Context: an optimization exercise on an open-source flow, tuned for a short achievable clock period and few clock cycles. The choices shown serve that exercise and are no tape-out recipe.
RTL that was checked went through simulation tests only; none was proved equivalent to the original.
Some runs may be left out. An edit can pass the tests and still lose a function that they never use.
The RTL of run 2 was laid out without a check of its function.
Power figures rest on the tool's default switching activity, not on a simulated workload.

run_1/detail.png
Window x 90 to 130, y 311 to 351 um. Cells in gray, sequential cells in the stronger gray; small squares are vias.
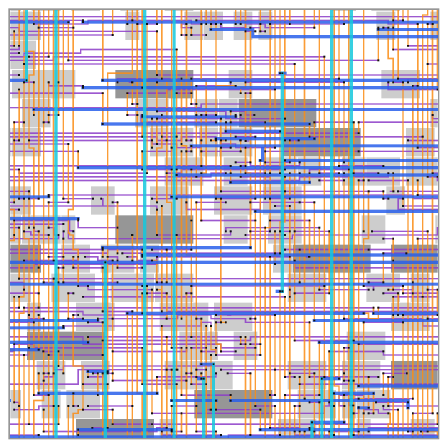
run_1/layer_met2.png
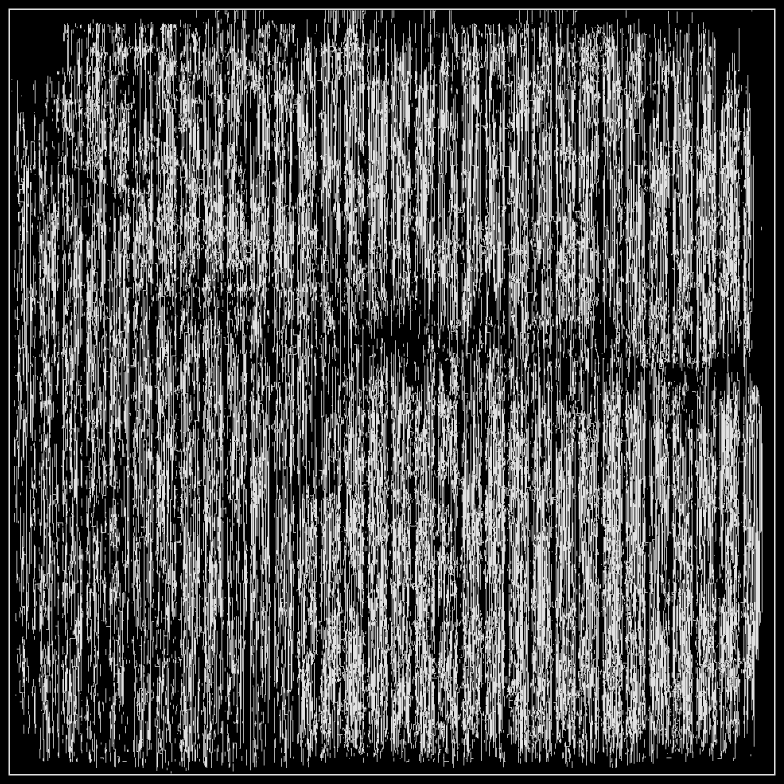
run_1/flops_by_reg.png
Scale bar: 100 um. Other sequential cells in the stronger gray, the rest of the logic in the fainter gray.
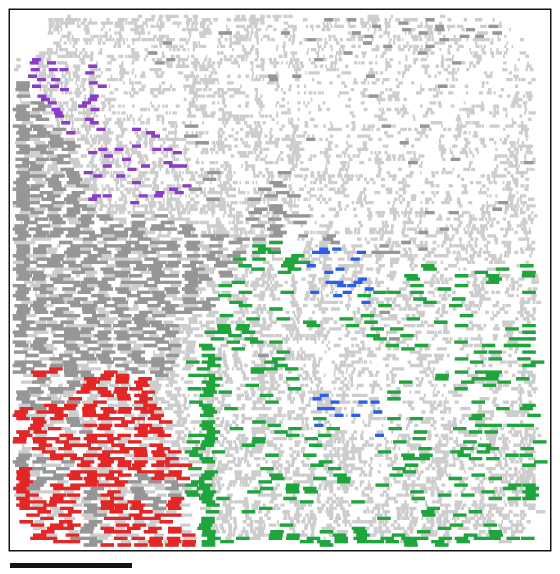
$ cat flow/run.sh
#!/bin/bash
# synth_recipe.tcl (not shown) runs the flow's synth.tcl, then flattens the netlist and writes it again
# the make line also repeats each setting of config.mk as NAME=value (left out here)
make -C /OpenROAD-flow-scripts/flow DESIGN_CONFIG=/design/flow/config.mk WORK_HOME=/design/flow/orfs CLKGATE_MAP_FILE= SYNTH_SCRIPT=/design/flow/synth_recipe.tcl finish
$ cat flow/config.mk
export PLATFORM = sky130hd
export DESIGN_NAME = eve_core
export DESIGN_NICKNAME = eve_core
export VERILOG_FILES = /design/flow/design.v
export SDC_FILE = /design/flow/constraint.sdc
export NUM_CORES = 4
export LEC_CHECK = 0
export CAP_MARGIN = 20
export CORE_MARGIN = 2
export CORE_UTILIZATION = 40
export SLEW_MARGIN = 20
$ cat flow/constraint.sdc
create_clock -name core_clock -period 9.0 [get_ports {clock}]
set_input_delay 1.8000 -clock core_clock [delete_from_list [all_inputs] [get_ports {clock}]]
set_output_delay 1.8000 -clock core_clock [all_outputs]
set_load 0.01 [all_outputs]
$ cat flow/design.v
module ALU (
    input   [3:0] func_code,
    input   [7:0] A_in,
    input   [7:0] B_in,
    input         ALU_CY_in,
    output logic  [7:0] ALU_out,
    output logic        ALU_CY_out,
    output logic        ALU_SN_out,
    output logic        ALU_ZE_out,
    output logic        ALU_OV_out
  );
  logic  [8:0] ADD_result;
  logic        ADD_overflow;
  logic  [8:0] SUB_result;
  logic        SUB_overflow;
  assign ADD_result = {1'b0, A_in} + {1'b0, B_in} + {8'b0, (func_code[0] & ALU_CY_in)};
  assign SUB_result = {1'b0, A_in} - {1'b0, B_in} - {8'b0, (func_code[0] & ALU_CY_in)};
  assign ADD_overflow = (A_in[7] &  B_in[7] & ~ADD_result[7]) | (~A_in[7] & ~B_in[7] & ADD_result[7]);
  assign SUB_overflow = (A_in[7] & ~B_in[7] & ~SUB_result[7]) | (~A_in[7] &  B_in[7] & SUB_result[7]);
  always_comb begin
    ALU_out = 8'h00;
    ALU_CY_out = 1'b0;
    ALU_OV_out = 1'b0;
    case (func_code)
      4'd0:  ALU_out = A_in & B_in;
      4'd1:  ALU_out = A_in | B_in;
      4'd2:  ALU_out = A_in ^ B_in;
      4'd3:  ALU_out = ~A_in;
      4'd4, 4'd5:
        begin
          ALU_out = ADD_result[7:0];
          ALU_CY_out = ADD_result[8];
          ALU_OV_out = ADD_overflow;
        end
      4'd6, 4'd7:
        begin
          ALU_out = SUB_result[7:0];
          ALU_CY_out = SUB_result[8];
          ALU_OV_out = SUB_overflow;
        end
      4'd8:
        begin
          ALU_out = (~A_in) + 8'd1;
          ALU_OV_out = (A_in == 8'h80);
        end
      4'd9:  ALU_out = 8'h00;
      4'd10: begin ALU_out = {A_in[6:0], 1'b0};      ALU_CY_out = A_in[7]; end
      4'd11: begin ALU_out = {A_in[6:0], ALU_CY_in}; ALU_CY_out = A_in[7]; end
      4'd12: begin ALU_out = {1'b0, A_in[7:1]};      ALU_CY_out = A_in[0]; end
      4'd13: begin ALU_out = {ALU_CY_in, A_in[7:1]}; ALU_CY_out = A_in[0]; end
      4'd14: ALU_out = A_in + 8'd1;
      4'd15: ALU_out = A_in - 8'd1;
    endcase
    ALU_SN_out = ALU_out[7];
    ALU_ZE_out = (ALU_out == 8'h00);
  end
endmodule   
module eve_core (
    input  logic         clock,
    input  logic         reset,
    output logic [15:0]  mem_addr,
    output logic         mem_wr_en,
    output logic [7:0]   mem_wdata,
    input  logic [7:0]   mem_rdata,
    output logic [7:0]   o_OUT_reg_num,
    output logic [7:0]   o_OUT_reg_data,
    output logic         o_OUT_wr_en,
    input  logic         i_OUT_wait,
    output logic [7:0]   o_IN_reg_num,
    output logic         o_IN_read,
    input  logic [7:0]   i_IN_reg_data,
    input  logic         i_IN_ready
  );
  localparam int L = 5;             
  localparam int N = 1 << L;
  localparam [3:0] S_F     = 4'd0,    
                   S_E1    = 4'd1,    
                   S_E2    = 4'd2,    
                   S_LDW   = 4'd3,    
                   S_IDX   = 4'd4,    
                   S_CALL2 = 4'd5,    
                   S_R1    = 4'd6,    
                   S_R2    = 4'd7,    
                   S_INW   = 4'd8,    
                   S_ILL   = 4'd9;    
  logic [3:0]  state;
  logic [15:0] ipc;           
  logic        fetched;       
  logic [15:0] sp;
  logic [15:0] tmp;           
  logic [7:0]  inst_save;     
  logic [7:0]  msb;           
  logic        CY, SN, ZE, OV;
  logic [63:0] regs;          
  logic        w1v;           
  logic [15:0] w1;            
  logic [N-1:0]  c_valid;
  logic [15-L:0] c_tag [0:N-1];
  logic [7:0]    c_op  [0:N-1];
  logic [7:0]    c_b1  [0:N-1];
  logic [7:0]    c_b2  [0:N-1];
  wire [L-1:0] idx  = ipc[L-1:0];
  wire [15:0]  ipc1 = ipc + 16'd1;
  wire [15:0]  ipc2 = ipc + 16'd2;
  wire [15:0]  ipc3 = ipc + 16'd3;
  wire         w1cov = w1v & ((w1 == ipc) | (w1 == ipc1) | (w1 == ipc2));
  wire         hit  = c_valid[idx] & (c_tag[idx] == ipc[15:L]) & ~w1cov;
  wire [7:0] A  = regs[7:0];
  wire [7:0] B  = regs[15:8];
  wire [15:0] XY = {regs[39:32], regs[47:40]};
  wire [15:0] M  = {regs[55:48], regs[63:56]};
  logic [7:0] op;
  logic [7:0] b1, b2;
  always_comb begin
    if (state == S_F) begin
      op = hit ? c_op[idx] : mem_rdata;
      b1 = c_b1[idx];
      b2 = c_b2[idx];
    end else begin
      op = inst_save;
      b1 = (state == S_E1) ? mem_rdata : msb;
      b2 = mem_rdata;
    end
  end
  wire [15:0] nn = {b1, b2};
  wire is_nop    = (op == 8'h00);
  wire is_mov    = (op[7:6] == 2'b01);
  wire is_ld     = (op[7:3] == 5'b10000);
  wire is_st     = (op[7:3] == 5'b10001);
  wire is_push   = (op[7:3] == 5'b10010);
  wire is_pop    = (op[7:3] == 5'b10011);
  wire is_movi   = (op[7:3] == 5'b10100);
  wire is_add16  = (op[7:3] == 5'b10101);
  wire is_alu    = (op[7:4] == 4'b1011);
  wire is_ldsp   = (op == 8'hC0);
  wire is_ldcode = (op == 8'hC1);
  wire is_gotoxy = (op == 8'hC2);
  wire is_call   = (op == 8'hC3);
  wire is_ret    = (op == 8'hC4);
  wire is_in     = (op == 8'hC5);
  wire is_out    = (op == 8'hC6);
  wire is_ldm    = (op == 8'hC7);
  wire is_stm    = (op == 8'hC8);
  wire is_cmp    = (op == 8'hC9);
  wire is_br     = (op[7:4] == 4'b1101);
  wire len2 = is_movi | is_in | is_out;
  wire len3 = is_ld | is_st | is_add16 | is_ldsp | is_call | is_ldm | is_stm | is_br;
  wire len1 = is_nop | is_mov | is_push | is_pop | is_alu | is_ldcode | is_gotoxy | is_ret | is_cmp;
  logic taken;
  wire lt_s = SN ^ OV;
  wire le_s = lt_s | ZE;
  always_comb begin
    case (op[3:0])
      4'd0:  taken = ZE;
      4'd1:  taken = ~ZE;
      4'd2:  taken = lt_s;
      4'd3:  taken = le_s;
      4'd4:  taken = ~le_s;
      4'd5:  taken = ~lt_s;
      4'd6:  taken = CY;
      4'd7:  taken = CY | ZE;
      4'd8:  taken = ~(CY | ZE);
      4'd9:  taken = ~CY;
      4'd10: taken = ~SN;
      4'd11: taken = SN;
      4'd12: taken = ~OV;
      4'd13: taken = OV;
      default: taken = 1'b1;
    endcase
  end
  wire [7:0] r_lo  = regs[8*op[2:0] +: 8];      
  wire [7:0] r_mid = regs[8*op[5:3] +: 8];      
  wire [7:0] alu_out;
  wire alu_cy, alu_sn, alu_ze, alu_ov;
  ALU MyALU (
    .func_code  (is_cmp ? 4'd6 : op[3:0]),
    .A_in       (A),
    .B_in       (B),
    .ALU_CY_in  (CY),
    .ALU_out    (alu_out),
    .ALU_CY_out (alu_cy),
    .ALU_SN_out (alu_sn),
    .ALU_ZE_out (alu_ze),
    .ALU_OV_out (alu_ov));
  logic [15:0] add16_src;
  always_comb begin
    case (op[2:1])
      2'b00: add16_src = XY;
      2'b01: add16_src = M;
      2'b10: add16_src = 16'h0000;
      2'b11: add16_src = {8'h00, A};
    endcase
  end
  wire [15:0] add16_result = add16_src + nn;
  logic [3:0]  next_state;
  logic [15:0] ipc_n;
  logic        fetched_n;
  logic        sp_we;
  logic [15:0] sp_n;
  logic        tmp_we;
  logic [15:0] tmp_n;
  logic        msb_we;
  logic [7:0]  msb_n;
  logic        rf_we8, rf_wexy, rf_wem;
  logic [2:0]  rf_wa;
  logic [7:0]  rf_wd8;
  logic        flags_we;
  logic        exec;
  logic        fill;
  always_comb begin
    next_state = state;
    ipc_n = ipc;
    fetched_n = 1'b0;
    sp_we = 1'b0;
    sp_n = sp + 16'd1;
    tmp_we = 1'b0;
    tmp_n = ipc3;
    msb_we = 1'b0;
    msb_n = mem_rdata;
    rf_we8 = 1'b0;
    rf_wexy = 1'b0;
    rf_wem = 1'b0;
    rf_wa = op[2:0];
    rf_wd8 = mem_rdata;
    flags_we = 1'b0;
    exec = 1'b0;
    fill = 1'b0;
    mem_addr = ipc1;
    mem_wr_en = 1'b0;
    mem_wdata = r_lo;
    o_OUT_reg_num = b1;
    o_OUT_reg_data = A;
    o_OUT_wr_en = 1'b0;
    o_IN_reg_num = (state == S_E1) ? mem_rdata : msb;
    o_IN_read = 1'b0;
    case (state)
      S_F:
        begin
          if (!hit && !fetched)
            begin
              mem_addr = ipc;
              fetched_n = 1'b1;
            end
          else if (!(len1 | len2 | len3))
            next_state = S_ILL;
          else if (hit || len1)
            exec = 1'b1;
          else if (is_br && !taken)
            begin
              mem_addr = ipc3;
              ipc_n = ipc3;
              fetched_n = 1'b1;
            end
          else
            begin
              mem_addr = ipc1;
              next_state = S_E1;
              if (is_in)
                o_IN_read = 1'b1;     
            end
        end
      S_E1:
        begin
          if (len2)
            exec = 1'b1;
          else
            begin
              msb_we = 1'b1;
              mem_addr = ipc2;
              next_state = S_E2;
            end
        end
      S_E2:
        exec = 1'b1;
      S_LDW:
        begin
          rf_we8 = 1'b1;
          rf_wa = (inst_save[7:4] == 4'b1001 || inst_save[7:4] == 4'b1000) ? inst_save[2:0] : 3'd0;
          mem_addr = ipc;
          fetched_n = 1'b1;
          next_state = S_F;
        end
      S_IDX:
        begin
          mem_addr = tmp;
          if (inst_save[3])
            begin
              mem_wr_en = 1'b1;
              mem_wdata = A;
              next_state = S_F;
            end
          else
            next_state = S_LDW;
        end
      S_CALL2:
        begin
          mem_addr = sp - 16'd1;
          mem_wr_en = 1'b1;
          mem_wdata = tmp[15:8];
          sp_we = 1'b1;
          sp_n = sp - 16'd1;
          next_state = S_F;
        end
      S_R1:
        begin
          mem_addr = sp;
          sp_we = 1'b1;
          msb_we = 1'b1;
          next_state = S_R2;
        end
      S_R2:
        begin
          mem_addr = {msb, mem_rdata};
          ipc_n = {msb, mem_rdata};
          fetched_n = 1'b1;
          next_state = S_F;
        end
      S_INW:
        begin
          o_IN_read = 1'b1;
          if (i_IN_ready)
            begin
              rf_we8 = 1'b1;
              rf_wa = 3'd0;
              rf_wd8 = i_IN_reg_data;
              mem_addr = ipc;
              fetched_n = 1'b1;
              next_state = S_F;
            end
        end
      default:
        begin
          next_state = S_ILL;
        end
    endcase
    if (exec)
      begin
        fill = !(state == S_F && hit);
        next_state = S_F;
        if (len1) begin ipc_n = ipc1; end
        if (len2) begin ipc_n = ipc2; end
        if (len3) begin ipc_n = ipc3; end
        mem_addr = ipc_n;
        fetched_n = 1'b1;
        if (is_mov)
          begin
            rf_we8 = 1'b1;
            rf_wd8 = r_mid;
          end
        if (is_alu)
          begin
            rf_we8 = 1'b1;
            rf_wa = 3'd0;
            rf_wd8 = alu_out;
            flags_we = 1'b1;
          end
        if (is_cmp)
          flags_we = 1'b1;
        if (is_movi)
          begin
            rf_we8 = 1'b1;
            rf_wd8 = b1;
          end
        if (is_add16)
          begin
            rf_wexy = ~op[0];
            rf_wem  =  op[0];
          end
        if (is_ldsp)
          begin
            sp_we = 1'b1;
            sp_n = nn;
          end
        if (is_gotoxy)
          begin
            ipc_n = XY;
            mem_addr = XY;
          end
        if (is_br)
          begin
            if (taken)
              begin
                ipc_n = nn;
                mem_addr = nn;
              end
          end
        if (is_ld)
          begin
            mem_addr = nn;
            fetched_n = 1'b0;
            next_state = S_LDW;
          end
        if (is_st)
          begin
            mem_addr = nn;
            mem_wr_en = 1'b1;
            mem_wdata = r_lo;
            fetched_n = 1'b0;
          end
        if (is_ldm | is_stm)
          begin
            tmp_we = 1'b1;
            tmp_n = nn + M;
            fetched_n = 1'b0;
            next_state = S_IDX;
          end
        if (is_push)
          begin
            mem_addr = sp - 16'd1;
            mem_wr_en = 1'b1;
            mem_wdata = r_lo;
            sp_we = 1'b1;
            sp_n = sp - 16'd1;
            fetched_n = 1'b0;
          end
        if (is_pop)
          begin
            mem_addr = sp;
            sp_we = 1'b1;
            fetched_n = 1'b0;
            next_state = S_LDW;
          end
        if (is_ldcode)
          begin
            mem_addr = XY;
            fetched_n = 1'b0;
            next_state = S_LDW;
          end
        if (is_call)
          begin
            mem_addr = sp - 16'd1;
            mem_wr_en = 1'b1;
            mem_wdata = ipc3[7:0];
            tmp_we = 1'b1;
            tmp_n = ipc3;
            sp_we = 1'b1;
            sp_n = sp - 16'd1;
            ipc_n = nn;
            fetched_n = 1'b0;
            next_state = S_CALL2;
          end
        if (is_ret)
          begin
            mem_addr = sp;
            sp_we = 1'b1;
            fetched_n = 1'b0;
            next_state = S_R1;
          end
        if (is_out)
          begin
            if (i_OUT_wait)
              begin
                ipc_n = ipc;
                fetched_n = 1'b0;
              end
            else
              o_OUT_wr_en = 1'b1;
          end
        if (is_in)
          begin
            o_IN_read = 1'b1;
            msb_we = 1'b1;
            msb_n = b1;
            if (state == S_E1 && i_IN_ready)
              begin
                rf_we8 = 1'b1;
                rf_wa = 3'd0;
                rf_wd8 = i_IN_reg_data;
              end
            else
              begin
                fetched_n = 1'b0;
                next_state = S_INW;
              end
          end
      end
  end
  wire [15:0] w1m1 = w1 - 16'd1;
  wire [15:0] w1m2 = w1 - 16'd2;
  always_ff @(posedge clock)
    begin
      if (reset)
        begin
          state     <= S_F;
          ipc       <= 16'h0000;
          fetched   <= 1'b0;
          sp        <= 16'h0000;
          CY        <= 1'b0;
          SN        <= 1'b0;
          ZE        <= 1'b0;
          OV        <= 1'b0;
          regs      <= 64'h0;
          w1v       <= 1'b0;
          c_valid   <= '0;
        end
      else
        begin
          state   <= next_state;
          ipc     <= ipc_n;
          fetched <= fetched_n;
          if (sp_we)
            sp <= sp_n;
          if (flags_we)
            begin
              CY <= alu_cy;
              SN <= alu_sn;
              ZE <= alu_ze;
              OV <= alu_ov;
            end
          if (rf_we8)
            regs[8*rf_wa +: 8] <= rf_wd8;
          else if (rf_wexy)
            begin
              regs[39:32] <= add16_result[15:8];
              regs[47:40] <= add16_result[7:0];
            end
          else if (rf_wem)
            begin
              regs[55:48] <= add16_result[15:8];
              regs[63:56] <= add16_result[7:0];
            end
          w1v <= mem_wr_en;
          for (int i = 0; i < N; i++)
            begin
              if (w1v && ((c_tag[i] == w1[15:L]   && i == w1[L-1:0]) ||
                          (c_tag[i] == w1m1[15:L] && i == w1m1[L-1:0]) ||
                          (c_tag[i] == w1m2[15:L] && i == w1m2[L-1:0])))
                c_valid[i] <= 1'b0;
              else if (fill && i == idx)
                c_valid[i] <= 1'b1;
            end
        end
      w1 <= mem_addr;
      if (state == S_F)
        inst_save <= op;
      if (msb_we)
        msb <= msb_n;
      if (tmp_we)
        tmp <= tmp_n;
      if (fill)
        begin
          c_tag[idx] <= ipc[15:L];
          c_op[idx]  <= op;
          c_b1[idx]  <= b1;
          c_b2[idx]  <= b2;
        end
    end
endmodule   
==> notes.md, run 1 <==
Timing:
- The smallest clock period supported by the final layout is computed as 9.21 ns.
- The minimum setup slack in the final design is -0.215 ns.
- The worst pin sits at a relative slew slack of 0.128.
- Clock skew on the completed layout was measured at 0.0500 ns.
- Setup violations remaining at the end of the flow were counted as 16.
- Derived from the worst setup path, the maximum achievable clock frequency is 109 MHz.
- The aggregate negative setup slack is -1.48 ns.

Global routing:
- The final global-route overflow total is 0.
- The initial antenna violation count is 47.

Final layout:
- After the last flow step, the layout net total stands at about 7,300.
- The share of cells above drive strength 1 is 0.245.
- The top cell types in the final layout, fill and taps aside, are 1,152 x sky130_fd_sc_hd__edfxtp_1, 753 x sky130_fd_sc_hd__buf_4, 606 x sky130_fd_sc_hd__xnor2_1, 476 x sky130_fd_sc_hd__nand2_1, 439 x sky130_fd_sc_hd__xor2_1.
- Once layout is complete, the cells apart from fillers number 9,807.
- Compared with the post-synthesis result, the final layout area differs by 21.8%.
- The library cell used most frequently in the layout, excluding fill and tap cells, is sky130_fd_sc_hd__edfxtp_1.

Power:
- The largest part of the power goes to combinational logic.
- The switching power is 18,800 uW.
- Of the total power, combinational logic draws 0.606.

Place:
- The post-placement cell count is 9,461.
- The wire-length estimate of the detail-placed layout is between 200 and 300 mm.
- The count of buffers from port buffering is 70.

Floorplanning:
- The overall die width is around 440 um.
- The placement row count is 160.
- The floorplan step set the die height to roughly 440 um.

Yosys:
- The post-synthesis instance area is 76,700 um^2.
- After synthesis the netlist holds a flip-flop and latch count of roughly 1,300.
- During synthesis, Yosys emitted a total of 2 warnings.

Run status:
- The checks that failed were setup timing.
- The run finished, with violations left.

Clocking:
- The clock tree root driver cell is sky130_fd_sc_hd__clkbuf_16.
- Clock-pin slew was measured on the worst setup and hold paths at 0.06 ns.
- Once the clock tree was built, the setup fixing pass inserted 40 buffers.
- Clock latency on the worst-skew pair, taken at its later pin, is 0.85 ns.
- The number of buffers added by the clock tree synthesis step is roughly 150.
- The clock tree synthesis step divided the H-tree into 4 levels.
- No sink is reached through more buffers than the 3 on the longest clock path.
- The TritonCTS sink count is 1,311.
- In this run, post-CTS hold repair placed 0 buffers.
- The post-cts repair resize count is 241.

Setup path:
- The slowest stage of the critical path is the sky130_fd_sc_hd__mux2i_1 cell.
- STA puts the critical path data arrival time at 7.41 ns.
- Together, buffers and inverters on the worst path number 10.
- The worst endpoint required time is 7.20 ns.
- The kind of cell adding the most delay to the critical path is buffers and inverters.

Flow run:
- Max-cap violations in this run came to 0.

Worst hold path:
- The path class of the tightest hold or removal check is reg2reg.

Detailed routing:
- The violation count after the first detailed-routing iteration is 9,966.
- The final route contains between 60,000 and 70,000 vias.
- After detailed routing, the number of vias per cell comes to 6.70.
- In the routed design, unresolved DRC markers number 0.
Testbench counts for the RTL of run 1, summed over its fixed seeds: cycles 308,610.
Back to the opening pictures, detail.png:
Blue stands for metal 3. Purple stands for metal 1. Cyan stands for metal 4. Orange stands for metal 2.
Sequential cells in the window: 10. Netlist names of flops here include `regs` (10). 86 logic cells have their middle in the window. Most frequent: mux2i_1 (15), dfxtp_1 (10).

Back to the opening pictures, layer_met2.png:
The layer carries 173 mm of wire. 6,156 nets have wire on it. The wires run mostly vertical.

Back to the opening pictures, flops_by_reg.png:
Green stands for `c_tag`, sequential cells 352. Purple stands for `regs`, sequential cells 64, where upper left. Blue stands for `c_valid`, sequential cells 32, where center. Red stands for `c_b2`, sequential cells 256, where lower left.
Another 607 sequential cells are not colored.

==> run 1: cell usage after synthesis (all sizes together) (61+ instances only) <==
cell,number
nor2,339
inv,101
nor3,164
a22oi,81
edfxtp,1152
ha,86
nor4,136
o21ai,243
dfxtp,159
o22ai,84
xor2,448
nand4,160
a31oi,69
mux4,311
a211oi,86
clkbuf,282
mux2i,168
buf,183
xnor2,621
nand3,210
nand2,485
a21oi,272
o211ai,61
==> run 1: per-stage QoR <==
stage / worst slack (ns) / area (um^2) / utilization / total power (uW)
floorplan: 0.187 / 76700 / - / 19200
global placement: -0.566 / 86500 / 0.454 / 30300
detailed placement: -0.586 / 86600 / 0.455 / 30300
CTS: -0.0709 / 92700 / 0.487 / 37200
global route: -0.248 / 93400 / 0.490 / 38900
finish: -0.215 / 93400 / 0.491 / 38300
==> run 1: path summary, 6_finish.rpt <==
check / start / end / cells past startpoint
worst max-delay path: flop / mem_addr[10] / 27
worst min-delay path: c_valid[27] / c_valid[27] / 1
worst max register to register: flop / regs[62] / 34
worst min register to register: c_valid[27] / c_valid[27] / 1
==> run 1: flip-flops by register name (all words and copies together), names as in the netlist, 32 cells and up, named ones only <==
| signal | count |
|---|---|
| c_tag | 352 |
| c_b2 | 256 |
| regs | 64 |
| c_b1 | 256 |
| c_op | 256 |
| c_valid | 32 |
==> run 1: area by class of cell <==
type	count	area [um^2]	area share
Multi-Input combinational cell	4648	38300	0.411
Timing Repair Buffer	950	8640	0.0925
Clock inverter	82	1050	0.0112
Antenna cell	12	30.0	0.000322
Tap cell	2511	3140	0.0336
Sequential cell	1311	37800	0.405
Clock buffer	186	3940	0.0422
Inverter	107	418	0.00448
==> run 1: kinds of logic (layout without fill, tap and decap cells) <==
| logic type | Yosys count | count (layout) | share of synthesized area |
|---|---|---|---|
| compound gates | 1271 | 1271 | 0.112 |
| xor+xnor | 1069 | 1069 | 0.122 |
| fa+ha+maj | 93 | 93 | 0.0159 |
| buf+inv | 572 | 1325 | 0.0303 |
| flops | 1311 | 1311 | 0.493 |
| mux | 506 | 506 | 0.117 |
| other cells | 0 | 12 | 0 |
| simple gates | 1709 | 1709 | 0.110 |
==> run 1: per-layer routing <==
layer / up-vias / share of wire / GRT usage
li1: 26400 / - / -
met1: 33500 / 0.40 / 0.567
met2: 4758 / 0.42 / 0.594
met3: 1014 / 0.12 / 0.107
met4: 18 / 0.056 / 0.193
met5: - / 0.00050 / 0
run_1/io_fan.png
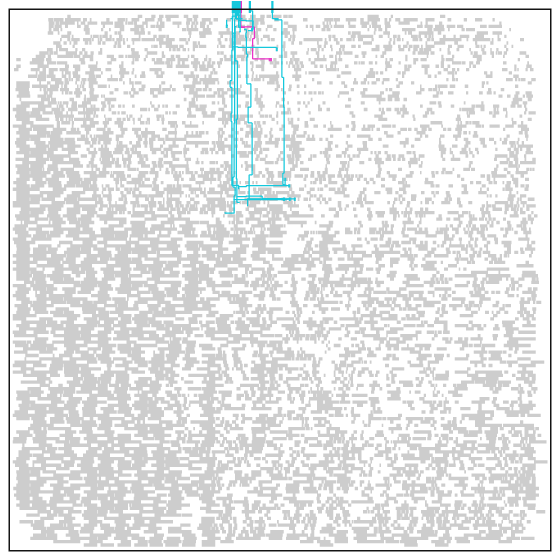

--- run 2 (changed files replaced; the others as in run 1) ---
==> flow/design.v <==
module ALU (
    input   [3:0] func_code,
    input   [7:0] A_in,
    input   [7:0] B_in,
    input         ALU_CY_in,
    output logic  [7:0] ALU_out,
    output logic        ALU_CY_out,
    output logic        ALU_SN_out,
    output logic        ALU_ZE_out,
    output logic        ALU_OV_out
  );
  logic  [8:0] ADD_result;
  logic        ADD_overflow;
  logic  [8:0] SUB_result;
  logic        SUB_overflow;
  assign ADD_result =  A_in + B_in  + ((func_code == 4'd5) ? ALU_CY_in : 0);
  assign SUB_result = (A_in - B_in) - ((func_code == 4'd7) ? ALU_CY_in : 0);
  assign ADD_overflow = (A_in[7] &  B_in[7] & ~ADD_result[7]) | (~A_in[7] & ~B_in[7] & ADD_result[7]);
  assign SUB_overflow = (A_in[7] & ~B_in[7] & ~SUB_result[7]) | (~A_in[7] &  B_in[7] & SUB_result[7]);
  always_comb begin
    ALU_out = 0;
    ALU_CY_out = 0;
    ALU_SN_out = 0;
    ALU_ZE_out = 0;
    ALU_OV_out = 0;
    case (func_code)
      4'd0:
        begin
          ALU_out = A_in & B_in;
        end
      4'd1:
        begin
          ALU_out = A_in | B_in;
        end
      4'd2:
        begin
          ALU_out = A_in ^ B_in;
        end
      4'd3:
        begin
          ALU_out = ~A_in;
        end
      4'd4:
        begin
          ALU_out = ADD_result[7:0];
          ALU_CY_out = ADD_result[8];
          ALU_OV_out = ADD_overflow;
        end
      4'd5:
        begin
          ALU_out = ADD_result[7:0];
          ALU_CY_out = ADD_result[8];
          ALU_OV_out = ADD_overflow;
        end
      4'd6:
        begin
          ALU_out = SUB_result[7:0];
          ALU_CY_out = SUB_result[8];
          ALU_OV_out = SUB_overflow;
        end
      4'd7:
        begin
          ALU_out = SUB_result[7:0];
          ALU_CY_out = SUB_result[8];
          ALU_OV_out = SUB_overflow;
        end
      4'd14:
        begin
          ALU_out = A_in + 8'b00000001;   
        end
      4'd15:
        begin
          ALU_out = A_in - 8'b00000001;   
        end
      4'd9:
        begin
          ALU_out = 8'b00000000;
        end
      4'd8:
        begin
          ALU_out = (~A_in) + 8'b1;   
          ALU_OV_out = (A_in == 8'h80) ? 1'b1 : 1'b0;
       end
      4'd10:
        begin
          ALU_out = { A_in [6: 0] , 1'b0 };
          ALU_CY_out = A_in [7];
        end
      4'd11:
        begin
          ALU_out = { A_in [6: 0] , ALU_CY_in };
          ALU_CY_out = A_in [7];
        end
      4'd12:
        begin
          ALU_out = { 1'b0 , A_in [7: 1] };
          ALU_CY_out = A_in [0];
        end
      4'd13:
        begin
          ALU_out = { ALU_CY_in , A_in [7: 1] };
          ALU_CY_out = A_in [0];
        end
      default:
        begin
          ALU_out = 8'hff;
        end
    endcase
    ALU_SN_out = ALU_out[7];
    ALU_ZE_out = (ALU_out == 8'b0) ? 1'b1 : 1'b0;
  end
endmodule   
module INSTRUCTION_DECODER (
    input        [7:0] inst,
    output logic [4:0] op_type,
    output logic [2:0] reg_d,          
    output logic [2:0] reg_s,
    output logic       add16_reg_d,    
    output logic [1:0] add16_reg_s,    
    output logic [3:0] func_code,
    output logic [3:0] cond_code
  );
  assign reg_d = inst[2:0];
  assign reg_s = inst[5:3];
  assign add16_reg_d = inst[0];
  assign add16_reg_s = inst[2:1];
  assign func_code = inst[3:0];
  assign cond_code = inst[3:0];
  always_comb begin
    case (inst[7:4])
      4'b0000: op_type = (inst[3:0] == 4'b0000) ? 5'd19 : 5'd20;
      4'b0100: op_type = 5'd0;
      4'b0101: op_type = 5'd0;
      4'b0110: op_type = 5'd0;
      4'b0111: op_type = 5'd0;
      4'b1000: op_type = inst[3] ? 5'd3 : 5'd2;
      4'b1001: op_type = inst[3] ? 5'd5 : 5'd4;
      4'b1010: op_type = inst[3] ? 5'd6 : 5'd1;
      4'b1011: op_type = 5'd7;
      4'b1100: case (inst[3:0])
                 4'b0000: op_type = 5'd8;
                 4'b0001: op_type = 5'd9;
                 4'b0010: op_type = 5'd10;
                 4'b0011: op_type = 5'd11;
                 4'b0100: op_type = 5'd12;
                 4'b0101: op_type = 5'd13;
                 4'b0110: op_type = 5'd14;
                 4'b0111: op_type = 5'd15;
                 4'b1000: op_type = 5'd16;
                 4'b1001: op_type = 5'd17;
                 default: op_type = 5'd20;
               endcase
      4'b1101: op_type = 5'd18;
      default: op_type = 5'd20;
    endcase
  end  
endmodule   
module REGISTERS (
    input  wire         clock,
    input  wire         reset,
    input  wire         reg_write_en_8,
    input  wire         reg_write_en_xy,
    input  wire         reg_write_en_m,
    input  wire   [2:0] reg_rd_addr,
    input  wire   [2:0] reg_wr_addr,
    input  wire  [15:0] data_in,
    output wire   [7:0] data_out,
    output wire   [7:0] a_out,
    output wire   [7:0] b_out,
    output wire  [15:0] xy_out,
    output wire  [15:0] m_out
  );       
  reg [63:0] regs;    
  assign data_out = regs[8*reg_rd_addr +: 8];
  assign a_out    = regs[ 7: 0];
  assign b_out    = regs[15: 8];
  assign xy_out   = { regs[39:32], regs[47:40] };
  assign m_out    = { regs[55:48], regs[63:56] };
  always_ff @(posedge clock)
    begin
      if (reset)
        begin
          regs <= 64'h0;
        end
      else if (reg_write_en_8)
        begin
          regs[8*reg_wr_addr +: 8] <= data_in [7:0];
        end
      else if (reg_write_en_xy)
        begin
          regs[39:32] <= data_in [15:8];
          regs[47:40] <= data_in [7:0];
        end
      else if (reg_write_en_m)
        begin
          regs[55:48] <= data_in [15:8];
          regs[63:56] <= data_in [7:0];
        end
    end
endmodule   
module eve_core (
    input  logic         clock,
    input  logic         reset,
    output logic [15:0]  mem_addr,              
    output logic         mem_wr_en,             
    output logic [7:0]   mem_wdata,             
    input  logic [7:0]   mem_rdata,             
    output logic [7:0]   o_OUT_reg_num,         
    output logic [7:0]   o_OUT_reg_data,        
    output logic         o_OUT_wr_en,           
    input  logic         i_OUT_wait,            
    output logic [7:0]   o_IN_reg_num,          
    output logic         o_IN_read,             
    input  logic [7:0]   i_IN_reg_data,         
    input  logic         i_IN_ready             
  );
  localparam [2:0] START_STATE   = 3'd0,
                   FETCH_STATE   = 3'd1,
                   EXEC_STATE    = 3'd2,
                   EXEC_STATE_2  = 3'd3,
                   EXEC_STATE_3  = 3'd4,
                   EXEC_STATE_4  = 3'd5,
                   ILLEGAL_STATE = 3'd6;
  logic [2:0]  state;
  logic [15:0] pc;             
  logic [15:0] sp;             
  logic [7:0]  inst_save;      
  logic [7:0]  msb;            
  logic        CY;             
  logic        SN;
  logic        ZE;
  logic        OV;
  logic [7:0]  inst;           
  logic [2:0]  next_state;
  logic        pc_wr_en;
  logic [15:0] next_pc;
  logic [15:0] pc_plus_2;
  logic        cond_wr_en;
  logic        sp_wr_en;
  logic [15:0] next_sp;
  logic [15:0] sp_minus_one;
  logic [15:0] sp_minus_two;
  logic        msb_wr_en;
  logic [7:0]  next_msb;
  logic [15:0] add16_result;
  logic        take_the_jump;
  logic        LT_signed;
  logic        LE_signed;
  logic [15:0] mem_addr_in;
  logic [7:0]  mem_data_in;
  wire [7:0]   mem_data_out;
  wire [4:0]   op_type;
  wire [2:0]   reg_d;            
  wire [2:0]   reg_s;
  wire         add16_reg_d;      
  wire [1:0]   add16_reg_s;      
  wire [3:0]   func_code;
  wire [3:0]   cond_code;
  logic         reg_write_en_8;
  logic         reg_write_en_xy;
  logic         reg_write_en_m;
  logic   [2:0] reg_rd_addr;
  logic   [2:0] reg_wr_addr;         
  logic  [15:0] reg_data_in;
  wire    [7:0] reg_data_out;
  wire    [7:0] reg_a_out;
  wire    [7:0] reg_b_out;
  wire   [15:0] reg_xy_out;
  wire   [15:0] reg_m_out;
  logic   [3:0] ALU_func_code;
  logic   [7:0] ALU_A_in;
  logic   [7:0] ALU_B_in;
  logic         ALU_CY_in;
  wire    [7:0] ALU_result_out;
  wire          ALU_CY_out;
  wire          ALU_SN_out;
  wire          ALU_ZE_out;
  wire          ALU_OV_out;
  assign mem_addr     = mem_addr_in;
  assign mem_wdata    = mem_data_in;
  assign mem_data_out = mem_rdata;
  INSTRUCTION_DECODER MyDecoder
    ( .inst         (inst),
      .op_type      (op_type),
      .reg_d        (reg_d),
      .reg_s        (reg_s),
      .add16_reg_d  (add16_reg_d),
      .add16_reg_s  (add16_reg_s),
      .func_code    (func_code),
      .cond_code    (cond_code) );
  REGISTERS MyRegisters
    ( .clock           (clock),
      .reset           (reset),
      .reg_write_en_8  (reg_write_en_8),   
      .reg_write_en_xy (reg_write_en_xy),
      .reg_write_en_m  (reg_write_en_m),
      .reg_rd_addr     (reg_rd_addr),
      .reg_wr_addr     (reg_wr_addr),
      .data_in         (reg_data_in),
      .data_out        (reg_data_out),     
      .a_out           (reg_a_out),
      .b_out           (reg_b_out),
      .xy_out          (reg_xy_out),
      .m_out           (reg_m_out) );      
  ALU MyALU
  ( .func_code      (ALU_func_code),    
    .A_in           (ALU_A_in),
    .B_in           (ALU_B_in),
    .ALU_CY_in      (ALU_CY_in),
    .ALU_out        (ALU_result_out),   
    .ALU_CY_out     (ALU_CY_out),
    .ALU_SN_out     (ALU_SN_out),
    .ALU_ZE_out     (ALU_ZE_out),
    .ALU_OV_out     (ALU_OV_out) );
  always_ff @(posedge clock)
    begin
      if (reset)
        begin
          state            <= START_STATE;
          pc               <= 16'h0000;
          sp               <= 16'h0000;
          inst_save        <= 8'h00;
          CY               <= 1'b0;
          SN               <= 1'b0;
          ZE               <= 1'b0;
          OV               <= 1'b0;
        end
      else
        begin
          state <= next_state;
          if (state == FETCH_STATE)
            inst_save <= mem_data_out;
          if (pc_wr_en)
            pc <= next_pc;
          if (msb_wr_en)
            msb <= next_msb;
          if (sp_wr_en)
            sp <= next_sp;
          if (cond_wr_en)
            begin
              CY <= ALU_CY_out;
              SN <= ALU_SN_out;
              ZE <= ALU_ZE_out;
              OV <= ALU_OV_out;
            end
        end
    end
  always_comb begin
    inst = (state == FETCH_STATE) ? mem_data_out : inst_save;
    mem_addr_in = pc;
    mem_wr_en = 0;
    mem_data_in = reg_data_out;
    reg_write_en_8 = 0;
    reg_write_en_xy = 0;
    reg_write_en_m = 0;
    reg_rd_addr = reg_s;
    reg_wr_addr = reg_d;         
    reg_data_in = mem_data_out;
    ALU_func_code = func_code;
    ALU_A_in = reg_a_out;
    ALU_B_in = reg_b_out;
    ALU_CY_in = CY;
    o_OUT_reg_num = 0;
    o_OUT_reg_data = 0;
    o_OUT_wr_en = 0;
    o_IN_reg_num = 0;
    o_IN_read = 0;
    next_state = FETCH_STATE;
    pc_wr_en = 1;
    next_pc = pc + 1;
    pc_plus_2 = pc + 2;
    msb_wr_en = 0;
    next_msb = 0;
    sp_wr_en = 0;
    next_sp = sp + 1;
    sp_minus_one = sp - 1;
    sp_minus_two = sp - 2;
    cond_wr_en = 0;
    take_the_jump = 0;
    LT_signed = SN ^ OV;
    LE_signed = LT_signed | ZE;
    case (inst [3:0])
      4'd0:    take_the_jump = ZE;
      4'd1:    take_the_jump = ~ZE;
      4'd2:    take_the_jump = LT_signed;
      4'd3:    take_the_jump = LE_signed;
      4'd4:    take_the_jump = ~LE_signed;
      4'd5:    take_the_jump = ~LT_signed;
      4'd6:   take_the_jump = CY;
      4'd7:   take_the_jump = CY | ZE;
      4'd8:   take_the_jump = ~(CY | ZE);
      4'd9:   take_the_jump = ~CY;
      4'd10:   take_the_jump = ~SN;
      4'd11:   take_the_jump = SN;
      4'd12:   take_the_jump = ~OV;
      4'd13:   take_the_jump = OV;
      4'd14:  take_the_jump = 1;
      4'd15: take_the_jump = 1;
    endcase
    case (add16_reg_s)
      2'b00: add16_result = reg_xy_out;
      2'b01: add16_result = reg_m_out;
      2'b10: add16_result = 16'b0;
      2'b11: add16_result = { 8'b0, reg_a_out };
    endcase
    add16_result = add16_result + { msb, mem_data_out };
    case (state)
      START_STATE:
          begin
          end
      FETCH_STATE:
        begin
          case (op_type)
            5'd0:
              begin
                reg_data_in = reg_data_out;
                reg_write_en_8 = 1;
              end
            5'd7:
              begin
                reg_data_in = ALU_result_out;
                reg_wr_addr = 0;    
                reg_write_en_8 = 1;
                cond_wr_en = 1;
              end
            5'd17:
              begin
                ALU_func_code = 4'd6;
                cond_wr_en = 1;
              end
            5'd1:
              begin
                next_state = EXEC_STATE;
              end
            5'd14:
              begin
                next_state = EXEC_STATE;
              end
            5'd13:
              begin
                next_state = EXEC_STATE;
              end
            5'd18:
              begin
                if (~take_the_jump)
                  begin
                    next_pc = pc + 3;
                    mem_addr_in = pc_plus_2;
                  end
                else
                  begin
                    next_state = EXEC_STATE;
                  end
              end
            5'd6:
              begin
                next_state = EXEC_STATE;
              end
            5'd8:
              begin
                next_state = EXEC_STATE;
              end
            5'd2:
              begin
                next_state = EXEC_STATE;
              end
            5'd15:
              begin
                next_state = EXEC_STATE;
              end
            5'd3:
              begin
                next_state = EXEC_STATE;
              end
            5'd16:
              begin
                next_state = EXEC_STATE;
              end
            5'd11:
              begin
                next_state = EXEC_STATE;
              end
            5'd12:
              begin
                next_state = EXEC_STATE;
                mem_addr_in = sp;
                sp_wr_en = 1;
             end
            5'd9:
              begin
                next_state = EXEC_STATE;
                pc_wr_en = 0;
                mem_addr_in = reg_xy_out;
              end
            5'd4:
              begin
                next_state = EXEC_STATE;
                pc_wr_en = 0;
                reg_rd_addr = reg_d;
                mem_addr_in = sp_minus_one;
                next_sp = sp_minus_one;
                sp_wr_en = 1;
                mem_wr_en = 1;
              end
            5'd5:
              begin
                next_state = EXEC_STATE;
                pc_wr_en = 0;
                mem_addr_in = sp;
                sp_wr_en = 1;
              end
            5'd10:
              begin
                mem_addr_in = reg_xy_out;
                next_pc = reg_xy_out + 1;
              end
            5'd20:
              begin
                next_state = ILLEGAL_STATE;
                pc_wr_en = 0;
              end
            default:
              begin
              end
          endcase
        end
      EXEC_STATE:
        begin
          case (op_type)
            5'd1:
              begin
                reg_write_en_8 = 1;
              end
            5'd8:
              begin
                next_state = EXEC_STATE_2;
                next_msb = mem_data_out;
                msb_wr_en = 1;
              end
            5'd6:
              begin
                next_state = EXEC_STATE_2;
                next_msb = mem_data_out;
                msb_wr_en = 1;
              end
            5'd14:
              begin
                next_state = EXEC_STATE_2;
                pc_wr_en = 0;
                o_OUT_reg_num = mem_data_out;
                o_OUT_wr_en = 1;
                o_OUT_reg_data = reg_a_out;
              end
            5'd13:
              begin
                next_state = EXEC_STATE_2;
                pc_wr_en = 0;
                o_IN_reg_num = mem_data_out;
                o_IN_read = 1;
                next_msb = mem_data_out;
                msb_wr_en = 1;
              end
            5'd18:
              begin
                next_state = EXEC_STATE_2;
                next_msb = mem_data_out;
                msb_wr_en = 1;
              end
            5'd2:
              begin
                next_state = EXEC_STATE_2;
                next_msb = mem_data_out;
                msb_wr_en = 1;
              end
            5'd15:
              begin
                next_state = EXEC_STATE_2;
                next_msb = mem_data_out;
                msb_wr_en = 1;
              end
            5'd3:
              begin
                next_state = EXEC_STATE_2;
                next_msb = mem_data_out;
                msb_wr_en = 1;
              end
            5'd16:
              begin
                next_state = EXEC_STATE_2;
                next_msb = mem_data_out;
                msb_wr_en = 1;
              end
            5'd11:
              begin
                next_state = EXEC_STATE_2;
                next_msb = mem_data_out;
                msb_wr_en = 1;
                pc_wr_en = 0;
                mem_data_in = next_pc[7:0];
                mem_addr_in = sp_minus_one;
                mem_wr_en = 1;
              end
            5'd12:
              begin
                next_state = EXEC_STATE_2;
                next_msb = mem_data_out;
                msb_wr_en = 1;
                mem_addr_in = sp;
                sp_wr_en = 1;
              end
            5'd9:
              begin
                reg_wr_addr = 0;   
                reg_write_en_8 = 1;
              end
            5'd5:
              begin
                reg_write_en_8 = 1;
              end
          endcase
        end
      EXEC_STATE_2:
        begin
          case (op_type)
            5'd8:
              begin
                next_sp = { msb, mem_data_out };
                sp_wr_en = 1;
              end
            5'd6:
              begin
                reg_data_in = add16_result;
                if (add16_reg_d == 1'b0)   
                  reg_write_en_xy = 1;
                else                       
                  reg_write_en_m = 1;
              end
            5'd14:
              if (i_OUT_wait)
                begin
                  next_state = EXEC_STATE_2;
                  pc_wr_en = 0;
                end
            5'd13:
              begin
                o_IN_reg_num = msb;
                o_IN_read = 1;
                if (i_IN_ready)
                  begin
                    reg_data_in = i_IN_reg_data;
                    reg_wr_addr = 0;   
                    reg_write_en_8 = 1;
                  end
                else
                  begin
                    next_state = EXEC_STATE_2;
                    pc_wr_en = 0;
                  end
              end
            5'd18:
              begin
                mem_addr_in = { msb , mem_data_out };
                next_pc  = { msb , mem_data_out } + 1;
              end
            5'd2:
              begin
                next_state = EXEC_STATE_3;
                mem_addr_in = { msb, mem_data_out };
                pc_wr_en = 0;
              end
            5'd15:
              begin
                next_state = EXEC_STATE_3;
                mem_addr_in = { msb, mem_data_out } + reg_m_out;
                pc_wr_en = 0;
              end
            5'd3:
              begin
                next_state = EXEC_STATE_3;
                mem_addr_in = { msb, mem_data_out };
                reg_rd_addr = reg_d;
                mem_wr_en = 1;
                pc_wr_en = 0;
              end
            5'd16:
              begin
                next_state = EXEC_STATE_3;
                mem_addr_in = { msb, mem_data_out } + reg_m_out;
                mem_data_in = reg_a_out;
                mem_wr_en = 1;
                pc_wr_en = 0;
              end
            5'd11:
              begin
                next_state = EXEC_STATE_3;
                pc_wr_en = 0;
              end
            5'd12:
              begin
                mem_addr_in = { msb, mem_data_out };
                next_pc = { msb, mem_data_out } + 1;
              end
            endcase
          end
      EXEC_STATE_3:
        begin
          case (op_type)
            5'd2:
              begin
                reg_write_en_8 = 1;
              end
            5'd15:
              begin
                reg_wr_addr = 3'b000;   
                reg_write_en_8 = 1;
              end
            5'd11:
              begin
                next_state = EXEC_STATE_4;
                mem_data_in = next_pc[15:8];   
                next_pc = { msb, mem_data_out };
                mem_addr_in = sp_minus_two;
                mem_wr_en = 1;
                next_sp = sp_minus_two;
                sp_wr_en = 1;
              end
          endcase
        end
      EXEC_STATE_4:
        begin
        end
      default:
        begin
          next_state = ILLEGAL_STATE;
          pc_wr_en = 0;
        end
    endcase
  end
endmodule   
run_2/io_fan.png
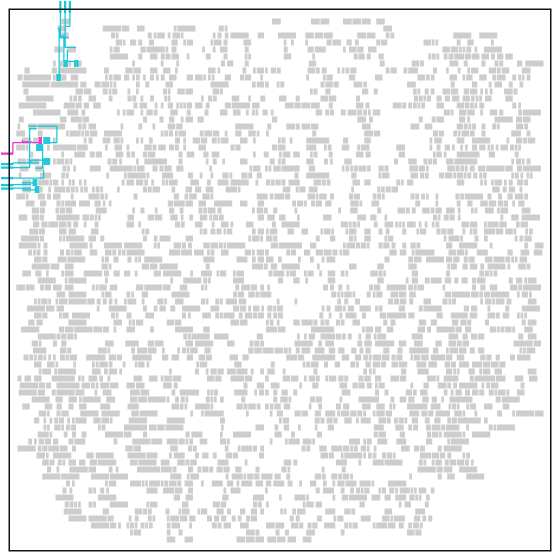
Cyan stands for `o_IN_reg_num`, direction output, end cells 8, buffers 8, wire 194 um. Magenta stands for `o_IN_read`, direction output, end cells 1, buffers 1, wire 19.3 um.

run_2/layout.png
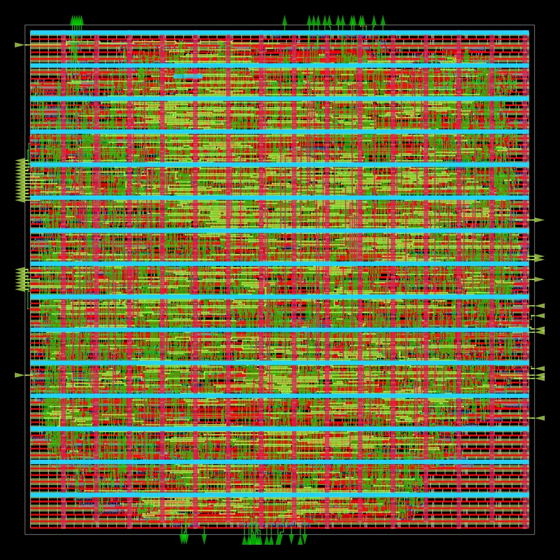
Die ar.: 44,000 um^2
Finished Cell Area: 18,600 um^2
Die Y-Extent: 210 um

run_2/layer_met2.png
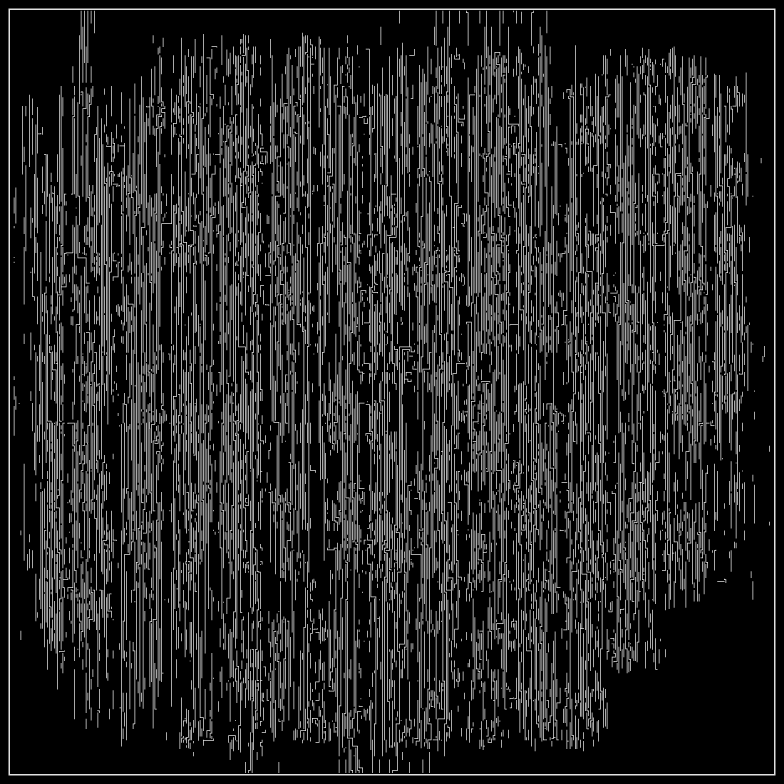
The longest straight run is 71.7 um. The wires run mostly vertical. 1,980 nets have wire on it. The layer carries 36.3 mm of wire. The layer holds 40% of the routed length.

run_2/detail.png
Window x 32 to 72, y 137 to 177 um. Cells in gray, sequential cells in the stronger gray; small squares are vias.
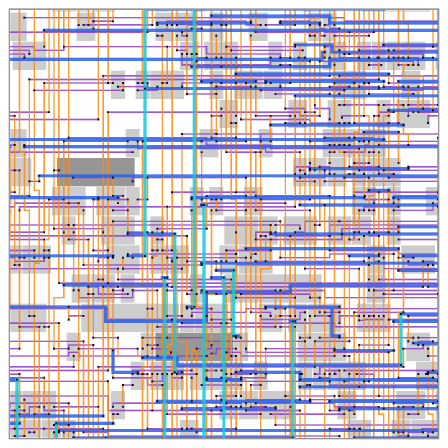
Purple stands for metal 1. Cyan stands for metal 4. Blue stands for metal 3. Orange stands for metal 2.
112 logic cells have their middle in the window. Most frequent: nand2_1 (21), nor2_1 (13). Netlist names of flops here include `pc` (2). Sequential cells in the window: 2.

==> run 2 against run 1 <==
Compared with the run above: now clean on timing, DRC and antenna; global-route usage shrank 0.58 points; count of clock-buffer cells in the layout decreased by 169; total power decreased by 85%; critical path depth down 14; setup slack improved by 0.87 ns; flip-flop and latch count fell by 1192; via count shrank 68%; sequential power down 91%; sequential share of layout area shrank 27 points; critical endpoint is now mem_addr[3]; highest routed layer unchanged.
==> notes.md, run 2 <==
Clocking:
- The longest clock path from root to sink contains 2 buffers.
- The total setup buffers inserted after CTS is 0.
- The clock tree root driver cell is sky130_fd_sc_hd__clkbuf_16.
- The H-tree generated during clock tree synthesis spans 4 levels.
- The post-cts repair resize count is 0.

Yosys:
- Ranked by instance count, the synthesized netlist is headed by 300 x sky130_fd_sc_hd__nand2_1, 220 x sky130_fd_sc_hd__nor2_1, 170 x sky130_fd_sc_hd__a21oi_1.
- Of the total synthesized cell area, the portion taken by AND, OR, NAND and NOR gates is 0.259.
- After synthesis, the largest family of logic cells by area is compound AO/OA/AOI/OAI gates.
- The portion of synthesized area spent on multiplexers is 0.0428.
- Counting flops and latches in the post-synthesis netlist gives 119.
- The synthesized netlist occupies a cell area of 16,900 um^2.
- The share of synthesized cell area in full adder, half adder and majority cells is 0.0639.
- The count of synthesis-stage warnings from yosys is 4.
- The complex-gate fraction of the synthesized area came to 0.356.

Final layout:
- The area growth from synthesis to layout is 9.88%.
- Across the whole layout, storage elements account for 2460 um^2.
- Of the total standard cell area in the layout, the multi-input combinational portion is 0.721.
- The fraction of final cell area spent on clock buffers and inverters in this run is 0.0290.
- The net count reported at finish is 2,495.
- The multi-input gate count is roughly 2,000.
- The clock buffers instantiated in the layout total 17.
- For this run, the number of standard cells in the final layout without fillers is 2,944.
- The number of antenna cells inserted is 0.
- By area, multi-input combinational cells come first.
- The layout sequential cell count is 119.
- Summing all multi-input logic gate instances after layout gives ~13,000 um^2.

Floorplanning:
- The placement row count is 75.
- In this run the horizontal extent of the chip is 210 um.
- The well-tap cell count is ~540.

Timing:
- The aggregate negative setup slack is 0 ns.
- The tightest slew margin relative to the limit is 0.169.
- The highest achievable clock rate is ~120 MHz.
- The clock tree skew after final layout is 0.0150 ns.

Place:
- At the placement stage, the worst setup path has a slack of 0.852 ns.
- Detailed placement ended at an HPWL of ~67 mm.
- The cell area reported after detailed placement is 18,100 um^2.
- The post-placement cell count is 2,912.

Setup path:
- The reg-to-reg critical path endpoint is MyRegisters.regs[61].
- The data arrival time of the critical path is 6.55 ns.
- The worst endpoint required time is 7.20 ns.

Global routing:
- The layer flagged by global routing as most heavily used is met2.
- The met2 routing resource usage after global routing is 0.575.
- Summed over all layers, the global routing overflow is 0.
- For this run, global-route usage on met1 was measured as 0.574.

Run status:
- The run finished with no timing, DRC or antenna violations.

Worst hold path:
- The endpoint of the worst hold path is MyRegisters.regs[27].
- The min-delay analysis places its worst path in the category reg2reg.
==> run 2: changes by cell type after synthesis, sizes merged, moves of 118 or more <==
| cell | before | now |
|---|---|---|
| buf | 183 | 45 |
| clkbuf | 282 | 162 |
| edfxtp | 1152 | 8 |
| mux2i | 168 | 50 |
| mux4 | 311 | 0 |
| nand2 | 485 | 302 |
| nand3 | 210 | 77 |
| nand4 | 160 | 20 |
| nor2 | 339 | 221 |
| nor4 | 136 | 18 |
| xnor2 | 621 | 86 |
| xor2 | 448 | 47 |
==> run 2: kinds of logic after synthesis <==
kind of cell    count (synthesis)
flops                         119
simple gates                  905
mux                            66
buf+inv                       270
compound gates                858
fa+ha+maj                      83
xor+xnor                      133
==> run 2: worst max-delay path: stages <==
cell	delay, ns
sky130_fd_sc_hd__clkdlybuf4s50_1	0.77
sky130_fd_sc_hd__nor2b_1	0.16
sky130_fd_sc_hd__o2111ai_1	0.12
sky130_fd_sc_hd__o21ai_0	0.33
sky130_fd_sc_hd__nor3_2	0.86
sky130_fd_sc_hd__buf_4	0.27
sky130_fd_sc_hd__nor2_1	0.09
sky130_fd_sc_hd__nand2_1	0.14
sky130_fd_sc_hd__or4b_1	0.69
sky130_fd_sc_hd__nand2_1	0.16
sky130_fd_sc_hd__a21oi_1	0.07
sky130_fd_sc_hd__o21ai_0	0.45
sky130_fd_sc_hd__clkdlybuf4s50_1	0.63
==> run 2: report_power, final <==
group          switching (uW)  total [uW]  internal, uW  leakage (uW)
logic                    2820        4150          1330       0.00527
registers                 201         789           588      0.000989
clock network             338         696           358      0.000277
==> run 2: worst max path at each step <==
stage | startpoint | slack (ns) | end
after global placement | mem_rdata[1] | 0.86 | mem_addr[12]
after CTS | mem_rdata[1] | 0.83 | mem_addr[12]
final | mem_rdata[6] | 0.65 | mem_addr[3]
after floorplan | mem_rdata[6] | 2.24 | mem_wdata[3]
after detailed placement | mem_rdata[1] | 0.85 | mem_addr[12]
after global routing | mem_rdata[6] | 0.47 | mem_addr[3]
==> run 2: layer usage <==
metal | vias up | wire, um
li1 | 9045 | -
met1 | 9897 | 37800
met2 | 1572 | 36300
met3 | 225 | 12200
met4 | 2 | 3540
met5 | - | 10
run_2/flops_by_reg.png
Scale bar: 50 um. Other sequential cells in the stronger gray, the rest of the logic in the fainter gray.
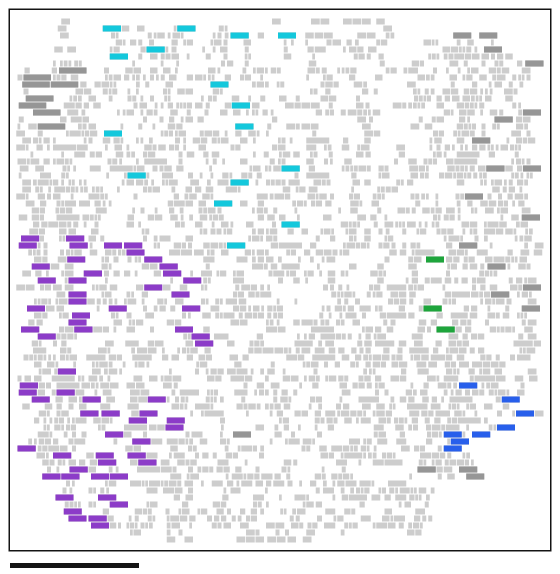

==> run 3: a larger rewrite; changed files in full <==
==> flow/design.v <==
module ALU (
    input   [3:0] func_code,
    input   [7:0] A_in,
    input   [7:0] B_in,
    input         ALU_CY_in,
    output logic  [7:0] ALU_out,
    output logic        ALU_CY_out,
    output logic        ALU_SN_out,
    output logic        ALU_ZE_out,
    output logic        ALU_OV_out
  );
  logic  [8:0] ADD_result;
  logic        ADD_overflow;
  logic  [8:0] SUB_result;
  logic        SUB_overflow;
  assign ADD_result = {1'b0, A_in} + {1'b0, B_in} + {8'b0, (func_code[0] & ALU_CY_in)};
  assign SUB_result = {1'b0, A_in} - {1'b0, B_in} - {8'b0, (func_code[0] & ALU_CY_in)};
  assign ADD_overflow = (A_in[7] &  B_in[7] & ~ADD_result[7]) | (~A_in[7] & ~B_in[7] & ADD_result[7]);
  assign SUB_overflow = (A_in[7] & ~B_in[7] & ~SUB_result[7]) | (~A_in[7] &  B_in[7] & SUB_result[7]);
  always_comb begin
    ALU_out = 8'h00;
    ALU_CY_out = 1'b0;
    ALU_OV_out = 1'b0;
    case (func_code)
      4'd0:  ALU_out = A_in & B_in;
      4'd1:  ALU_out = A_in | B_in;
      4'd2:  ALU_out = A_in ^ B_in;
      4'd3:  ALU_out = ~A_in;
      4'd4, 4'd5:
        begin
          ALU_out = ADD_result[7:0];
          ALU_CY_out = ADD_result[8];
          ALU_OV_out = ADD_overflow;
        end
      4'd6, 4'd7:
        begin
          ALU_out = SUB_result[7:0];
          ALU_CY_out = SUB_result[8];
          ALU_OV_out = SUB_overflow;
        end
      4'd8:
        begin
          ALU_out = (~A_in) + 8'd1;
          ALU_OV_out = (A_in == 8'h80);
        end
      4'd9:  ALU_out = 8'h00;
      4'd10: begin ALU_out = {A_in[6:0], 1'b0};      ALU_CY_out = A_in[7]; end
      4'd11: begin ALU_out = {A_in[6:0], ALU_CY_in}; ALU_CY_out = A_in[7]; end
      4'd12: begin ALU_out = {1'b0, A_in[7:1]};      ALU_CY_out = A_in[0]; end
      4'd13: begin ALU_out = {ALU_CY_in, A_in[7:1]}; ALU_CY_out = A_in[0]; end
      4'd14: ALU_out = A_in + 8'd1;
      4'd15: ALU_out = A_in - 8'd1;
    endcase
    ALU_SN_out = ALU_out[7];
    ALU_ZE_out = (ALU_out == 8'h00);
  end
endmodule   
module CTRL (
    input  logic [9:0]  st,            
    input  logic        hit,           
    input  logic        fetched,       
    input  logic [7:0]  op,
    input  logic [7:0]  b1,
    input  logic [7:0]  b2,
    input  logic [7:0]  inst_save,
    input  logic [7:0]  msb,
    input  logic [7:0]  mem_rdata,
    input  logic [15:0] ipc,
    input  logic [15:0] ipc1,
    input  logic [15:0] ipc2,
    input  logic [15:0] ipc3,
    input  logic [15:0] sp,
    input  logic [15:0] spm1,
    input  logic [15:0] spp1,
    input  logic [15:0] tmp,
    input  logic [63:0] regs,
    input  logic        CY, SN, ZE, OV,
    input  logic        i_OUT_wait,
    input  logic [7:0]  i_IN_reg_data,
    input  logic        i_IN_ready,
    output logic [9:0]  st_n,
    output logic [15:0] ipc_n,
    output logic        fetched_n,
    output logic        sp_we,
    output logic [15:0] sp_n,
    output logic        tmp_we,
    output logic [15:0] tmp_n,
    output logic        msb_we,
    output logic [7:0]  msb_n,
    output logic        rf_we8,
    output logic        rf_wexy,
    output logic        rf_wem,
    output logic [2:0]  rf_wa,
    output logic [7:0]  rf_wd8,
    output logic [15:0] add16_result,
    output logic        flags_we,
    output logic        cy_n, sn_n, ze_n, ov_n,
    output logic        fill,
    output logic [15:0] mem_addr,
    output logic        mem_wr_en,
    output logic [7:0]  mem_wdata,
    output logic        o_OUT_wr_en,
    output logic        o_IN_read
  );
  localparam int F = 0, E1 = 1, E2 = 2, LDW = 3, IDX = 4, CALL2 = 5, R1 = 6, R2 = 7, INW = 8, ILL = 9;
  wire [7:0]  A  = regs[7:0];
  wire [7:0]  B  = regs[15:8];
  wire [15:0] XY = {regs[39:32], regs[47:40]};
  wire [15:0] M  = {regs[55:48], regs[63:56]};
  wire [15:0] nn = {b1, b2};
  wire is_nop    = (op == 8'h00);
  wire is_mov    = (op[7:6] == 2'b01);
  wire is_ld     = (op[7:3] == 5'b10000);
  wire is_st     = (op[7:3] == 5'b10001);
  wire is_push   = (op[7:3] == 5'b10010);
  wire is_pop    = (op[7:3] == 5'b10011);
  wire is_movi   = (op[7:3] == 5'b10100);
  wire is_add16  = (op[7:3] == 5'b10101);
  wire is_alu    = (op[7:4] == 4'b1011);
  wire is_ldsp   = (op == 8'hC0);
  wire is_ldcode = (op == 8'hC1);
  wire is_gotoxy = (op == 8'hC2);
  wire is_call   = (op == 8'hC3);
  wire is_ret    = (op == 8'hC4);
  wire is_in     = (op == 8'hC5);
  wire is_out    = (op == 8'hC6);
  wire is_ldm    = (op == 8'hC7);
  wire is_stm    = (op == 8'hC8);
  wire is_cmp    = (op == 8'hC9);
  wire is_br     = (op[7:4] == 4'b1101);
  wire len2 = is_movi | is_in | is_out;
  wire len3 = is_ld | is_st | is_add16 | is_ldsp | is_call | is_ldm | is_stm | is_br;
  wire len1 = is_nop | is_mov | is_push | is_pop | is_alu | is_ldcode | is_gotoxy | is_ret | is_cmp;
  logic taken;
  wire lt_s = SN ^ OV;
  wire le_s = lt_s | ZE;
  always_comb begin
    case (op[3:0])
      4'd0:  taken = ZE;
      4'd1:  taken = ~ZE;
      4'd2:  taken = lt_s;
      4'd3:  taken = le_s;
      4'd4:  taken = ~le_s;
      4'd5:  taken = ~lt_s;
      4'd6:  taken = CY;
      4'd7:  taken = CY | ZE;
      4'd8:  taken = ~(CY | ZE);
      4'd9:  taken = ~CY;
      4'd10: taken = ~SN;
      4'd11: taken = SN;
      4'd12: taken = ~OV;
      4'd13: taken = OV;
      default: taken = 1'b1;
    endcase
  end
  wire [7:0] r_lo  = regs[8*op[2:0] +: 8];      
  wire [7:0] r_mid = regs[8*op[5:3] +: 8];      
  wire [7:0] alu_out;
  wire alu_cy, alu_sn, alu_ze, alu_ov;
  ALU MyALU (
    .func_code  (is_cmp ? 4'd6 : op[3:0]),
    .A_in       (A),
    .B_in       (B),
    .ALU_CY_in  (CY),
    .ALU_out    (alu_out),
    .ALU_CY_out (alu_cy),
    .ALU_SN_out (alu_sn),
    .ALU_ZE_out (alu_ze),
    .ALU_OV_out (alu_ov));
  assign cy_n = alu_cy;
  assign sn_n = alu_sn;
  assign ze_n = alu_ze;
  assign ov_n = alu_ov;
  logic [15:0] add16_src;
  always_comb begin
    case (op[2:1])
      2'b00: add16_src = XY;
      2'b01: add16_src = M;
      2'b10: add16_src = 16'h0000;
      2'b11: add16_src = {8'h00, A};
    endcase
  end
  assign add16_result = add16_src + nn;
  logic exec;
  always_comb begin
    st_n = st;
    ipc_n = ipc;
    fetched_n = 1'b0;
    sp_we = 1'b0;
    sp_n = spp1;
    tmp_we = 1'b0;
    tmp_n = ipc3;
    msb_we = 1'b0;
    msb_n = mem_rdata;
    rf_we8 = 1'b0;
    rf_wexy = 1'b0;
    rf_wem = 1'b0;
    rf_wa = op[2:0];
    rf_wd8 = mem_rdata;
    flags_we = 1'b0;
    exec = 1'b0;
    fill = 1'b0;
    mem_addr = ipc1;
    mem_wr_en = 1'b0;
    mem_wdata = r_lo;
    o_OUT_wr_en = 1'b0;
    o_IN_read = 1'b0;
    if (st[F])
      begin
        if (!hit && !fetched)
          begin
            mem_addr = ipc;
            fetched_n = 1'b1;
          end
        else if (!(len1 | len2 | len3))
          st_n = 10'b1 << ILL;
        else if (hit || len1)
          exec = 1'b1;
        else if (is_br && !taken)
          begin
            mem_addr = ipc3;
            ipc_n = ipc3;
            fetched_n = 1'b1;
          end
        else
          begin
            mem_addr = ipc1;
            st_n = 10'b1 << E1;
            if (is_in)
              o_IN_read = 1'b1;     
          end
      end
    if (st[E1])
      begin
        if (len2)
          exec = 1'b1;
        else
          begin
            msb_we = 1'b1;
            mem_addr = ipc2;
            st_n = 10'b1 << E2;
          end
      end
    if (st[E2])
      exec = 1'b1;
    if (st[LDW])
      begin
        rf_we8 = 1'b1;
        rf_wa = (inst_save[7:4] == 4'b1001 || inst_save[7:4] == 4'b1000) ? inst_save[2:0] : 3'd0;
        mem_addr = ipc;
        fetched_n = 1'b1;
        st_n = 10'b1 << F;
      end
    if (st[IDX])
      begin
        mem_addr = tmp;
        if (inst_save[3])
          begin
            mem_wr_en = 1'b1;
            mem_wdata = A;
            st_n = 10'b1 << F;
          end
        else
          st_n = 10'b1 << LDW;
      end
    if (st[CALL2])
      begin
        mem_addr = spm1;
        mem_wr_en = 1'b1;
        mem_wdata = tmp[15:8];
        sp_we = 1'b1;
        sp_n = spm1;
        st_n = 10'b1 << F;
      end
    if (st[R1])
      begin
        mem_addr = sp;
        sp_we = 1'b1;
        msb_we = 1'b1;
        st_n = 10'b1 << R2;
      end
    if (st[R2])
      begin
        mem_addr = {msb, mem_rdata};
        ipc_n = {msb, mem_rdata};
        fetched_n = 1'b1;
        st_n = 10'b1 << F;
      end
    if (st[INW])
      begin
        o_IN_read = 1'b1;
        if (i_IN_ready)
          begin
            rf_we8 = 1'b1;
            rf_wa = 3'd0;
            rf_wd8 = i_IN_reg_data;
            mem_addr = ipc;
            fetched_n = 1'b1;
            st_n = 10'b1 << F;
          end
      end
    if (exec)
      begin
        fill = !hit;
        st_n = 10'b1 << F;
        if (len1) ipc_n = ipc1;
        if (len2) ipc_n = ipc2;
        if (len3) ipc_n = ipc3;
        mem_addr = ipc_n;
        fetched_n = 1'b1;
        if (is_mov)
          begin
            rf_we8 = 1'b1;
            rf_wd8 = r_mid;
          end
        if (is_alu)
          begin
            rf_we8 = 1'b1;
            rf_wa = 3'd0;
            rf_wd8 = alu_out;
            flags_we = 1'b1;
          end
        if (is_cmp)
          flags_we = 1'b1;
        if (is_movi)
          begin
            rf_we8 = 1'b1;
            rf_wd8 = b1;
          end
        if (is_add16)
          begin
            rf_wexy = ~op[0];
            rf_wem  =  op[0];
          end
        if (is_ldsp)
          begin
            sp_we = 1'b1;
            sp_n = nn;
          end
        if (is_gotoxy)
          begin
            ipc_n = XY;
            mem_addr = XY;
          end
        if (is_br)
          begin
            if (taken)
              begin
                ipc_n = nn;
                mem_addr = nn;
              end
          end
        if (is_ld)
          begin
            mem_addr = nn;
            fetched_n = 1'b0;
            st_n = 10'b1 << LDW;
          end
        if (is_st)
          begin
            mem_addr = nn;
            mem_wr_en = 1'b1;
            mem_wdata = r_lo;
            fetched_n = 1'b0;
          end
        if (is_ldm | is_stm)
          begin
            tmp_we = 1'b1;
            tmp_n = nn + M;
            fetched_n = 1'b0;
            st_n = 10'b1 << IDX;
          end
        if (is_push)
          begin
            mem_addr = spm1;
            mem_wr_en = 1'b1;
            mem_wdata = r_lo;
            sp_we = 1'b1;
            sp_n = spm1;
            fetched_n = 1'b0;
          end
        if (is_pop)
          begin
            mem_addr = sp;
            sp_we = 1'b1;
            fetched_n = 1'b0;
            st_n = 10'b1 << LDW;
          end
        if (is_ldcode)
          begin
            mem_addr = XY;
            fetched_n = 1'b0;
            st_n = 10'b1 << LDW;
          end
        if (is_call)
          begin
            mem_addr = spm1;
            mem_wr_en = 1'b1;
            mem_wdata = ipc3[7:0];
            tmp_we = 1'b1;
            tmp_n = ipc3;
            sp_we = 1'b1;
            sp_n = spm1;
            ipc_n = nn;
            fetched_n = 1'b0;
            st_n = 10'b1 << CALL2;
          end
        if (is_ret)
          begin
            mem_addr = sp;
            sp_we = 1'b1;
            fetched_n = 1'b0;
            st_n = 10'b1 << R1;
          end
        if (is_out)
          begin
            if (i_OUT_wait)
              begin
                ipc_n = ipc;
                fetched_n = 1'b0;
              end
            else
              o_OUT_wr_en = 1'b1;
          end
        if (is_in)
          begin
            o_IN_read = 1'b1;
            msb_we = 1'b1;
            msb_n = b1;
            if (st[E1] && i_IN_ready)
              begin
                rf_we8 = 1'b1;
                rf_wa = 3'd0;
                rf_wd8 = i_IN_reg_data;
              end
            else
              begin
                fetched_n = 1'b0;
                st_n = 10'b1 << INW;
              end
          end
      end
    if (st[ILL])
      st_n = 10'b1 << ILL;
  end
endmodule   
module eve_core (
    input  logic         clock,
    input  logic         reset,
    output logic [15:0]  mem_addr,
    output logic         mem_wr_en,
    output logic [7:0]   mem_wdata,
    input  logic [7:0]   mem_rdata,
    output logic [7:0]   o_OUT_reg_num,
    output logic [7:0]   o_OUT_reg_data,
    output logic         o_OUT_wr_en,
    input  logic         i_OUT_wait,
    output logic [7:0]   o_IN_reg_num,
    output logic         o_IN_read,
    input  logic [7:0]   i_IN_reg_data,
    input  logic         i_IN_ready
  );
  localparam int L = 5;             
  localparam int N = 1 << L;
  localparam int F = 0, E1 = 1;
  logic [9:0]  st;            
  logic [15:0] ipc;           
  logic        fetched;       
  logic [15:0] sp;
  logic [15:0] tmp;           
  logic [7:0]  inst_save;     
  logic [7:0]  msb;           
  logic        CY, SN, ZE, OV;
  logic [63:0] regs;          
  logic        w1v;           
  logic [15:0] w1, w1m1, w1m2;
  logic [N-1:0]  c_valid;
  logic [15-L:0] c_tag [0:N-1];
  logic [7:0]    c_op  [0:N-1];
  logic [7:0]    c_b1  [0:N-1];
  logic [7:0]    c_b2  [0:N-1];
  logic [14:0]   c_pd  [0:N-1];    
  logic          e_hit;
  logic [14:0]   e_pd;
  logic [7:0]    e_op, e_b1, e_b2;
  logic [15:0] ipc1, ipc2, ipc3, spm1, spp1;
  wire hit   = e_hit;
  wire use_h = st[F] & hit;
  logic [9:0]  h_st_n,        o_st_n;
  logic [15:0] h_ipc_n,       o_ipc_n;
  logic        h_fetched_n,   o_fetched_n;
  logic        h_sp_we,       o_sp_we;
  logic [15:0] h_sp_n,        o_sp_n;
  logic        h_tmp_we,      o_tmp_we;
  logic [15:0] h_tmp_n,       o_tmp_n;
  logic        h_msb_we,      o_msb_we;
  logic [7:0]  h_msb_n,       o_msb_n;
  logic        h_rf_we8,      o_rf_we8;
  logic        h_rf_wexy,     o_rf_wexy;
  logic        h_rf_wem,      o_rf_wem;
  logic [2:0]  h_rf_wa,       o_rf_wa;
  logic [7:0]  h_rf_wd8,      o_rf_wd8;
  logic [15:0] h_add16,       o_add16;
  logic        h_flags_we,    o_flags_we;
  logic        h_cy, h_sn, h_ze, h_ov, o_cy, o_sn, o_ze, o_ov;
  logic        h_fill,        o_fill;
  logic [15:0] h_mem_addr,    o_mem_addr;
  logic        h_mem_wr_en,   o_mem_wr_en;
  logic [7:0]  h_mem_wdata,   o_mem_wdata;
  logic        h_out_wr_en,   o_out_wr_en;
  logic        h_in_read,     o_in_read;
  wire [7:0] o_op = st[F]  ? mem_rdata : inst_save;
  wire [7:0] o_b1 = st[E1] ? mem_rdata : msb;
  localparam int PD_IPC1 = 0, PD_IPC2 = 1, PD_IPC3 = 2, PD_NN = 3, PD_BR = 4, PD_XY = 5,
                 PD_SP = 6, PD_SPM1 = 7, PD_WR = 8, PD_CALL = 9, PD_OUT = 10, PD_IN = 11,
                 PD_L1 = 12, PD_L2 = 13, PD_GOTO = 14;
  wire [14:0] pd;
  assign pd[PD_L1]   = (o_op == 8'h00) | (o_op[7:6] == 2'b01) | (o_op[7:4] == 4'b1001) | (o_op[7:4] == 4'b1011) |
                       (o_op == 8'hC1) | (o_op == 8'hC2) | (o_op == 8'hC4) | (o_op == 8'hC9);
  assign pd[PD_L2]   = (o_op[7:3] == 5'b10100) | (o_op == 8'hC5) | (o_op == 8'hC6);
  assign pd[PD_GOTO] = (o_op == 8'hC2);
  assign pd[PD_IPC1] = (o_op == 8'h00) | (o_op[7:6] == 2'b01) | (o_op[7:4] == 4'b1011) | (o_op == 8'hC9);
  assign pd[PD_IPC2] = (o_op[7:3] == 5'b10100) | (o_op == 8'hC5) | (o_op == 8'hC6);
  assign pd[PD_IPC3] = (o_op[7:3] == 5'b10101) | (o_op == 8'hC0) | (o_op == 8'hC7) | (o_op == 8'hC8);
  assign pd[PD_NN]   = (o_op[7:4] == 4'b1000);
  assign pd[PD_BR]   = (o_op[7:4] == 4'b1101);
  assign pd[PD_XY]   = (o_op == 8'hC1) | (o_op == 8'hC2);
  assign pd[PD_SP]   = (o_op[7:3] == 5'b10011) | (o_op == 8'hC4);
  assign pd[PD_SPM1] = (o_op[7:3] == 5'b10010) | (o_op == 8'hC3);
  assign pd[PD_WR]   = (o_op[7:3] == 5'b10001) | (o_op[7:3] == 5'b10010) | (o_op == 8'hC3);
  assign pd[PD_CALL] = (o_op == 8'hC3);
  assign pd[PD_OUT]  = (o_op == 8'hC6);
  assign pd[PD_IN]   = (o_op == 8'hC5);
  CTRL HitCtrl (
    .st(10'b1), .hit(1'b1), .fetched(1'b1),
    .op(e_op), .b1(e_b1), .b2(e_b2), .inst_save(inst_save), .msb(msb), .mem_rdata(mem_rdata),
    .ipc(ipc), .ipc1(ipc1), .ipc2(ipc2), .ipc3(ipc3), .sp(sp), .spm1(spm1), .spp1(spp1), .tmp(tmp),
    .regs(regs), .CY(CY), .SN(SN), .ZE(ZE), .OV(OV),
    .i_OUT_wait(i_OUT_wait), .i_IN_reg_data(i_IN_reg_data), .i_IN_ready(i_IN_ready),
    .st_n(h_st_n), .ipc_n(h_ipc_n), .fetched_n(h_fetched_n), .sp_we(h_sp_we), .sp_n(h_sp_n),
    .tmp_we(h_tmp_we), .tmp_n(h_tmp_n), .msb_we(h_msb_we), .msb_n(h_msb_n),
    .rf_we8(h_rf_we8), .rf_wexy(h_rf_wexy), .rf_wem(h_rf_wem), .rf_wa(h_rf_wa), .rf_wd8(h_rf_wd8),
    .add16_result(h_add16), .flags_we(h_flags_we), .cy_n(h_cy), .sn_n(h_sn), .ze_n(h_ze), .ov_n(h_ov),
    .fill(h_fill), .mem_addr(h_mem_addr), .mem_wr_en(h_mem_wr_en), .mem_wdata(h_mem_wdata),
    .o_OUT_wr_en(h_out_wr_en), .o_IN_read(h_in_read));
  CTRL BusCtrl (
    .st(st), .hit(1'b0), .fetched(fetched),
    .op(o_op), .b1(o_b1), .b2(mem_rdata), .inst_save(inst_save), .msb(msb), .mem_rdata(mem_rdata),
    .ipc(ipc), .ipc1(ipc1), .ipc2(ipc2), .ipc3(ipc3), .sp(sp), .spm1(spm1), .spp1(spp1), .tmp(tmp),
    .regs(regs), .CY(CY), .SN(SN), .ZE(ZE), .OV(OV),
    .i_OUT_wait(i_OUT_wait), .i_IN_reg_data(i_IN_reg_data), .i_IN_ready(i_IN_ready),
    .st_n(o_st_n), .ipc_n(o_ipc_n), .fetched_n(o_fetched_n), .sp_we(o_sp_we), .sp_n(o_sp_n),
    .tmp_we(o_tmp_we), .tmp_n(o_tmp_n), .msb_we(o_msb_we), .msb_n(o_msb_n),
    .rf_we8(o_rf_we8), .rf_wexy(o_rf_wexy), .rf_wem(o_rf_wem), .rf_wa(o_rf_wa), .rf_wd8(o_rf_wd8),
    .add16_result(o_add16), .flags_we(o_flags_we), .cy_n(o_cy), .sn_n(o_sn), .ze_n(o_ze), .ov_n(o_ov),
    .fill(o_fill), .mem_addr(o_mem_addr), .mem_wr_en(o_mem_wr_en), .mem_wdata(o_mem_wdata),
    .o_OUT_wr_en(o_out_wr_en), .o_IN_read(o_in_read));
  wire [9:0]  st_n      = use_h ? h_st_n      : o_st_n;
  wire        fetched_n = use_h ? h_fetched_n : o_fetched_n;
  wire        sp_we     = use_h ? h_sp_we     : o_sp_we;
  wire [15:0] sp_n      = use_h ? h_sp_n      : o_sp_n;
  wire        tmp_we    = use_h ? h_tmp_we    : o_tmp_we;
  wire [15:0] tmp_n     = use_h ? h_tmp_n     : o_tmp_n;
  wire        msb_we    = use_h ? h_msb_we    : o_msb_we;
  wire [7:0]  msb_n     = use_h ? h_msb_n     : o_msb_n;
  wire        rf_we8    = use_h ? h_rf_we8    : o_rf_we8;
  wire        rf_wexy   = use_h ? h_rf_wexy   : o_rf_wexy;
  wire        rf_wem    = use_h ? h_rf_wem    : o_rf_wem;
  wire [2:0]  rf_wa     = use_h ? h_rf_wa     : o_rf_wa;
  wire [7:0]  rf_wd8    = use_h ? h_rf_wd8    : o_rf_wd8;
  wire [15:0] add16     = use_h ? h_add16     : o_add16;
  wire        flags_we  = use_h ? h_flags_we  : o_flags_we;
  wire        cy_n      = use_h ? h_cy        : o_cy;
  wire        sn_n      = use_h ? h_sn        : o_sn;
  wire        ze_n      = use_h ? h_ze        : o_ze;
  wire        ov_n      = use_h ? h_ov        : o_ov;
  wire        fill      = ~use_h & o_fill;
  localparam int E2 = 2, LDW = 3, IDX = 4, CALL2 = 5, R1 = 6, R2 = 7, INW = 8;
  wire fm = st[F] & ~hit &  fetched;      
  wire fb = st[F] & ~hit & ~fetched;      
  logic r_taken;
  wire  r_lt = SN ^ OV;
  wire  r_le = r_lt | ZE;
  always_comb begin
    case (mem_rdata[3:0])
      4'd0:  r_taken = ZE;
      4'd1:  r_taken = ~ZE;
      4'd2:  r_taken = r_lt;
      4'd3:  r_taken = r_le;
      4'd4:  r_taken = ~r_le;
      4'd5:  r_taken = ~r_lt;
      4'd6:  r_taken = CY;
      4'd7:  r_taken = CY | ZE;
      4'd8:  r_taken = ~(CY | ZE);
      4'd9:  r_taken = ~CY;
      4'd10: r_taken = ~SN;
      4'd11: r_taken = SN;
      4'd12: r_taken = ~OV;
      4'd13: r_taken = OV;
      default: r_taken = 1'b1;
    endcase
  end
  wire r_brnt = (mem_rdata[7:4] == 4'b1101) & ~r_taken;
  wire r_xy   = (mem_rdata == 8'hC1) | (mem_rdata == 8'hC2);
  wire r_sp   = (mem_rdata[7:3] == 5'b10011) | (mem_rdata == 8'hC4);
  wire r_push = (mem_rdata[7:3] == 5'b10010);
  wire r_in   = (mem_rdata == 8'hC5);
  logic h_taken;
  always_comb begin
    case (e_op[3:0])
      4'd0:  h_taken = ZE;
      4'd1:  h_taken = ~ZE;
      4'd2:  h_taken = r_lt;
      4'd3:  h_taken = r_le;
      4'd4:  h_taken = ~r_le;
      4'd5:  h_taken = ~r_lt;
      4'd6:  h_taken = CY;
      4'd7:  h_taken = CY | ZE;
      4'd8:  h_taken = ~(CY | ZE);
      4'd9:  h_taken = ~CY;
      4'd10: h_taken = ~SN;
      4'd11: h_taken = SN;
      4'd12: h_taken = ~OV;
      4'd13: h_taken = OV;
      default: h_taken = 1'b1;
    endcase
  end
  wire h_call  = e_pd[PD_CALL];
  wire h_out   = e_pd[PD_OUT];
  wire h_in    = e_pd[PD_IN];
  wire h_ipc1  = e_pd[PD_IPC1];
  wire h_ipc2  = e_pd[PD_IPC2];
  wire h_ipc3  = e_pd[PD_IPC3];
  wire h_nn    = e_pd[PD_NN];
  wire h_br    = e_pd[PD_BR];
  wire h_xy    = e_pd[PD_XY];
  wire h_sp    = e_pd[PD_SP];
  wire h_spm1  = e_pd[PD_SPM1];
  wire s_nn    = (inst_save[7:4] == 4'b1000) | (inst_save[7:4] == 4'b1101);    
  wire s_st    = (inst_save[7:3] == 5'b10001);
  wire s_call  = (inst_save == 8'hC3);
  wire a_ipc  = fb | st[LDW] | st[INW];
  wire a_ipc1 = (fm & ~(r_brnt | r_xy | r_sp | r_push)) | (use_h & h_ipc1);
  wire a_ipc2 = st[E1] | (use_h & h_ipc2);
  wire a_ipc3 = (fm & r_brnt) | (use_h & h_ipc3) | (use_h & h_br & ~h_taken) | (st[E2] & ~s_nn & ~s_call);
  wire a_hnn  = (use_h & h_nn) | (use_h & h_br & h_taken);
  wire a_rnn  = (st[E2] & s_nn) | st[R2];
  wire a_xy   = (fm & r_xy) | (use_h & h_xy);
  wire a_sp   = (fm & r_sp) | (use_h & h_sp) | st[R1];
  wire a_spm1 = (fm & r_push) | (use_h & h_spm1) | (st[E2] & s_call) | st[CALL2];
  wire a_tmp  = st[IDX];
  assign mem_addr = ({16{a_ipc}}  & ipc)
                  | ({16{a_ipc1}} & ipc1)
                  | ({16{a_ipc2}} & ipc2)
                  | ({16{a_ipc3}} & ipc3)
                  | ({16{a_hnn}}  & {e_b1, e_b2})
                  | ({16{a_rnn}}  & {msb, mem_rdata})
                  | ({16{a_xy}}   & {regs[39:32], regs[47:40]})
                  | ({16{a_sp}}   & sp)
                  | ({16{a_spm1}} & spm1)
                  | ({16{a_tmp}}  & tmp);
  assign mem_wr_en = (use_h & e_pd[PD_WR])
                   | (fm & r_push)
                   | (st[E2] & (s_st | s_call))
                   | (st[IDX] & inst_save[3])
                   | st[CALL2];
  wire [7:0] wd_bus  = regs[8*mem_rdata[2:0] +: 8];
  wire [7:0] wd_hit  = h_call ? ipc3[7:0] : regs[8*e_op[2:0] +: 8];
  wire [7:0] wd_save = s_call ? ipc3[7:0] : regs[8*inst_save[2:0] +: 8];
  assign mem_wdata = fm       ? wd_bus :
                     use_h    ? wd_hit :
                     st[IDX]  ? regs[7:0] :
                     st[CALL2] ? tmp[15:8] :
                     wd_save;
  assign o_OUT_wr_en = ~i_OUT_wait & ((use_h & h_out) | (st[E1] & (inst_save == 8'hC6)));
  assign o_IN_read   = (use_h & h_in) | (fm & r_in) | (st[E1] & (inst_save == 8'hC5)) | st[INW];
  wire r_goto = (mem_rdata == 8'hC2);
  wire r_len1 = (mem_rdata == 8'h00) | (mem_rdata[7:6] == 2'b01) | (mem_rdata[7:4] == 4'b1001) |
                (mem_rdata[7:4] == 4'b1011) | (mem_rdata == 8'hC1) | (mem_rdata == 8'hC2) |
                (mem_rdata == 8'hC4) | (mem_rdata == 8'hC9);
  wire s_len2 = (inst_save[7:3] == 5'b10100) | (inst_save == 8'hC5) | (inst_save == 8'hC6);
  wire s_out  = (inst_save == 8'hC6);
  wire s_jump = (inst_save[7:4] == 4'b1101) | (inst_save == 8'hC3);      
  wire h_wait = e_pd[PD_OUT] & i_OUT_wait;
  wire h_jump = e_pd[PD_CALL] | (e_pd[PD_BR] & h_taken);
  wire n_ipc  = fb | (fm & ~r_len1 & ~r_brnt) | (use_h & h_wait) |
                (st[E1] & ~(s_len2 & ~(s_out & i_OUT_wait))) |
                st[LDW] | st[IDX] | st[CALL2] | st[R1] | st[INW] | st[9];
  wire n_ipc1 = (fm & r_len1 & ~r_goto) | (use_h & e_pd[PD_L1] & ~e_pd[PD_GOTO]);
  wire n_ipc2 = (use_h & e_pd[PD_L2] & ~h_wait) | (st[E1] & s_len2 & ~(s_out & i_OUT_wait));
  wire n_ipc3 = (fm & r_brnt) | (use_h & ~e_pd[PD_L1] & ~e_pd[PD_L2] & ~h_jump) | (st[E2] & ~s_jump);
  wire n_xy   = (fm & r_goto) | (use_h & e_pd[PD_GOTO]);
  wire n_hnn  = use_h & h_jump;
  wire n_rnn  = (st[E2] & s_jump) | st[R2];
  wire [15:0] xy   = {regs[39:32], regs[47:40]};
  wire [15:0] hnn  = {e_b1, e_b2};
  wire [15:0] rnn  = {msb, mem_rdata};
  wire [15:0] ipc4 = ipc + 16'd4;
  wire [15:0] ipc5 = ipc + 16'd5;
  wire [15:0] ipc6 = ipc + 16'd6;
  function automatic [15:0] pick(input [15:0] v_ipc, v_ipc1, v_ipc2, v_ipc3, v_xy, v_hnn, v_rnn);
    pick = ({16{n_ipc}}  & v_ipc)  | ({16{n_ipc1}} & v_ipc1) | ({16{n_ipc2}} & v_ipc2) |
           ({16{n_ipc3}} & v_ipc3) | ({16{n_xy}}   & v_xy)   | ({16{n_hnn}}  & v_hnn)  |
           ({16{n_rnn}}  & v_rnn);
  endfunction
  wire [15:0] ipc_n  = pick(ipc,  ipc1, ipc2, ipc3, xy,          hnn,          rnn);
  wire [15:0] ipc1_n = pick(ipc1, ipc2, ipc3, ipc4, xy + 16'd1, hnn + 16'd1, rnn + 16'd1);
  wire [15:0] ipc2_n = pick(ipc2, ipc3, ipc4, ipc5, xy + 16'd2, hnn + 16'd2, rnn + 16'd2);
  wire [15:0] ipc3_n = pick(ipc3, ipc4, ipc5, ipc6, xy + 16'd3, hnn + 16'd3, rnn + 16'd3);
  assign o_OUT_reg_num  = use_h ? e_b1 : mem_rdata;
  assign o_OUT_reg_data = regs[7:0];
  assign o_IN_reg_num   = st[E1] ? mem_rdata : msb;
  wire [L-1:0] idx   = ipc[L-1:0];
  wire [L-1:0] idx_n = ipc_n[L-1:0];
  wire [15:0] w1m1_n = mem_addr - 16'd1;
  wire [15:0] w1m2_n = mem_addr - 16'd2;
  logic [N-1:0] inval;      
  logic [N-1:0] match;      
  always_comb
    for (int i = 0; i < N; i++)
      begin
        inval[i] = w1v && ((c_tag[i] == w1[15:L]   && i == w1[L-1:0]) ||
                           (c_tag[i] == w1m1[15:L] && i == w1m1[L-1:0]) ||
                           (c_tag[i] == w1m2[15:L] && i == w1m2[L-1:0]));
        match[i] = c_valid[i] && !inval[i] && (c_tag[i] == ipc_n[15:L]);
      end
  always_ff @(posedge clock)
    begin
      if (reset)
        begin
          st        <= 10'b1;
          ipc       <= 16'h0000;
          ipc1      <= 16'h0001;
          ipc2      <= 16'h0002;
          ipc3      <= 16'h0003;
          spm1      <= 16'hFFFF;
          spp1      <= 16'h0001;
          fetched   <= 1'b0;
          sp        <= 16'h0000;
          CY        <= 1'b0;
          SN        <= 1'b0;
          ZE        <= 1'b0;
          OV        <= 1'b0;
          regs      <= 64'h0;
          w1v       <= 1'b0;
          c_valid   <= '0;
          e_hit     <= 1'b0;
        end
      else
        begin
          st      <= st_n;
          ipc     <= ipc_n;
          ipc1    <= ipc1_n;
          ipc2    <= ipc2_n;
          ipc3    <= ipc3_n;
          fetched <= fetched_n;
          if (sp_we)
            begin
              sp   <= sp_n;
              spm1 <= sp_n - 16'd1;
              spp1 <= sp_n + 16'd1;
            end
          if (flags_we)
            begin
              CY <= cy_n;
              SN <= sn_n;
              ZE <= ze_n;
              OV <= ov_n;
            end
          if (rf_we8)
            regs[8*rf_wa +: 8] <= rf_wd8;
          else if (rf_wexy)
            begin
              regs[39:32] <= add16[15:8];
              regs[47:40] <= add16[7:0];
            end
          else if (rf_wem)
            begin
              regs[55:48] <= add16[15:8];
              regs[63:56] <= add16[7:0];
            end
          w1v <= mem_wr_en;
          for (int i = 0; i < N; i++)
            begin
              if (inval[i])
                c_valid[i] <= 1'b0;
              else if (fill && i == idx)
                c_valid[i] <= 1'b1;
            end
          e_hit <= match[idx_n] && !(fill && idx_n == idx) &&
                   !(mem_wr_en && ((mem_addr == ipc_n) || (w1m1_n == ipc_n) || (w1m2_n == ipc_n)));
        end
      w1   <= mem_addr;
      w1m1 <= w1m1_n;
      w1m2 <= w1m2_n;
      e_op <= c_op[idx_n];
      e_b1 <= c_b1[idx_n];
      e_b2 <= c_b2[idx_n];
      e_pd <= c_pd[idx_n];
      if (st[F])
        inst_save <= use_h ? e_op : mem_rdata;
      if (msb_we)
        msb <= msb_n;
      if (tmp_we)
        tmp <= tmp_n;
      if (fill)
        begin
          c_tag[idx] <= ipc[15:L];
          c_op[idx]  <= o_op;
          c_b1[idx]  <= o_b1;
          c_b2[idx]  <= mem_rdata;
          c_pd[idx]  <= pd;
        end
    end
endmodule   
==> flow/config.mk <==
export PLATFORM = sky130hd
export DESIGN_NAME = eve_core
export DESIGN_NICKNAME = eve_core
export VERILOG_FILES = /design/flow/design.v
export SDC_FILE = /design/flow/constraint.sdc
export NUM_CORES = 4
export LEC_CHECK = 0
export CAP_MARGIN = 20
export CORE_MARGIN = 2
export CORE_UTILIZATION = 40
export SETUP_SLACK_MARGIN = 4
export SLEW_MARGIN = 20
export TNS_END_PERCENT = 5
run_3/flops_by_reg.png
Scale bar: 200 um. Other sequential cells in the stronger gray, the rest of the logic in the fainter gray.
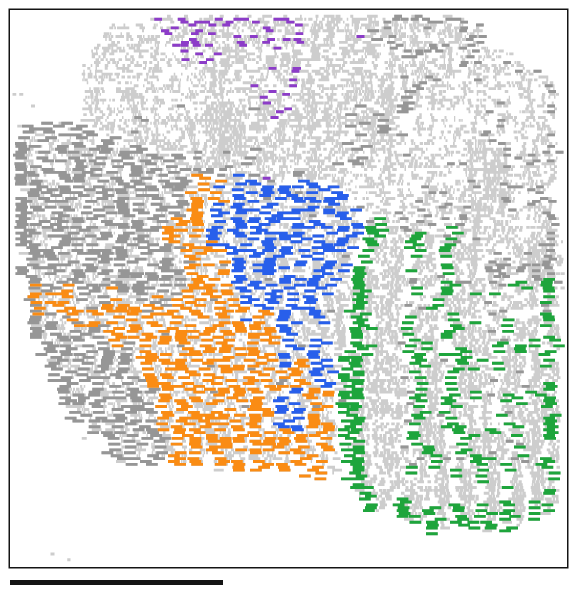
Green stands for `c_tag`, sequential cells 352. Orange stands for `c_pd`, sequential cells 448. Blue stands for `c_b2`, sequential cells 256, where center. Purple stands for `regs`, sequential cells 64, where top center.
Another 789 sequential cells are not colored.

run_3/detail.png
Window x 111 to 151, y 373 to 413 um. Cells in gray, sequential cells in the stronger gray; small squares are vias.
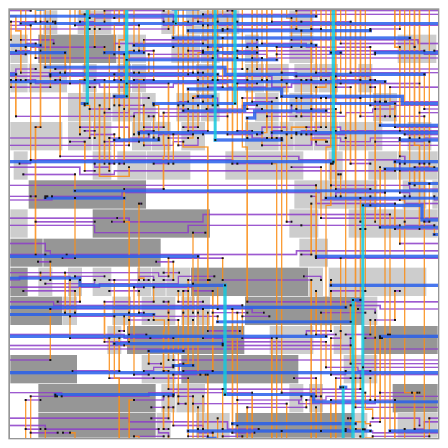
Orange stands for metal 2. Cyan stands for metal 4. Purple stands for metal 1. Blue stands for metal 3.
Netlist names of flops here include `c_op` (12), `OV` (1). 98 logic cells have their middle in the window. Most frequent: nand2_1 (18), edfxtp_1 (12), buf_4 (8). Sequential cells in the window: 13.

==> run 3 against run 2 <==
Compared with the run above: setup slack gained 2.1 ns; via count grew to 4.6 times the previous value; largest power group unchanged; critical path type unchanged; still clean; cell count grew to 4.9 times the previous value; highest routed layer unchanged.
==> notes.md, run 3 <==
Detailed routing:
- The violation count after the first detailed-routing iteration is 15,400.

Yosys:
- The cell area that synthesis handed to floorplanning was 108,000 um^2.
- The flop and latch count out of synthesis is 1,909.
- The multiplexer share of the synthesized area is 0.0226.
- The most common cell in the synthesized netlist is sky130_fd_sc_hd__nand2_1.
- During synthesis, Yosys emitted a total of 3 warnings.
- Of the total synthesized cell area, the portion taken by XOR and XNOR cells is 0.143.
- Of the total synthesized cell area, the portion taken by AND, OR, NAND and NOR gates is 0.168.
- The combinational family with the most area after synthesis is simple AND/OR/NAND/NOR gates.

Power:
- Of the total power, registers draw 0.318.
- The overall power of the completed layout is 35,400 uW.
- The internal power of the cells totals 20,400 uW.

Setup path:
- The startpoint of the worst register-to-register path is e_hit.
- The kind of cell adding the most delay to the critical path is compound AO/OA/AOI/OAI gates.
- In this run the critical register-to-register path is captured at e_hit.
- The critical path goes through buf_16 -> clkinv_8 -> buf_12 -> ha_4 -> o21ai_0 -> o311a_1 -> mux2i_2 -> o22ai_4 -> buf_4 -> buf_6 -> o21ai_4 -> buf_12 -> a22o_1 -> a211oi_4 -> inv_2 -> buf_6.
- On the critical path, the stage with the largest delay is an instance of sky130_fd_sc_hd__a211oi_4.

Timing:
- The aggregate negative setup slack is 0 ns.
- The worst pin sits at a relative slew slack of 0.133.
- Setup violations remaining at the end of the flow were counted as 0.

Final layout:
- The layout clock buffer count is roughly 280.
- The share of cells above drive strength 1 is 0.136.
- In the layout the commonest cells are 1,783 x sky130_fd_sc_hd__nand2_1, 1,600 x sky130_fd_sc_hd__edfxtp_1, 945 x sky130_fd_sc_hd__xor2_1, 815 x sky130_fd_sc_hd__xnor2_1, 469 x sky130_fd_sc_hd__nor2_1.
- Measured on the final layout, the clock distribution area share stands at 0.0537.
- In the final design database the tool counted 10,800 nets.
- Of the total standard cell area in the layout, the multi-input combinational portion is 0.412.
- The layout contains a multi-input combinational cell count of 7,638.
- In the final layout, the registers with the most flip-flops are c_pd: 448 flops, c_tag: 352 flops.

Run status:
- The flow ran to the end and the layout has no timing, DRC or antenna violations.

Clocking:
- The TritonCTS sink count is 1,909.
- The hold buffer count at cts is 0.
- The number of H-tree levels is 4.
- The post-CTS clock slew at the launch and capture registers of the worst setup and hold paths is roughly 0.060 ns.

Worst hold path:
- In this run the most critical hold path is launched from c_valid[1].
- The endpoint of the worst hold path is c_valid[1].
Testbench counts for the RTL of run 3, summed over its fixed seeds: cycles 308,610.
run_3/layout.png
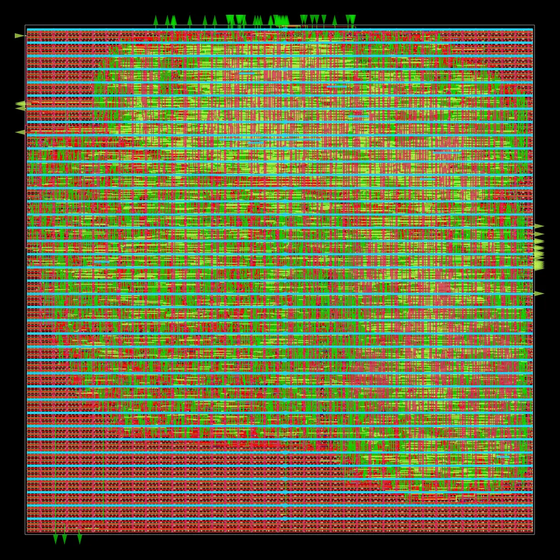
count of non-filler cells in the finished layout: 14,400
Layout Utilization: 0.470
Die ar.: 275,000 um^2
I/O pin count: 71
die span in x: 524 um

run_3/io_fan.png
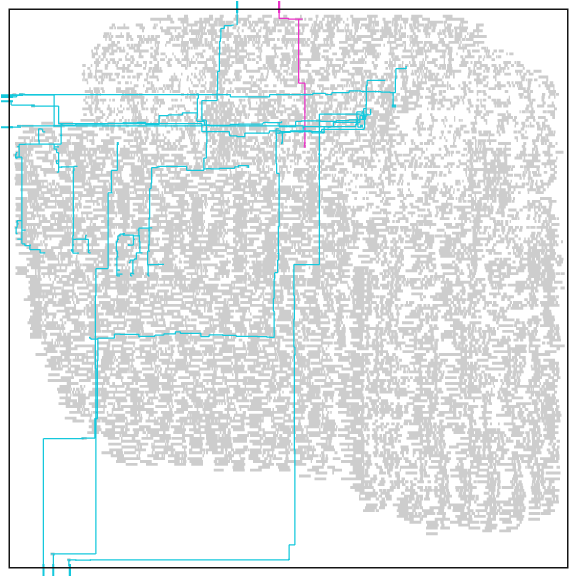
Magenta stands for `o_IN_read`, direction output, end cells 1, buffers 1, wire 156 um. Cyan stands for `o_IN_reg_num`, direction output, end cells 8, buffers 12, wire 4,710 um.
total of buffers placed on input and output ports: 70

==> run 3: changes by cell type after synthesis, sizes merged, moves of 391 or more <==
| cell | before | now |
|---|---|---|
| nand2 | 302 | 1793 |
| xnor2 | 86 | 817 |
| clkbuf | 162 | 611 |
| edfxtp | 8 | 1600 |
| xor2 | 47 | 946 |
| nand3 | 77 | 468 |
==> run 3: timing repair <==
action,4_1_cts,5_1_grt
gates cloned,29,2
buffers inserted,160,82
pin swaps,75,64
gates resized for setup,432,156
setup endpoints to repair,1750,661
==> run 3: cells by family (layout without fill, tap and decap cells) <==
kind of cell,after synthesis,after routing
fa+ha+maj,134,134
flops,1909,1909
simple gates,3881,3883
other cells,0,24
buf+inv,1015,1256
mux,162,163
compound gates,1691,1695
xor+xnor,1763,1763
==> run 3: worst register-to-register path, delay by kind of cell (launching register included) <==
| kind | cells | cell delay (ns) |
|---|---|---|
| buffers and inverters | 2 | 0.55 |
| flip-flops | 1 | 0.66 |
| AND/OR/NAND/NOR | 6 | 1.77 |
| XOR/XNOR | 1 | 0.21 |
| AO/OA/AOI/OAI | 8 | 2.74 |
==> run 3: worst max-delay path by stage <==
stage          cells past startpoint           end  slack (ns)
2_1_floorplan                     15  mem_addr[13]        2.88
3_3_place_gp                      19         e_hit        1.44
3_5_place_dp                      19         e_hit        1.39
4_1_cts                           15  mem_addr[15]        2.95
5_1_grt                           16  mem_addr[15]        2.77
6_report                          16   mem_addr[1]        2.74
==> run 3: per-layer routing <==
metal	track usage	wire length, um	share of wire
met2	0.496	203000	0.41
met5	0	232	0.00047
met3	0.108	66800	0.14
met1	0.458	187000	0.38
met4	0.195	33800	0.069
==> run 3: metrics by stage <==
| step | worst slack [ns] | hold WS, ns |
|---|---|---|
| final | 2.74 | 0.513 |
| after global routing | 2.77 | 0.529 |
| after CTS | 2.95 | 0.511 |
| after detailed placement | 1.39 | 0.503 |
| after global placement | 1.44 | 0.499 |
| after floorplan | 2.88 | 0.432 |
==> run 3: power groups by stage <==
stage               Clock, uW  Combinational, uW  Sequential [uW]
finish                   8650              15500            11300
global route             9060              16100            11200
global placement            0              13200            11400
CTS                      8700              14500            11200
floorplan                   0               8700            10600
detailed placement          0              13300            11400
run_3/layer_met2.png
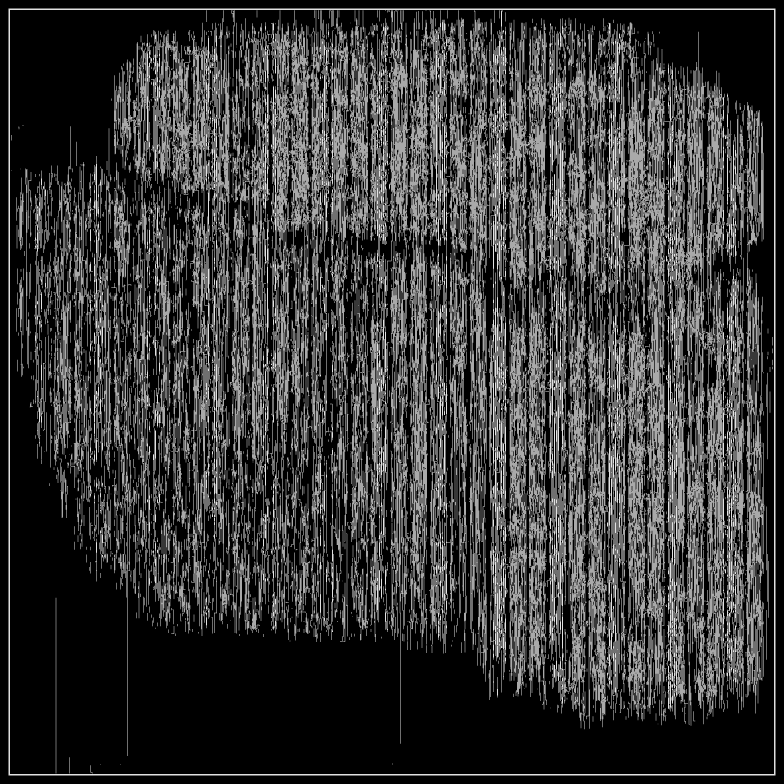

==> inputs of run 4 (changes only) <==
==> flow/flow/run.sh (new file) <==
#!/bin/bash
# Layout flow: the standard flow (standard.sh) with two changes to how the
# layout is made: the I/O port buffers inserted at placement are
# sky130_fd_sc_hd__buf_6 cells, and timing repair may resize a cell to any cell
# of the same function (not only one with the same footprint). The make output
# goes to flow_make.log in the work folder; ORFS's own logs stay under orfs/logs.
set -euo pipefail
bash standard.sh "BUFFER_PORTS_ARGS=-buffer_cell sky130_fd_sc_hd__buf_6" MATCH_CELL_FOOTPRINT=0 finish > flow_make.log 2>&1
==> flow/standard.sh (new file) <==
#!/bin/bash
# synth_recipe.tcl (not shown) runs the flow's synth.tcl, then flattens the netlist and writes it again
# the make line also repeats each setting of config.mk as NAME=value (left out here)
make -C /OpenROAD-flow-scripts/flow DESIGN_CONFIG=/design/flow/config.mk WORK_HOME=/design/flow/orfs CLKGATE_MAP_FILE= SYNTH_SCRIPT=/design/flow/synth_recipe.tcl "${@:-finish}"
--- a/flow/config.mk
+++ b/flow/config.mk
@@ -10,4 +10,4 @@
 export CORE_UTILIZATION = 40
 export SETUP_SLACK_MARGIN = 4
 export SLEW_MARGIN = 20
-export TNS_END_PERCENT = 5
+export TNS_END_PERCENT = 100
removed: flow/run.sh
run_4/layer_met2.png
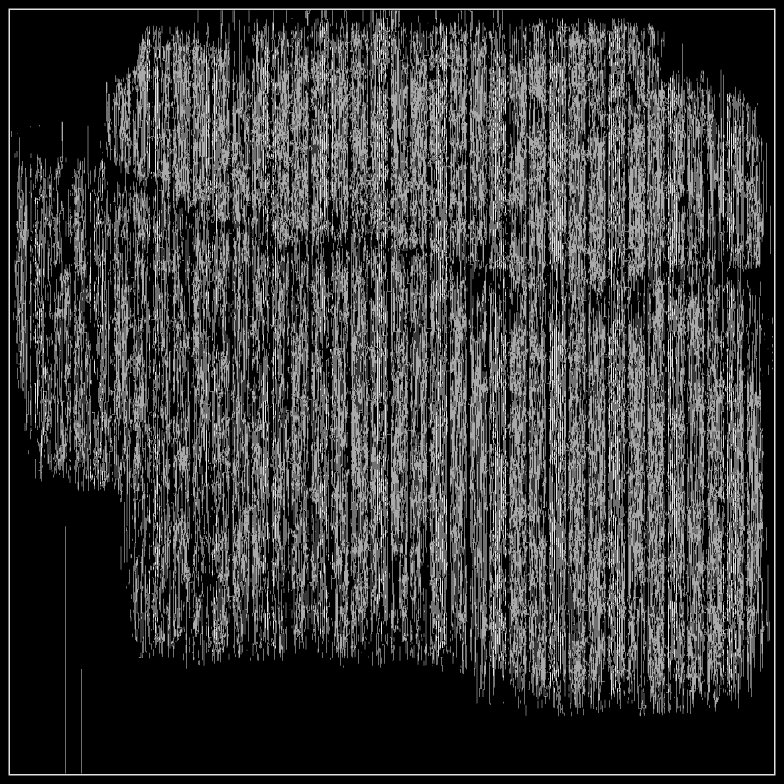
The wires run mostly vertical. The longest straight run is 170 um.
met2 track demand over resource in global routing: 0.516
final wirelength: 528 mm
total number of vias: 97,600

run_4/detail.png
Window x 111 to 151, y 373 to 413 um. Cells in gray, sequential cells in the stronger gray; small squares are vias.
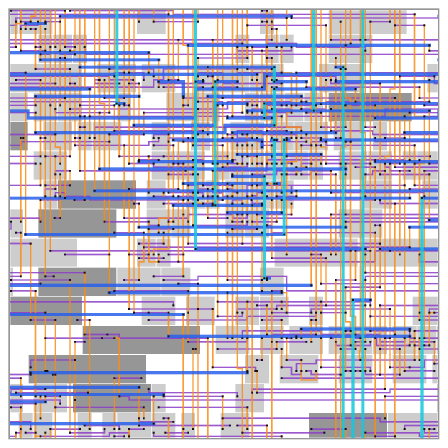
Cyan stands for metal 4. Orange stands for metal 2. Blue stands for metal 3. Purple stands for metal 1.
112 logic cells have their middle in the window. Sequential cells in the window: 9. Most frequent: nand2_1 (16), buf_4 (10). Netlist names of flops here include `c_op` (3).

==> run 4 against run 3 <==
Compared with the run above: sequential power is essentially flat; routed wire length increased by 7.5%; critical path depth shrank 3; still clean; synthesized area unchanged; core utilization up 1.9 points; setup slack better by 0.17 ns.
==> notes.md, run 4 <==
Clocking:
- CTS placed an instance of sky130_fd_sc_hd__clkbuf_16 at the clock tree root.
- The clock passes through at most 4 buffers.
- The number of buffers added by the clock tree synthesis step is 209.
- Clock latency on the worst-skew pair, taken at its later pin, is 0.93 ns.
- The number of H-tree levels is 4.

Worst hold path:
- The hold path depth is 2.
- The kind of path behind the tightest hold check is reg2reg.
- The worst hold path terminates at sp[7].
- The origin of the worst min-delay path is sp[7].

Floorplanning:
- The die covers between 200,000 and 300,000 um^2.
- The floorplan has 190 rows.
- In this run the vertical extent of the chip is between 500 and 600 um.

Setup path:
- The critical path starts at mem_rdata[0].
- The capturing element of the worst setup path is mem_addr[10].
- At the worst endpoint, the required time is 7.20 ns.
- The maximum cell stage delay along the critical path is 0.43 ns.
- In this run the critical register-to-register path is captured at e_hit.
- Traced cell by cell, the critical path runs through buf_16 -> clkinv_8 -> ha_4 -> buf_12 -> buf_4 -> a32oi_1 -> o41ai_2 -> buf_6 -> a22oi_1 -> o211ai_1 -> a221oi_4 -> inv_2 -> buf_6.
- Among the stages of the critical path, the cell type that occurs most often is sky130_fd_sc_hd__buf_6.
- On the critical path, the stage with the largest delay is an instance of sky130_fd_sc_hd__a22oi_1.
- The data arrival time of the critical path is 4.29 ns.

Timing:
- The clock tree skew after final layout is 0.0637 ns.
- The tightest slew margin relative to the limit is 0.0835.
- Final hold analysis gives a worst-case slack of 0.457 ns.
- Setup violations remaining at the end of the flow were counted as 0.
- The shortest period the worst path allows is 6.09 ns.

Final layout:
- The final layout contains 11,000 nets.
- From synthesis to final layout, the design area changed by 21.4%.
- After routing the design area is 131,000 um^2.
- The utilization after layout is 0.489.
- The total area of sequential cells is between 50,000 and 60,000 um^2.
- The library cell used most frequently in the layout, excluding fill and tap cells, is sky130_fd_sc_hd__nand2_1.
- The largest registers in the layout are c_pd: 448 flops, c_tag: 352 flops.
- The register with the most flip-flops in the layout has 448 of them.
- The top register by number of flip-flops is c_pd.
- The area occupied by multi-input gates is 53,700 um^2.

Yosys:
- The most common cell in the synthesized netlist is sky130_fd_sc_hd__nand2_1.
- By count the netlist is led by 1,793 x sky130_fd_sc_hd__nand2_1, 1,600 x sky130_fd_sc_hd__edfxtp_1, 946 x sky130_fd_sc_hd__xor2_1.
- The synthesized netlist occupies a cell area of ~110,000 um^2.
- The count of synthesis-stage warnings from yosys is 3.
- The flop and latch count out of synthesis is 1,909.

Run status:
- The flow ran to the end and the layout has no timing, DRC or antenna violations.

Power:
- The clock share of power is 0.237.
- The overall power of the completed layout is 37,800 uW.
- The cell-internal power is approximately 22,000 uW.
- Of the total power, registers draw 0.297.

Detailed routing:
- The via density per instance is 6.69.
- In the routed design, unresolved DRC markers number 0.
- The detailed router finished its first iteration with 16,500 violations.

Global routing:
- Global routing finished with a remaining overflow of 0.
- The initial antenna violation count is 44.

Flow run:
- The tool flagged a number of max-cap violations equal to 0.
run_4/flops_by_reg.png
Scale bar: 200 um. Other sequential cells in the stronger gray, the rest of the logic in the fainter gray.
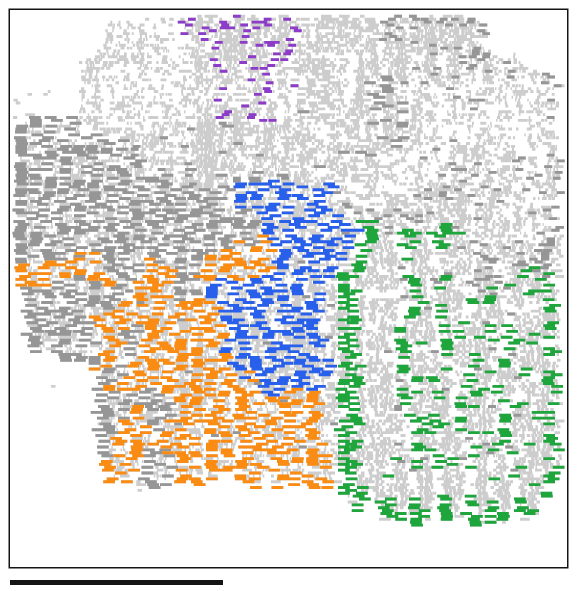
Blue stands for `c_b2`, sequential cells 256, where center. Orange stands for `c_pd`, sequential cells 448. Purple stands for `regs`, sequential cells 64, where top center. Green stands for `c_tag`, sequential cells 352.
Another 789 sequential cells are not colored.

run_4/placement.png
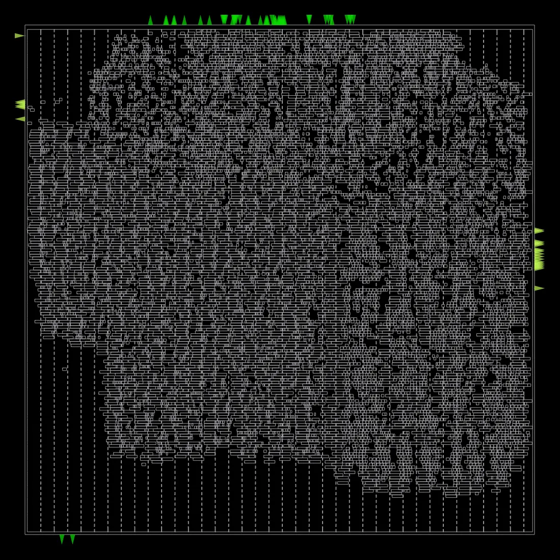
FF+latch count: 1,909
n_taps: 3,552
Fill cells: 23,800

==> run 4: cell types whose count changed in the layout (fill, tap and decap cells not counted), sizes merged, moves of 2 or more <==
cell / change
diode: +2
bufinv: +5
inv: -2
a21o: -2
buf: +179
clkdlybuf4s50: -34
bufbuf: -17
clkbuf: +76
==> run 4: cells by family (layout without fill, tap and decap cells) <==
family	after synthesis	after routing	synth area share
DFF	1909	1909	0.501
other	0	26	0
adders and majority gates	134	134	0.0159
buffers and inverters	1015	1461	0.0368
xor gates and xnor gates	1763	1763	0.143
AOI/OAI and AO/OA	1691	1694	0.112
muxes	162	163	0.0226
and+or+nand+nor	3881	3882	0.168
==> run 4: final cells by class <==
class / count / area share
Timing Repair Buffer: 937 / 0.0855
Multi-Input combinational cell: 7636 / 0.409
Antenna cell: 26 / 0.000495
Clock inverter: 103 / 0.00865
Tap cell: 3552 / 0.0338
Inverter: 140 / 0.00459
Clock buffer: 280 / 0.0445
Timing Repair inverter: 1 / 0.0000381
Sequential cell: 1909 / 0.414
==> run 4: metal layers <==
| metal | global-route usage | part of all wire | vias up | wire length, um |
|---|---|---|---|---|
| met5 | 0 | 0.00058 | - | 307 |
| met4 | 0.222 | 0.079 | 36 | 41800 |
| met3 | 0.123 | 0.15 | 2124 | 78000 |
| met2 | 0.516 | 0.41 | 8190 | 214000 |
| met1 | 0.474 | 0.37 | 48100 | 193000 |
| li1 | - | - | 39100 | - |
==> run 4: stage by stage <==
| stage | setup slack [ns] | std cells |
|---|---|---|
| 2_1_floorplan | 2.92 | 10600 |
| 3_3_place_gp | 1.44 | 13700 |
| 3_5_place_dp | 1.32 | 13700 |
| 4_1_cts | 3.07 | 14400 |
| 5_1_grt | 2.99 | 14600 |
| 6_report | 2.91 | 14600 |
==> run 4: power by group through the flow <==
stage                     combinational [uW]  clock [uW]  sequential, uW
final                                  17600        8950           11200
after global routing                   18100        9280           11200
after CTS                              15500        8950           11100
after detailed placement               13600           0           11400
after global placement                 13500           0           11400
after floorplan                         9170           0           10600
==> run 4: what timing repair did <==
action | CTS | global route
endpoints found under the setup margin | 1766 | 153
cloned | 68 | 42
gates resized for setup | 392 | 372
endpoints found under the hold margin | 0 | 0
buffers inserted | 222 | 162
pin swaps | 94 | 219

port drivers added, routing unchanged:
In the flow no input, the clock included, has a driving cell. The finished layouts below were timed again as built, in two steps.
Step 1, drivers: a clkbuf_16 drives clock and a buf_2 each remaining input, both assumed.
Step 2 adds t to the input delays and takes it off the output delays; t is the mean of the earliest and latest rising clock arrival at the registers after step 1. Input paths then give back, and output paths get back, about the clock's delay inside the block.
a / b / c = ideal ports / drivers / drivers and shift; a / b = the first two.
| run | shift t [ns] | slack for setup (ns) | worst setup path at the end | latest minus earliest clock arrival (ns) | slew at the worst register clock pin (ns) |
|---|---|---|---|---|---|
| run 1 | 0.922 | -0.215 / -0.315 / 0.172 | register to register | 0.050 / 0.050 | 0.07 / 0.07 |
| run 2 | 0.528 | 0.651 / 0.625 / 0.625 | input to output | 0.014 / 0.015 | 0.08 / 0.08 |
| run 3 | 0.983 | 2.742 / 2.658 / 1.980 | input to register | 0.083 / 0.084 | 0.07 / 0.07 |
| run 4 | 1.010 | 2.913 / 2.601 / 2.242 | input to register | 0.065 / 0.064 | 0.07 / 0.07 |
The setup slack of run 3, which loses most, moves by -0.084 ns with the drivers and by -0.762 ns with both steps.
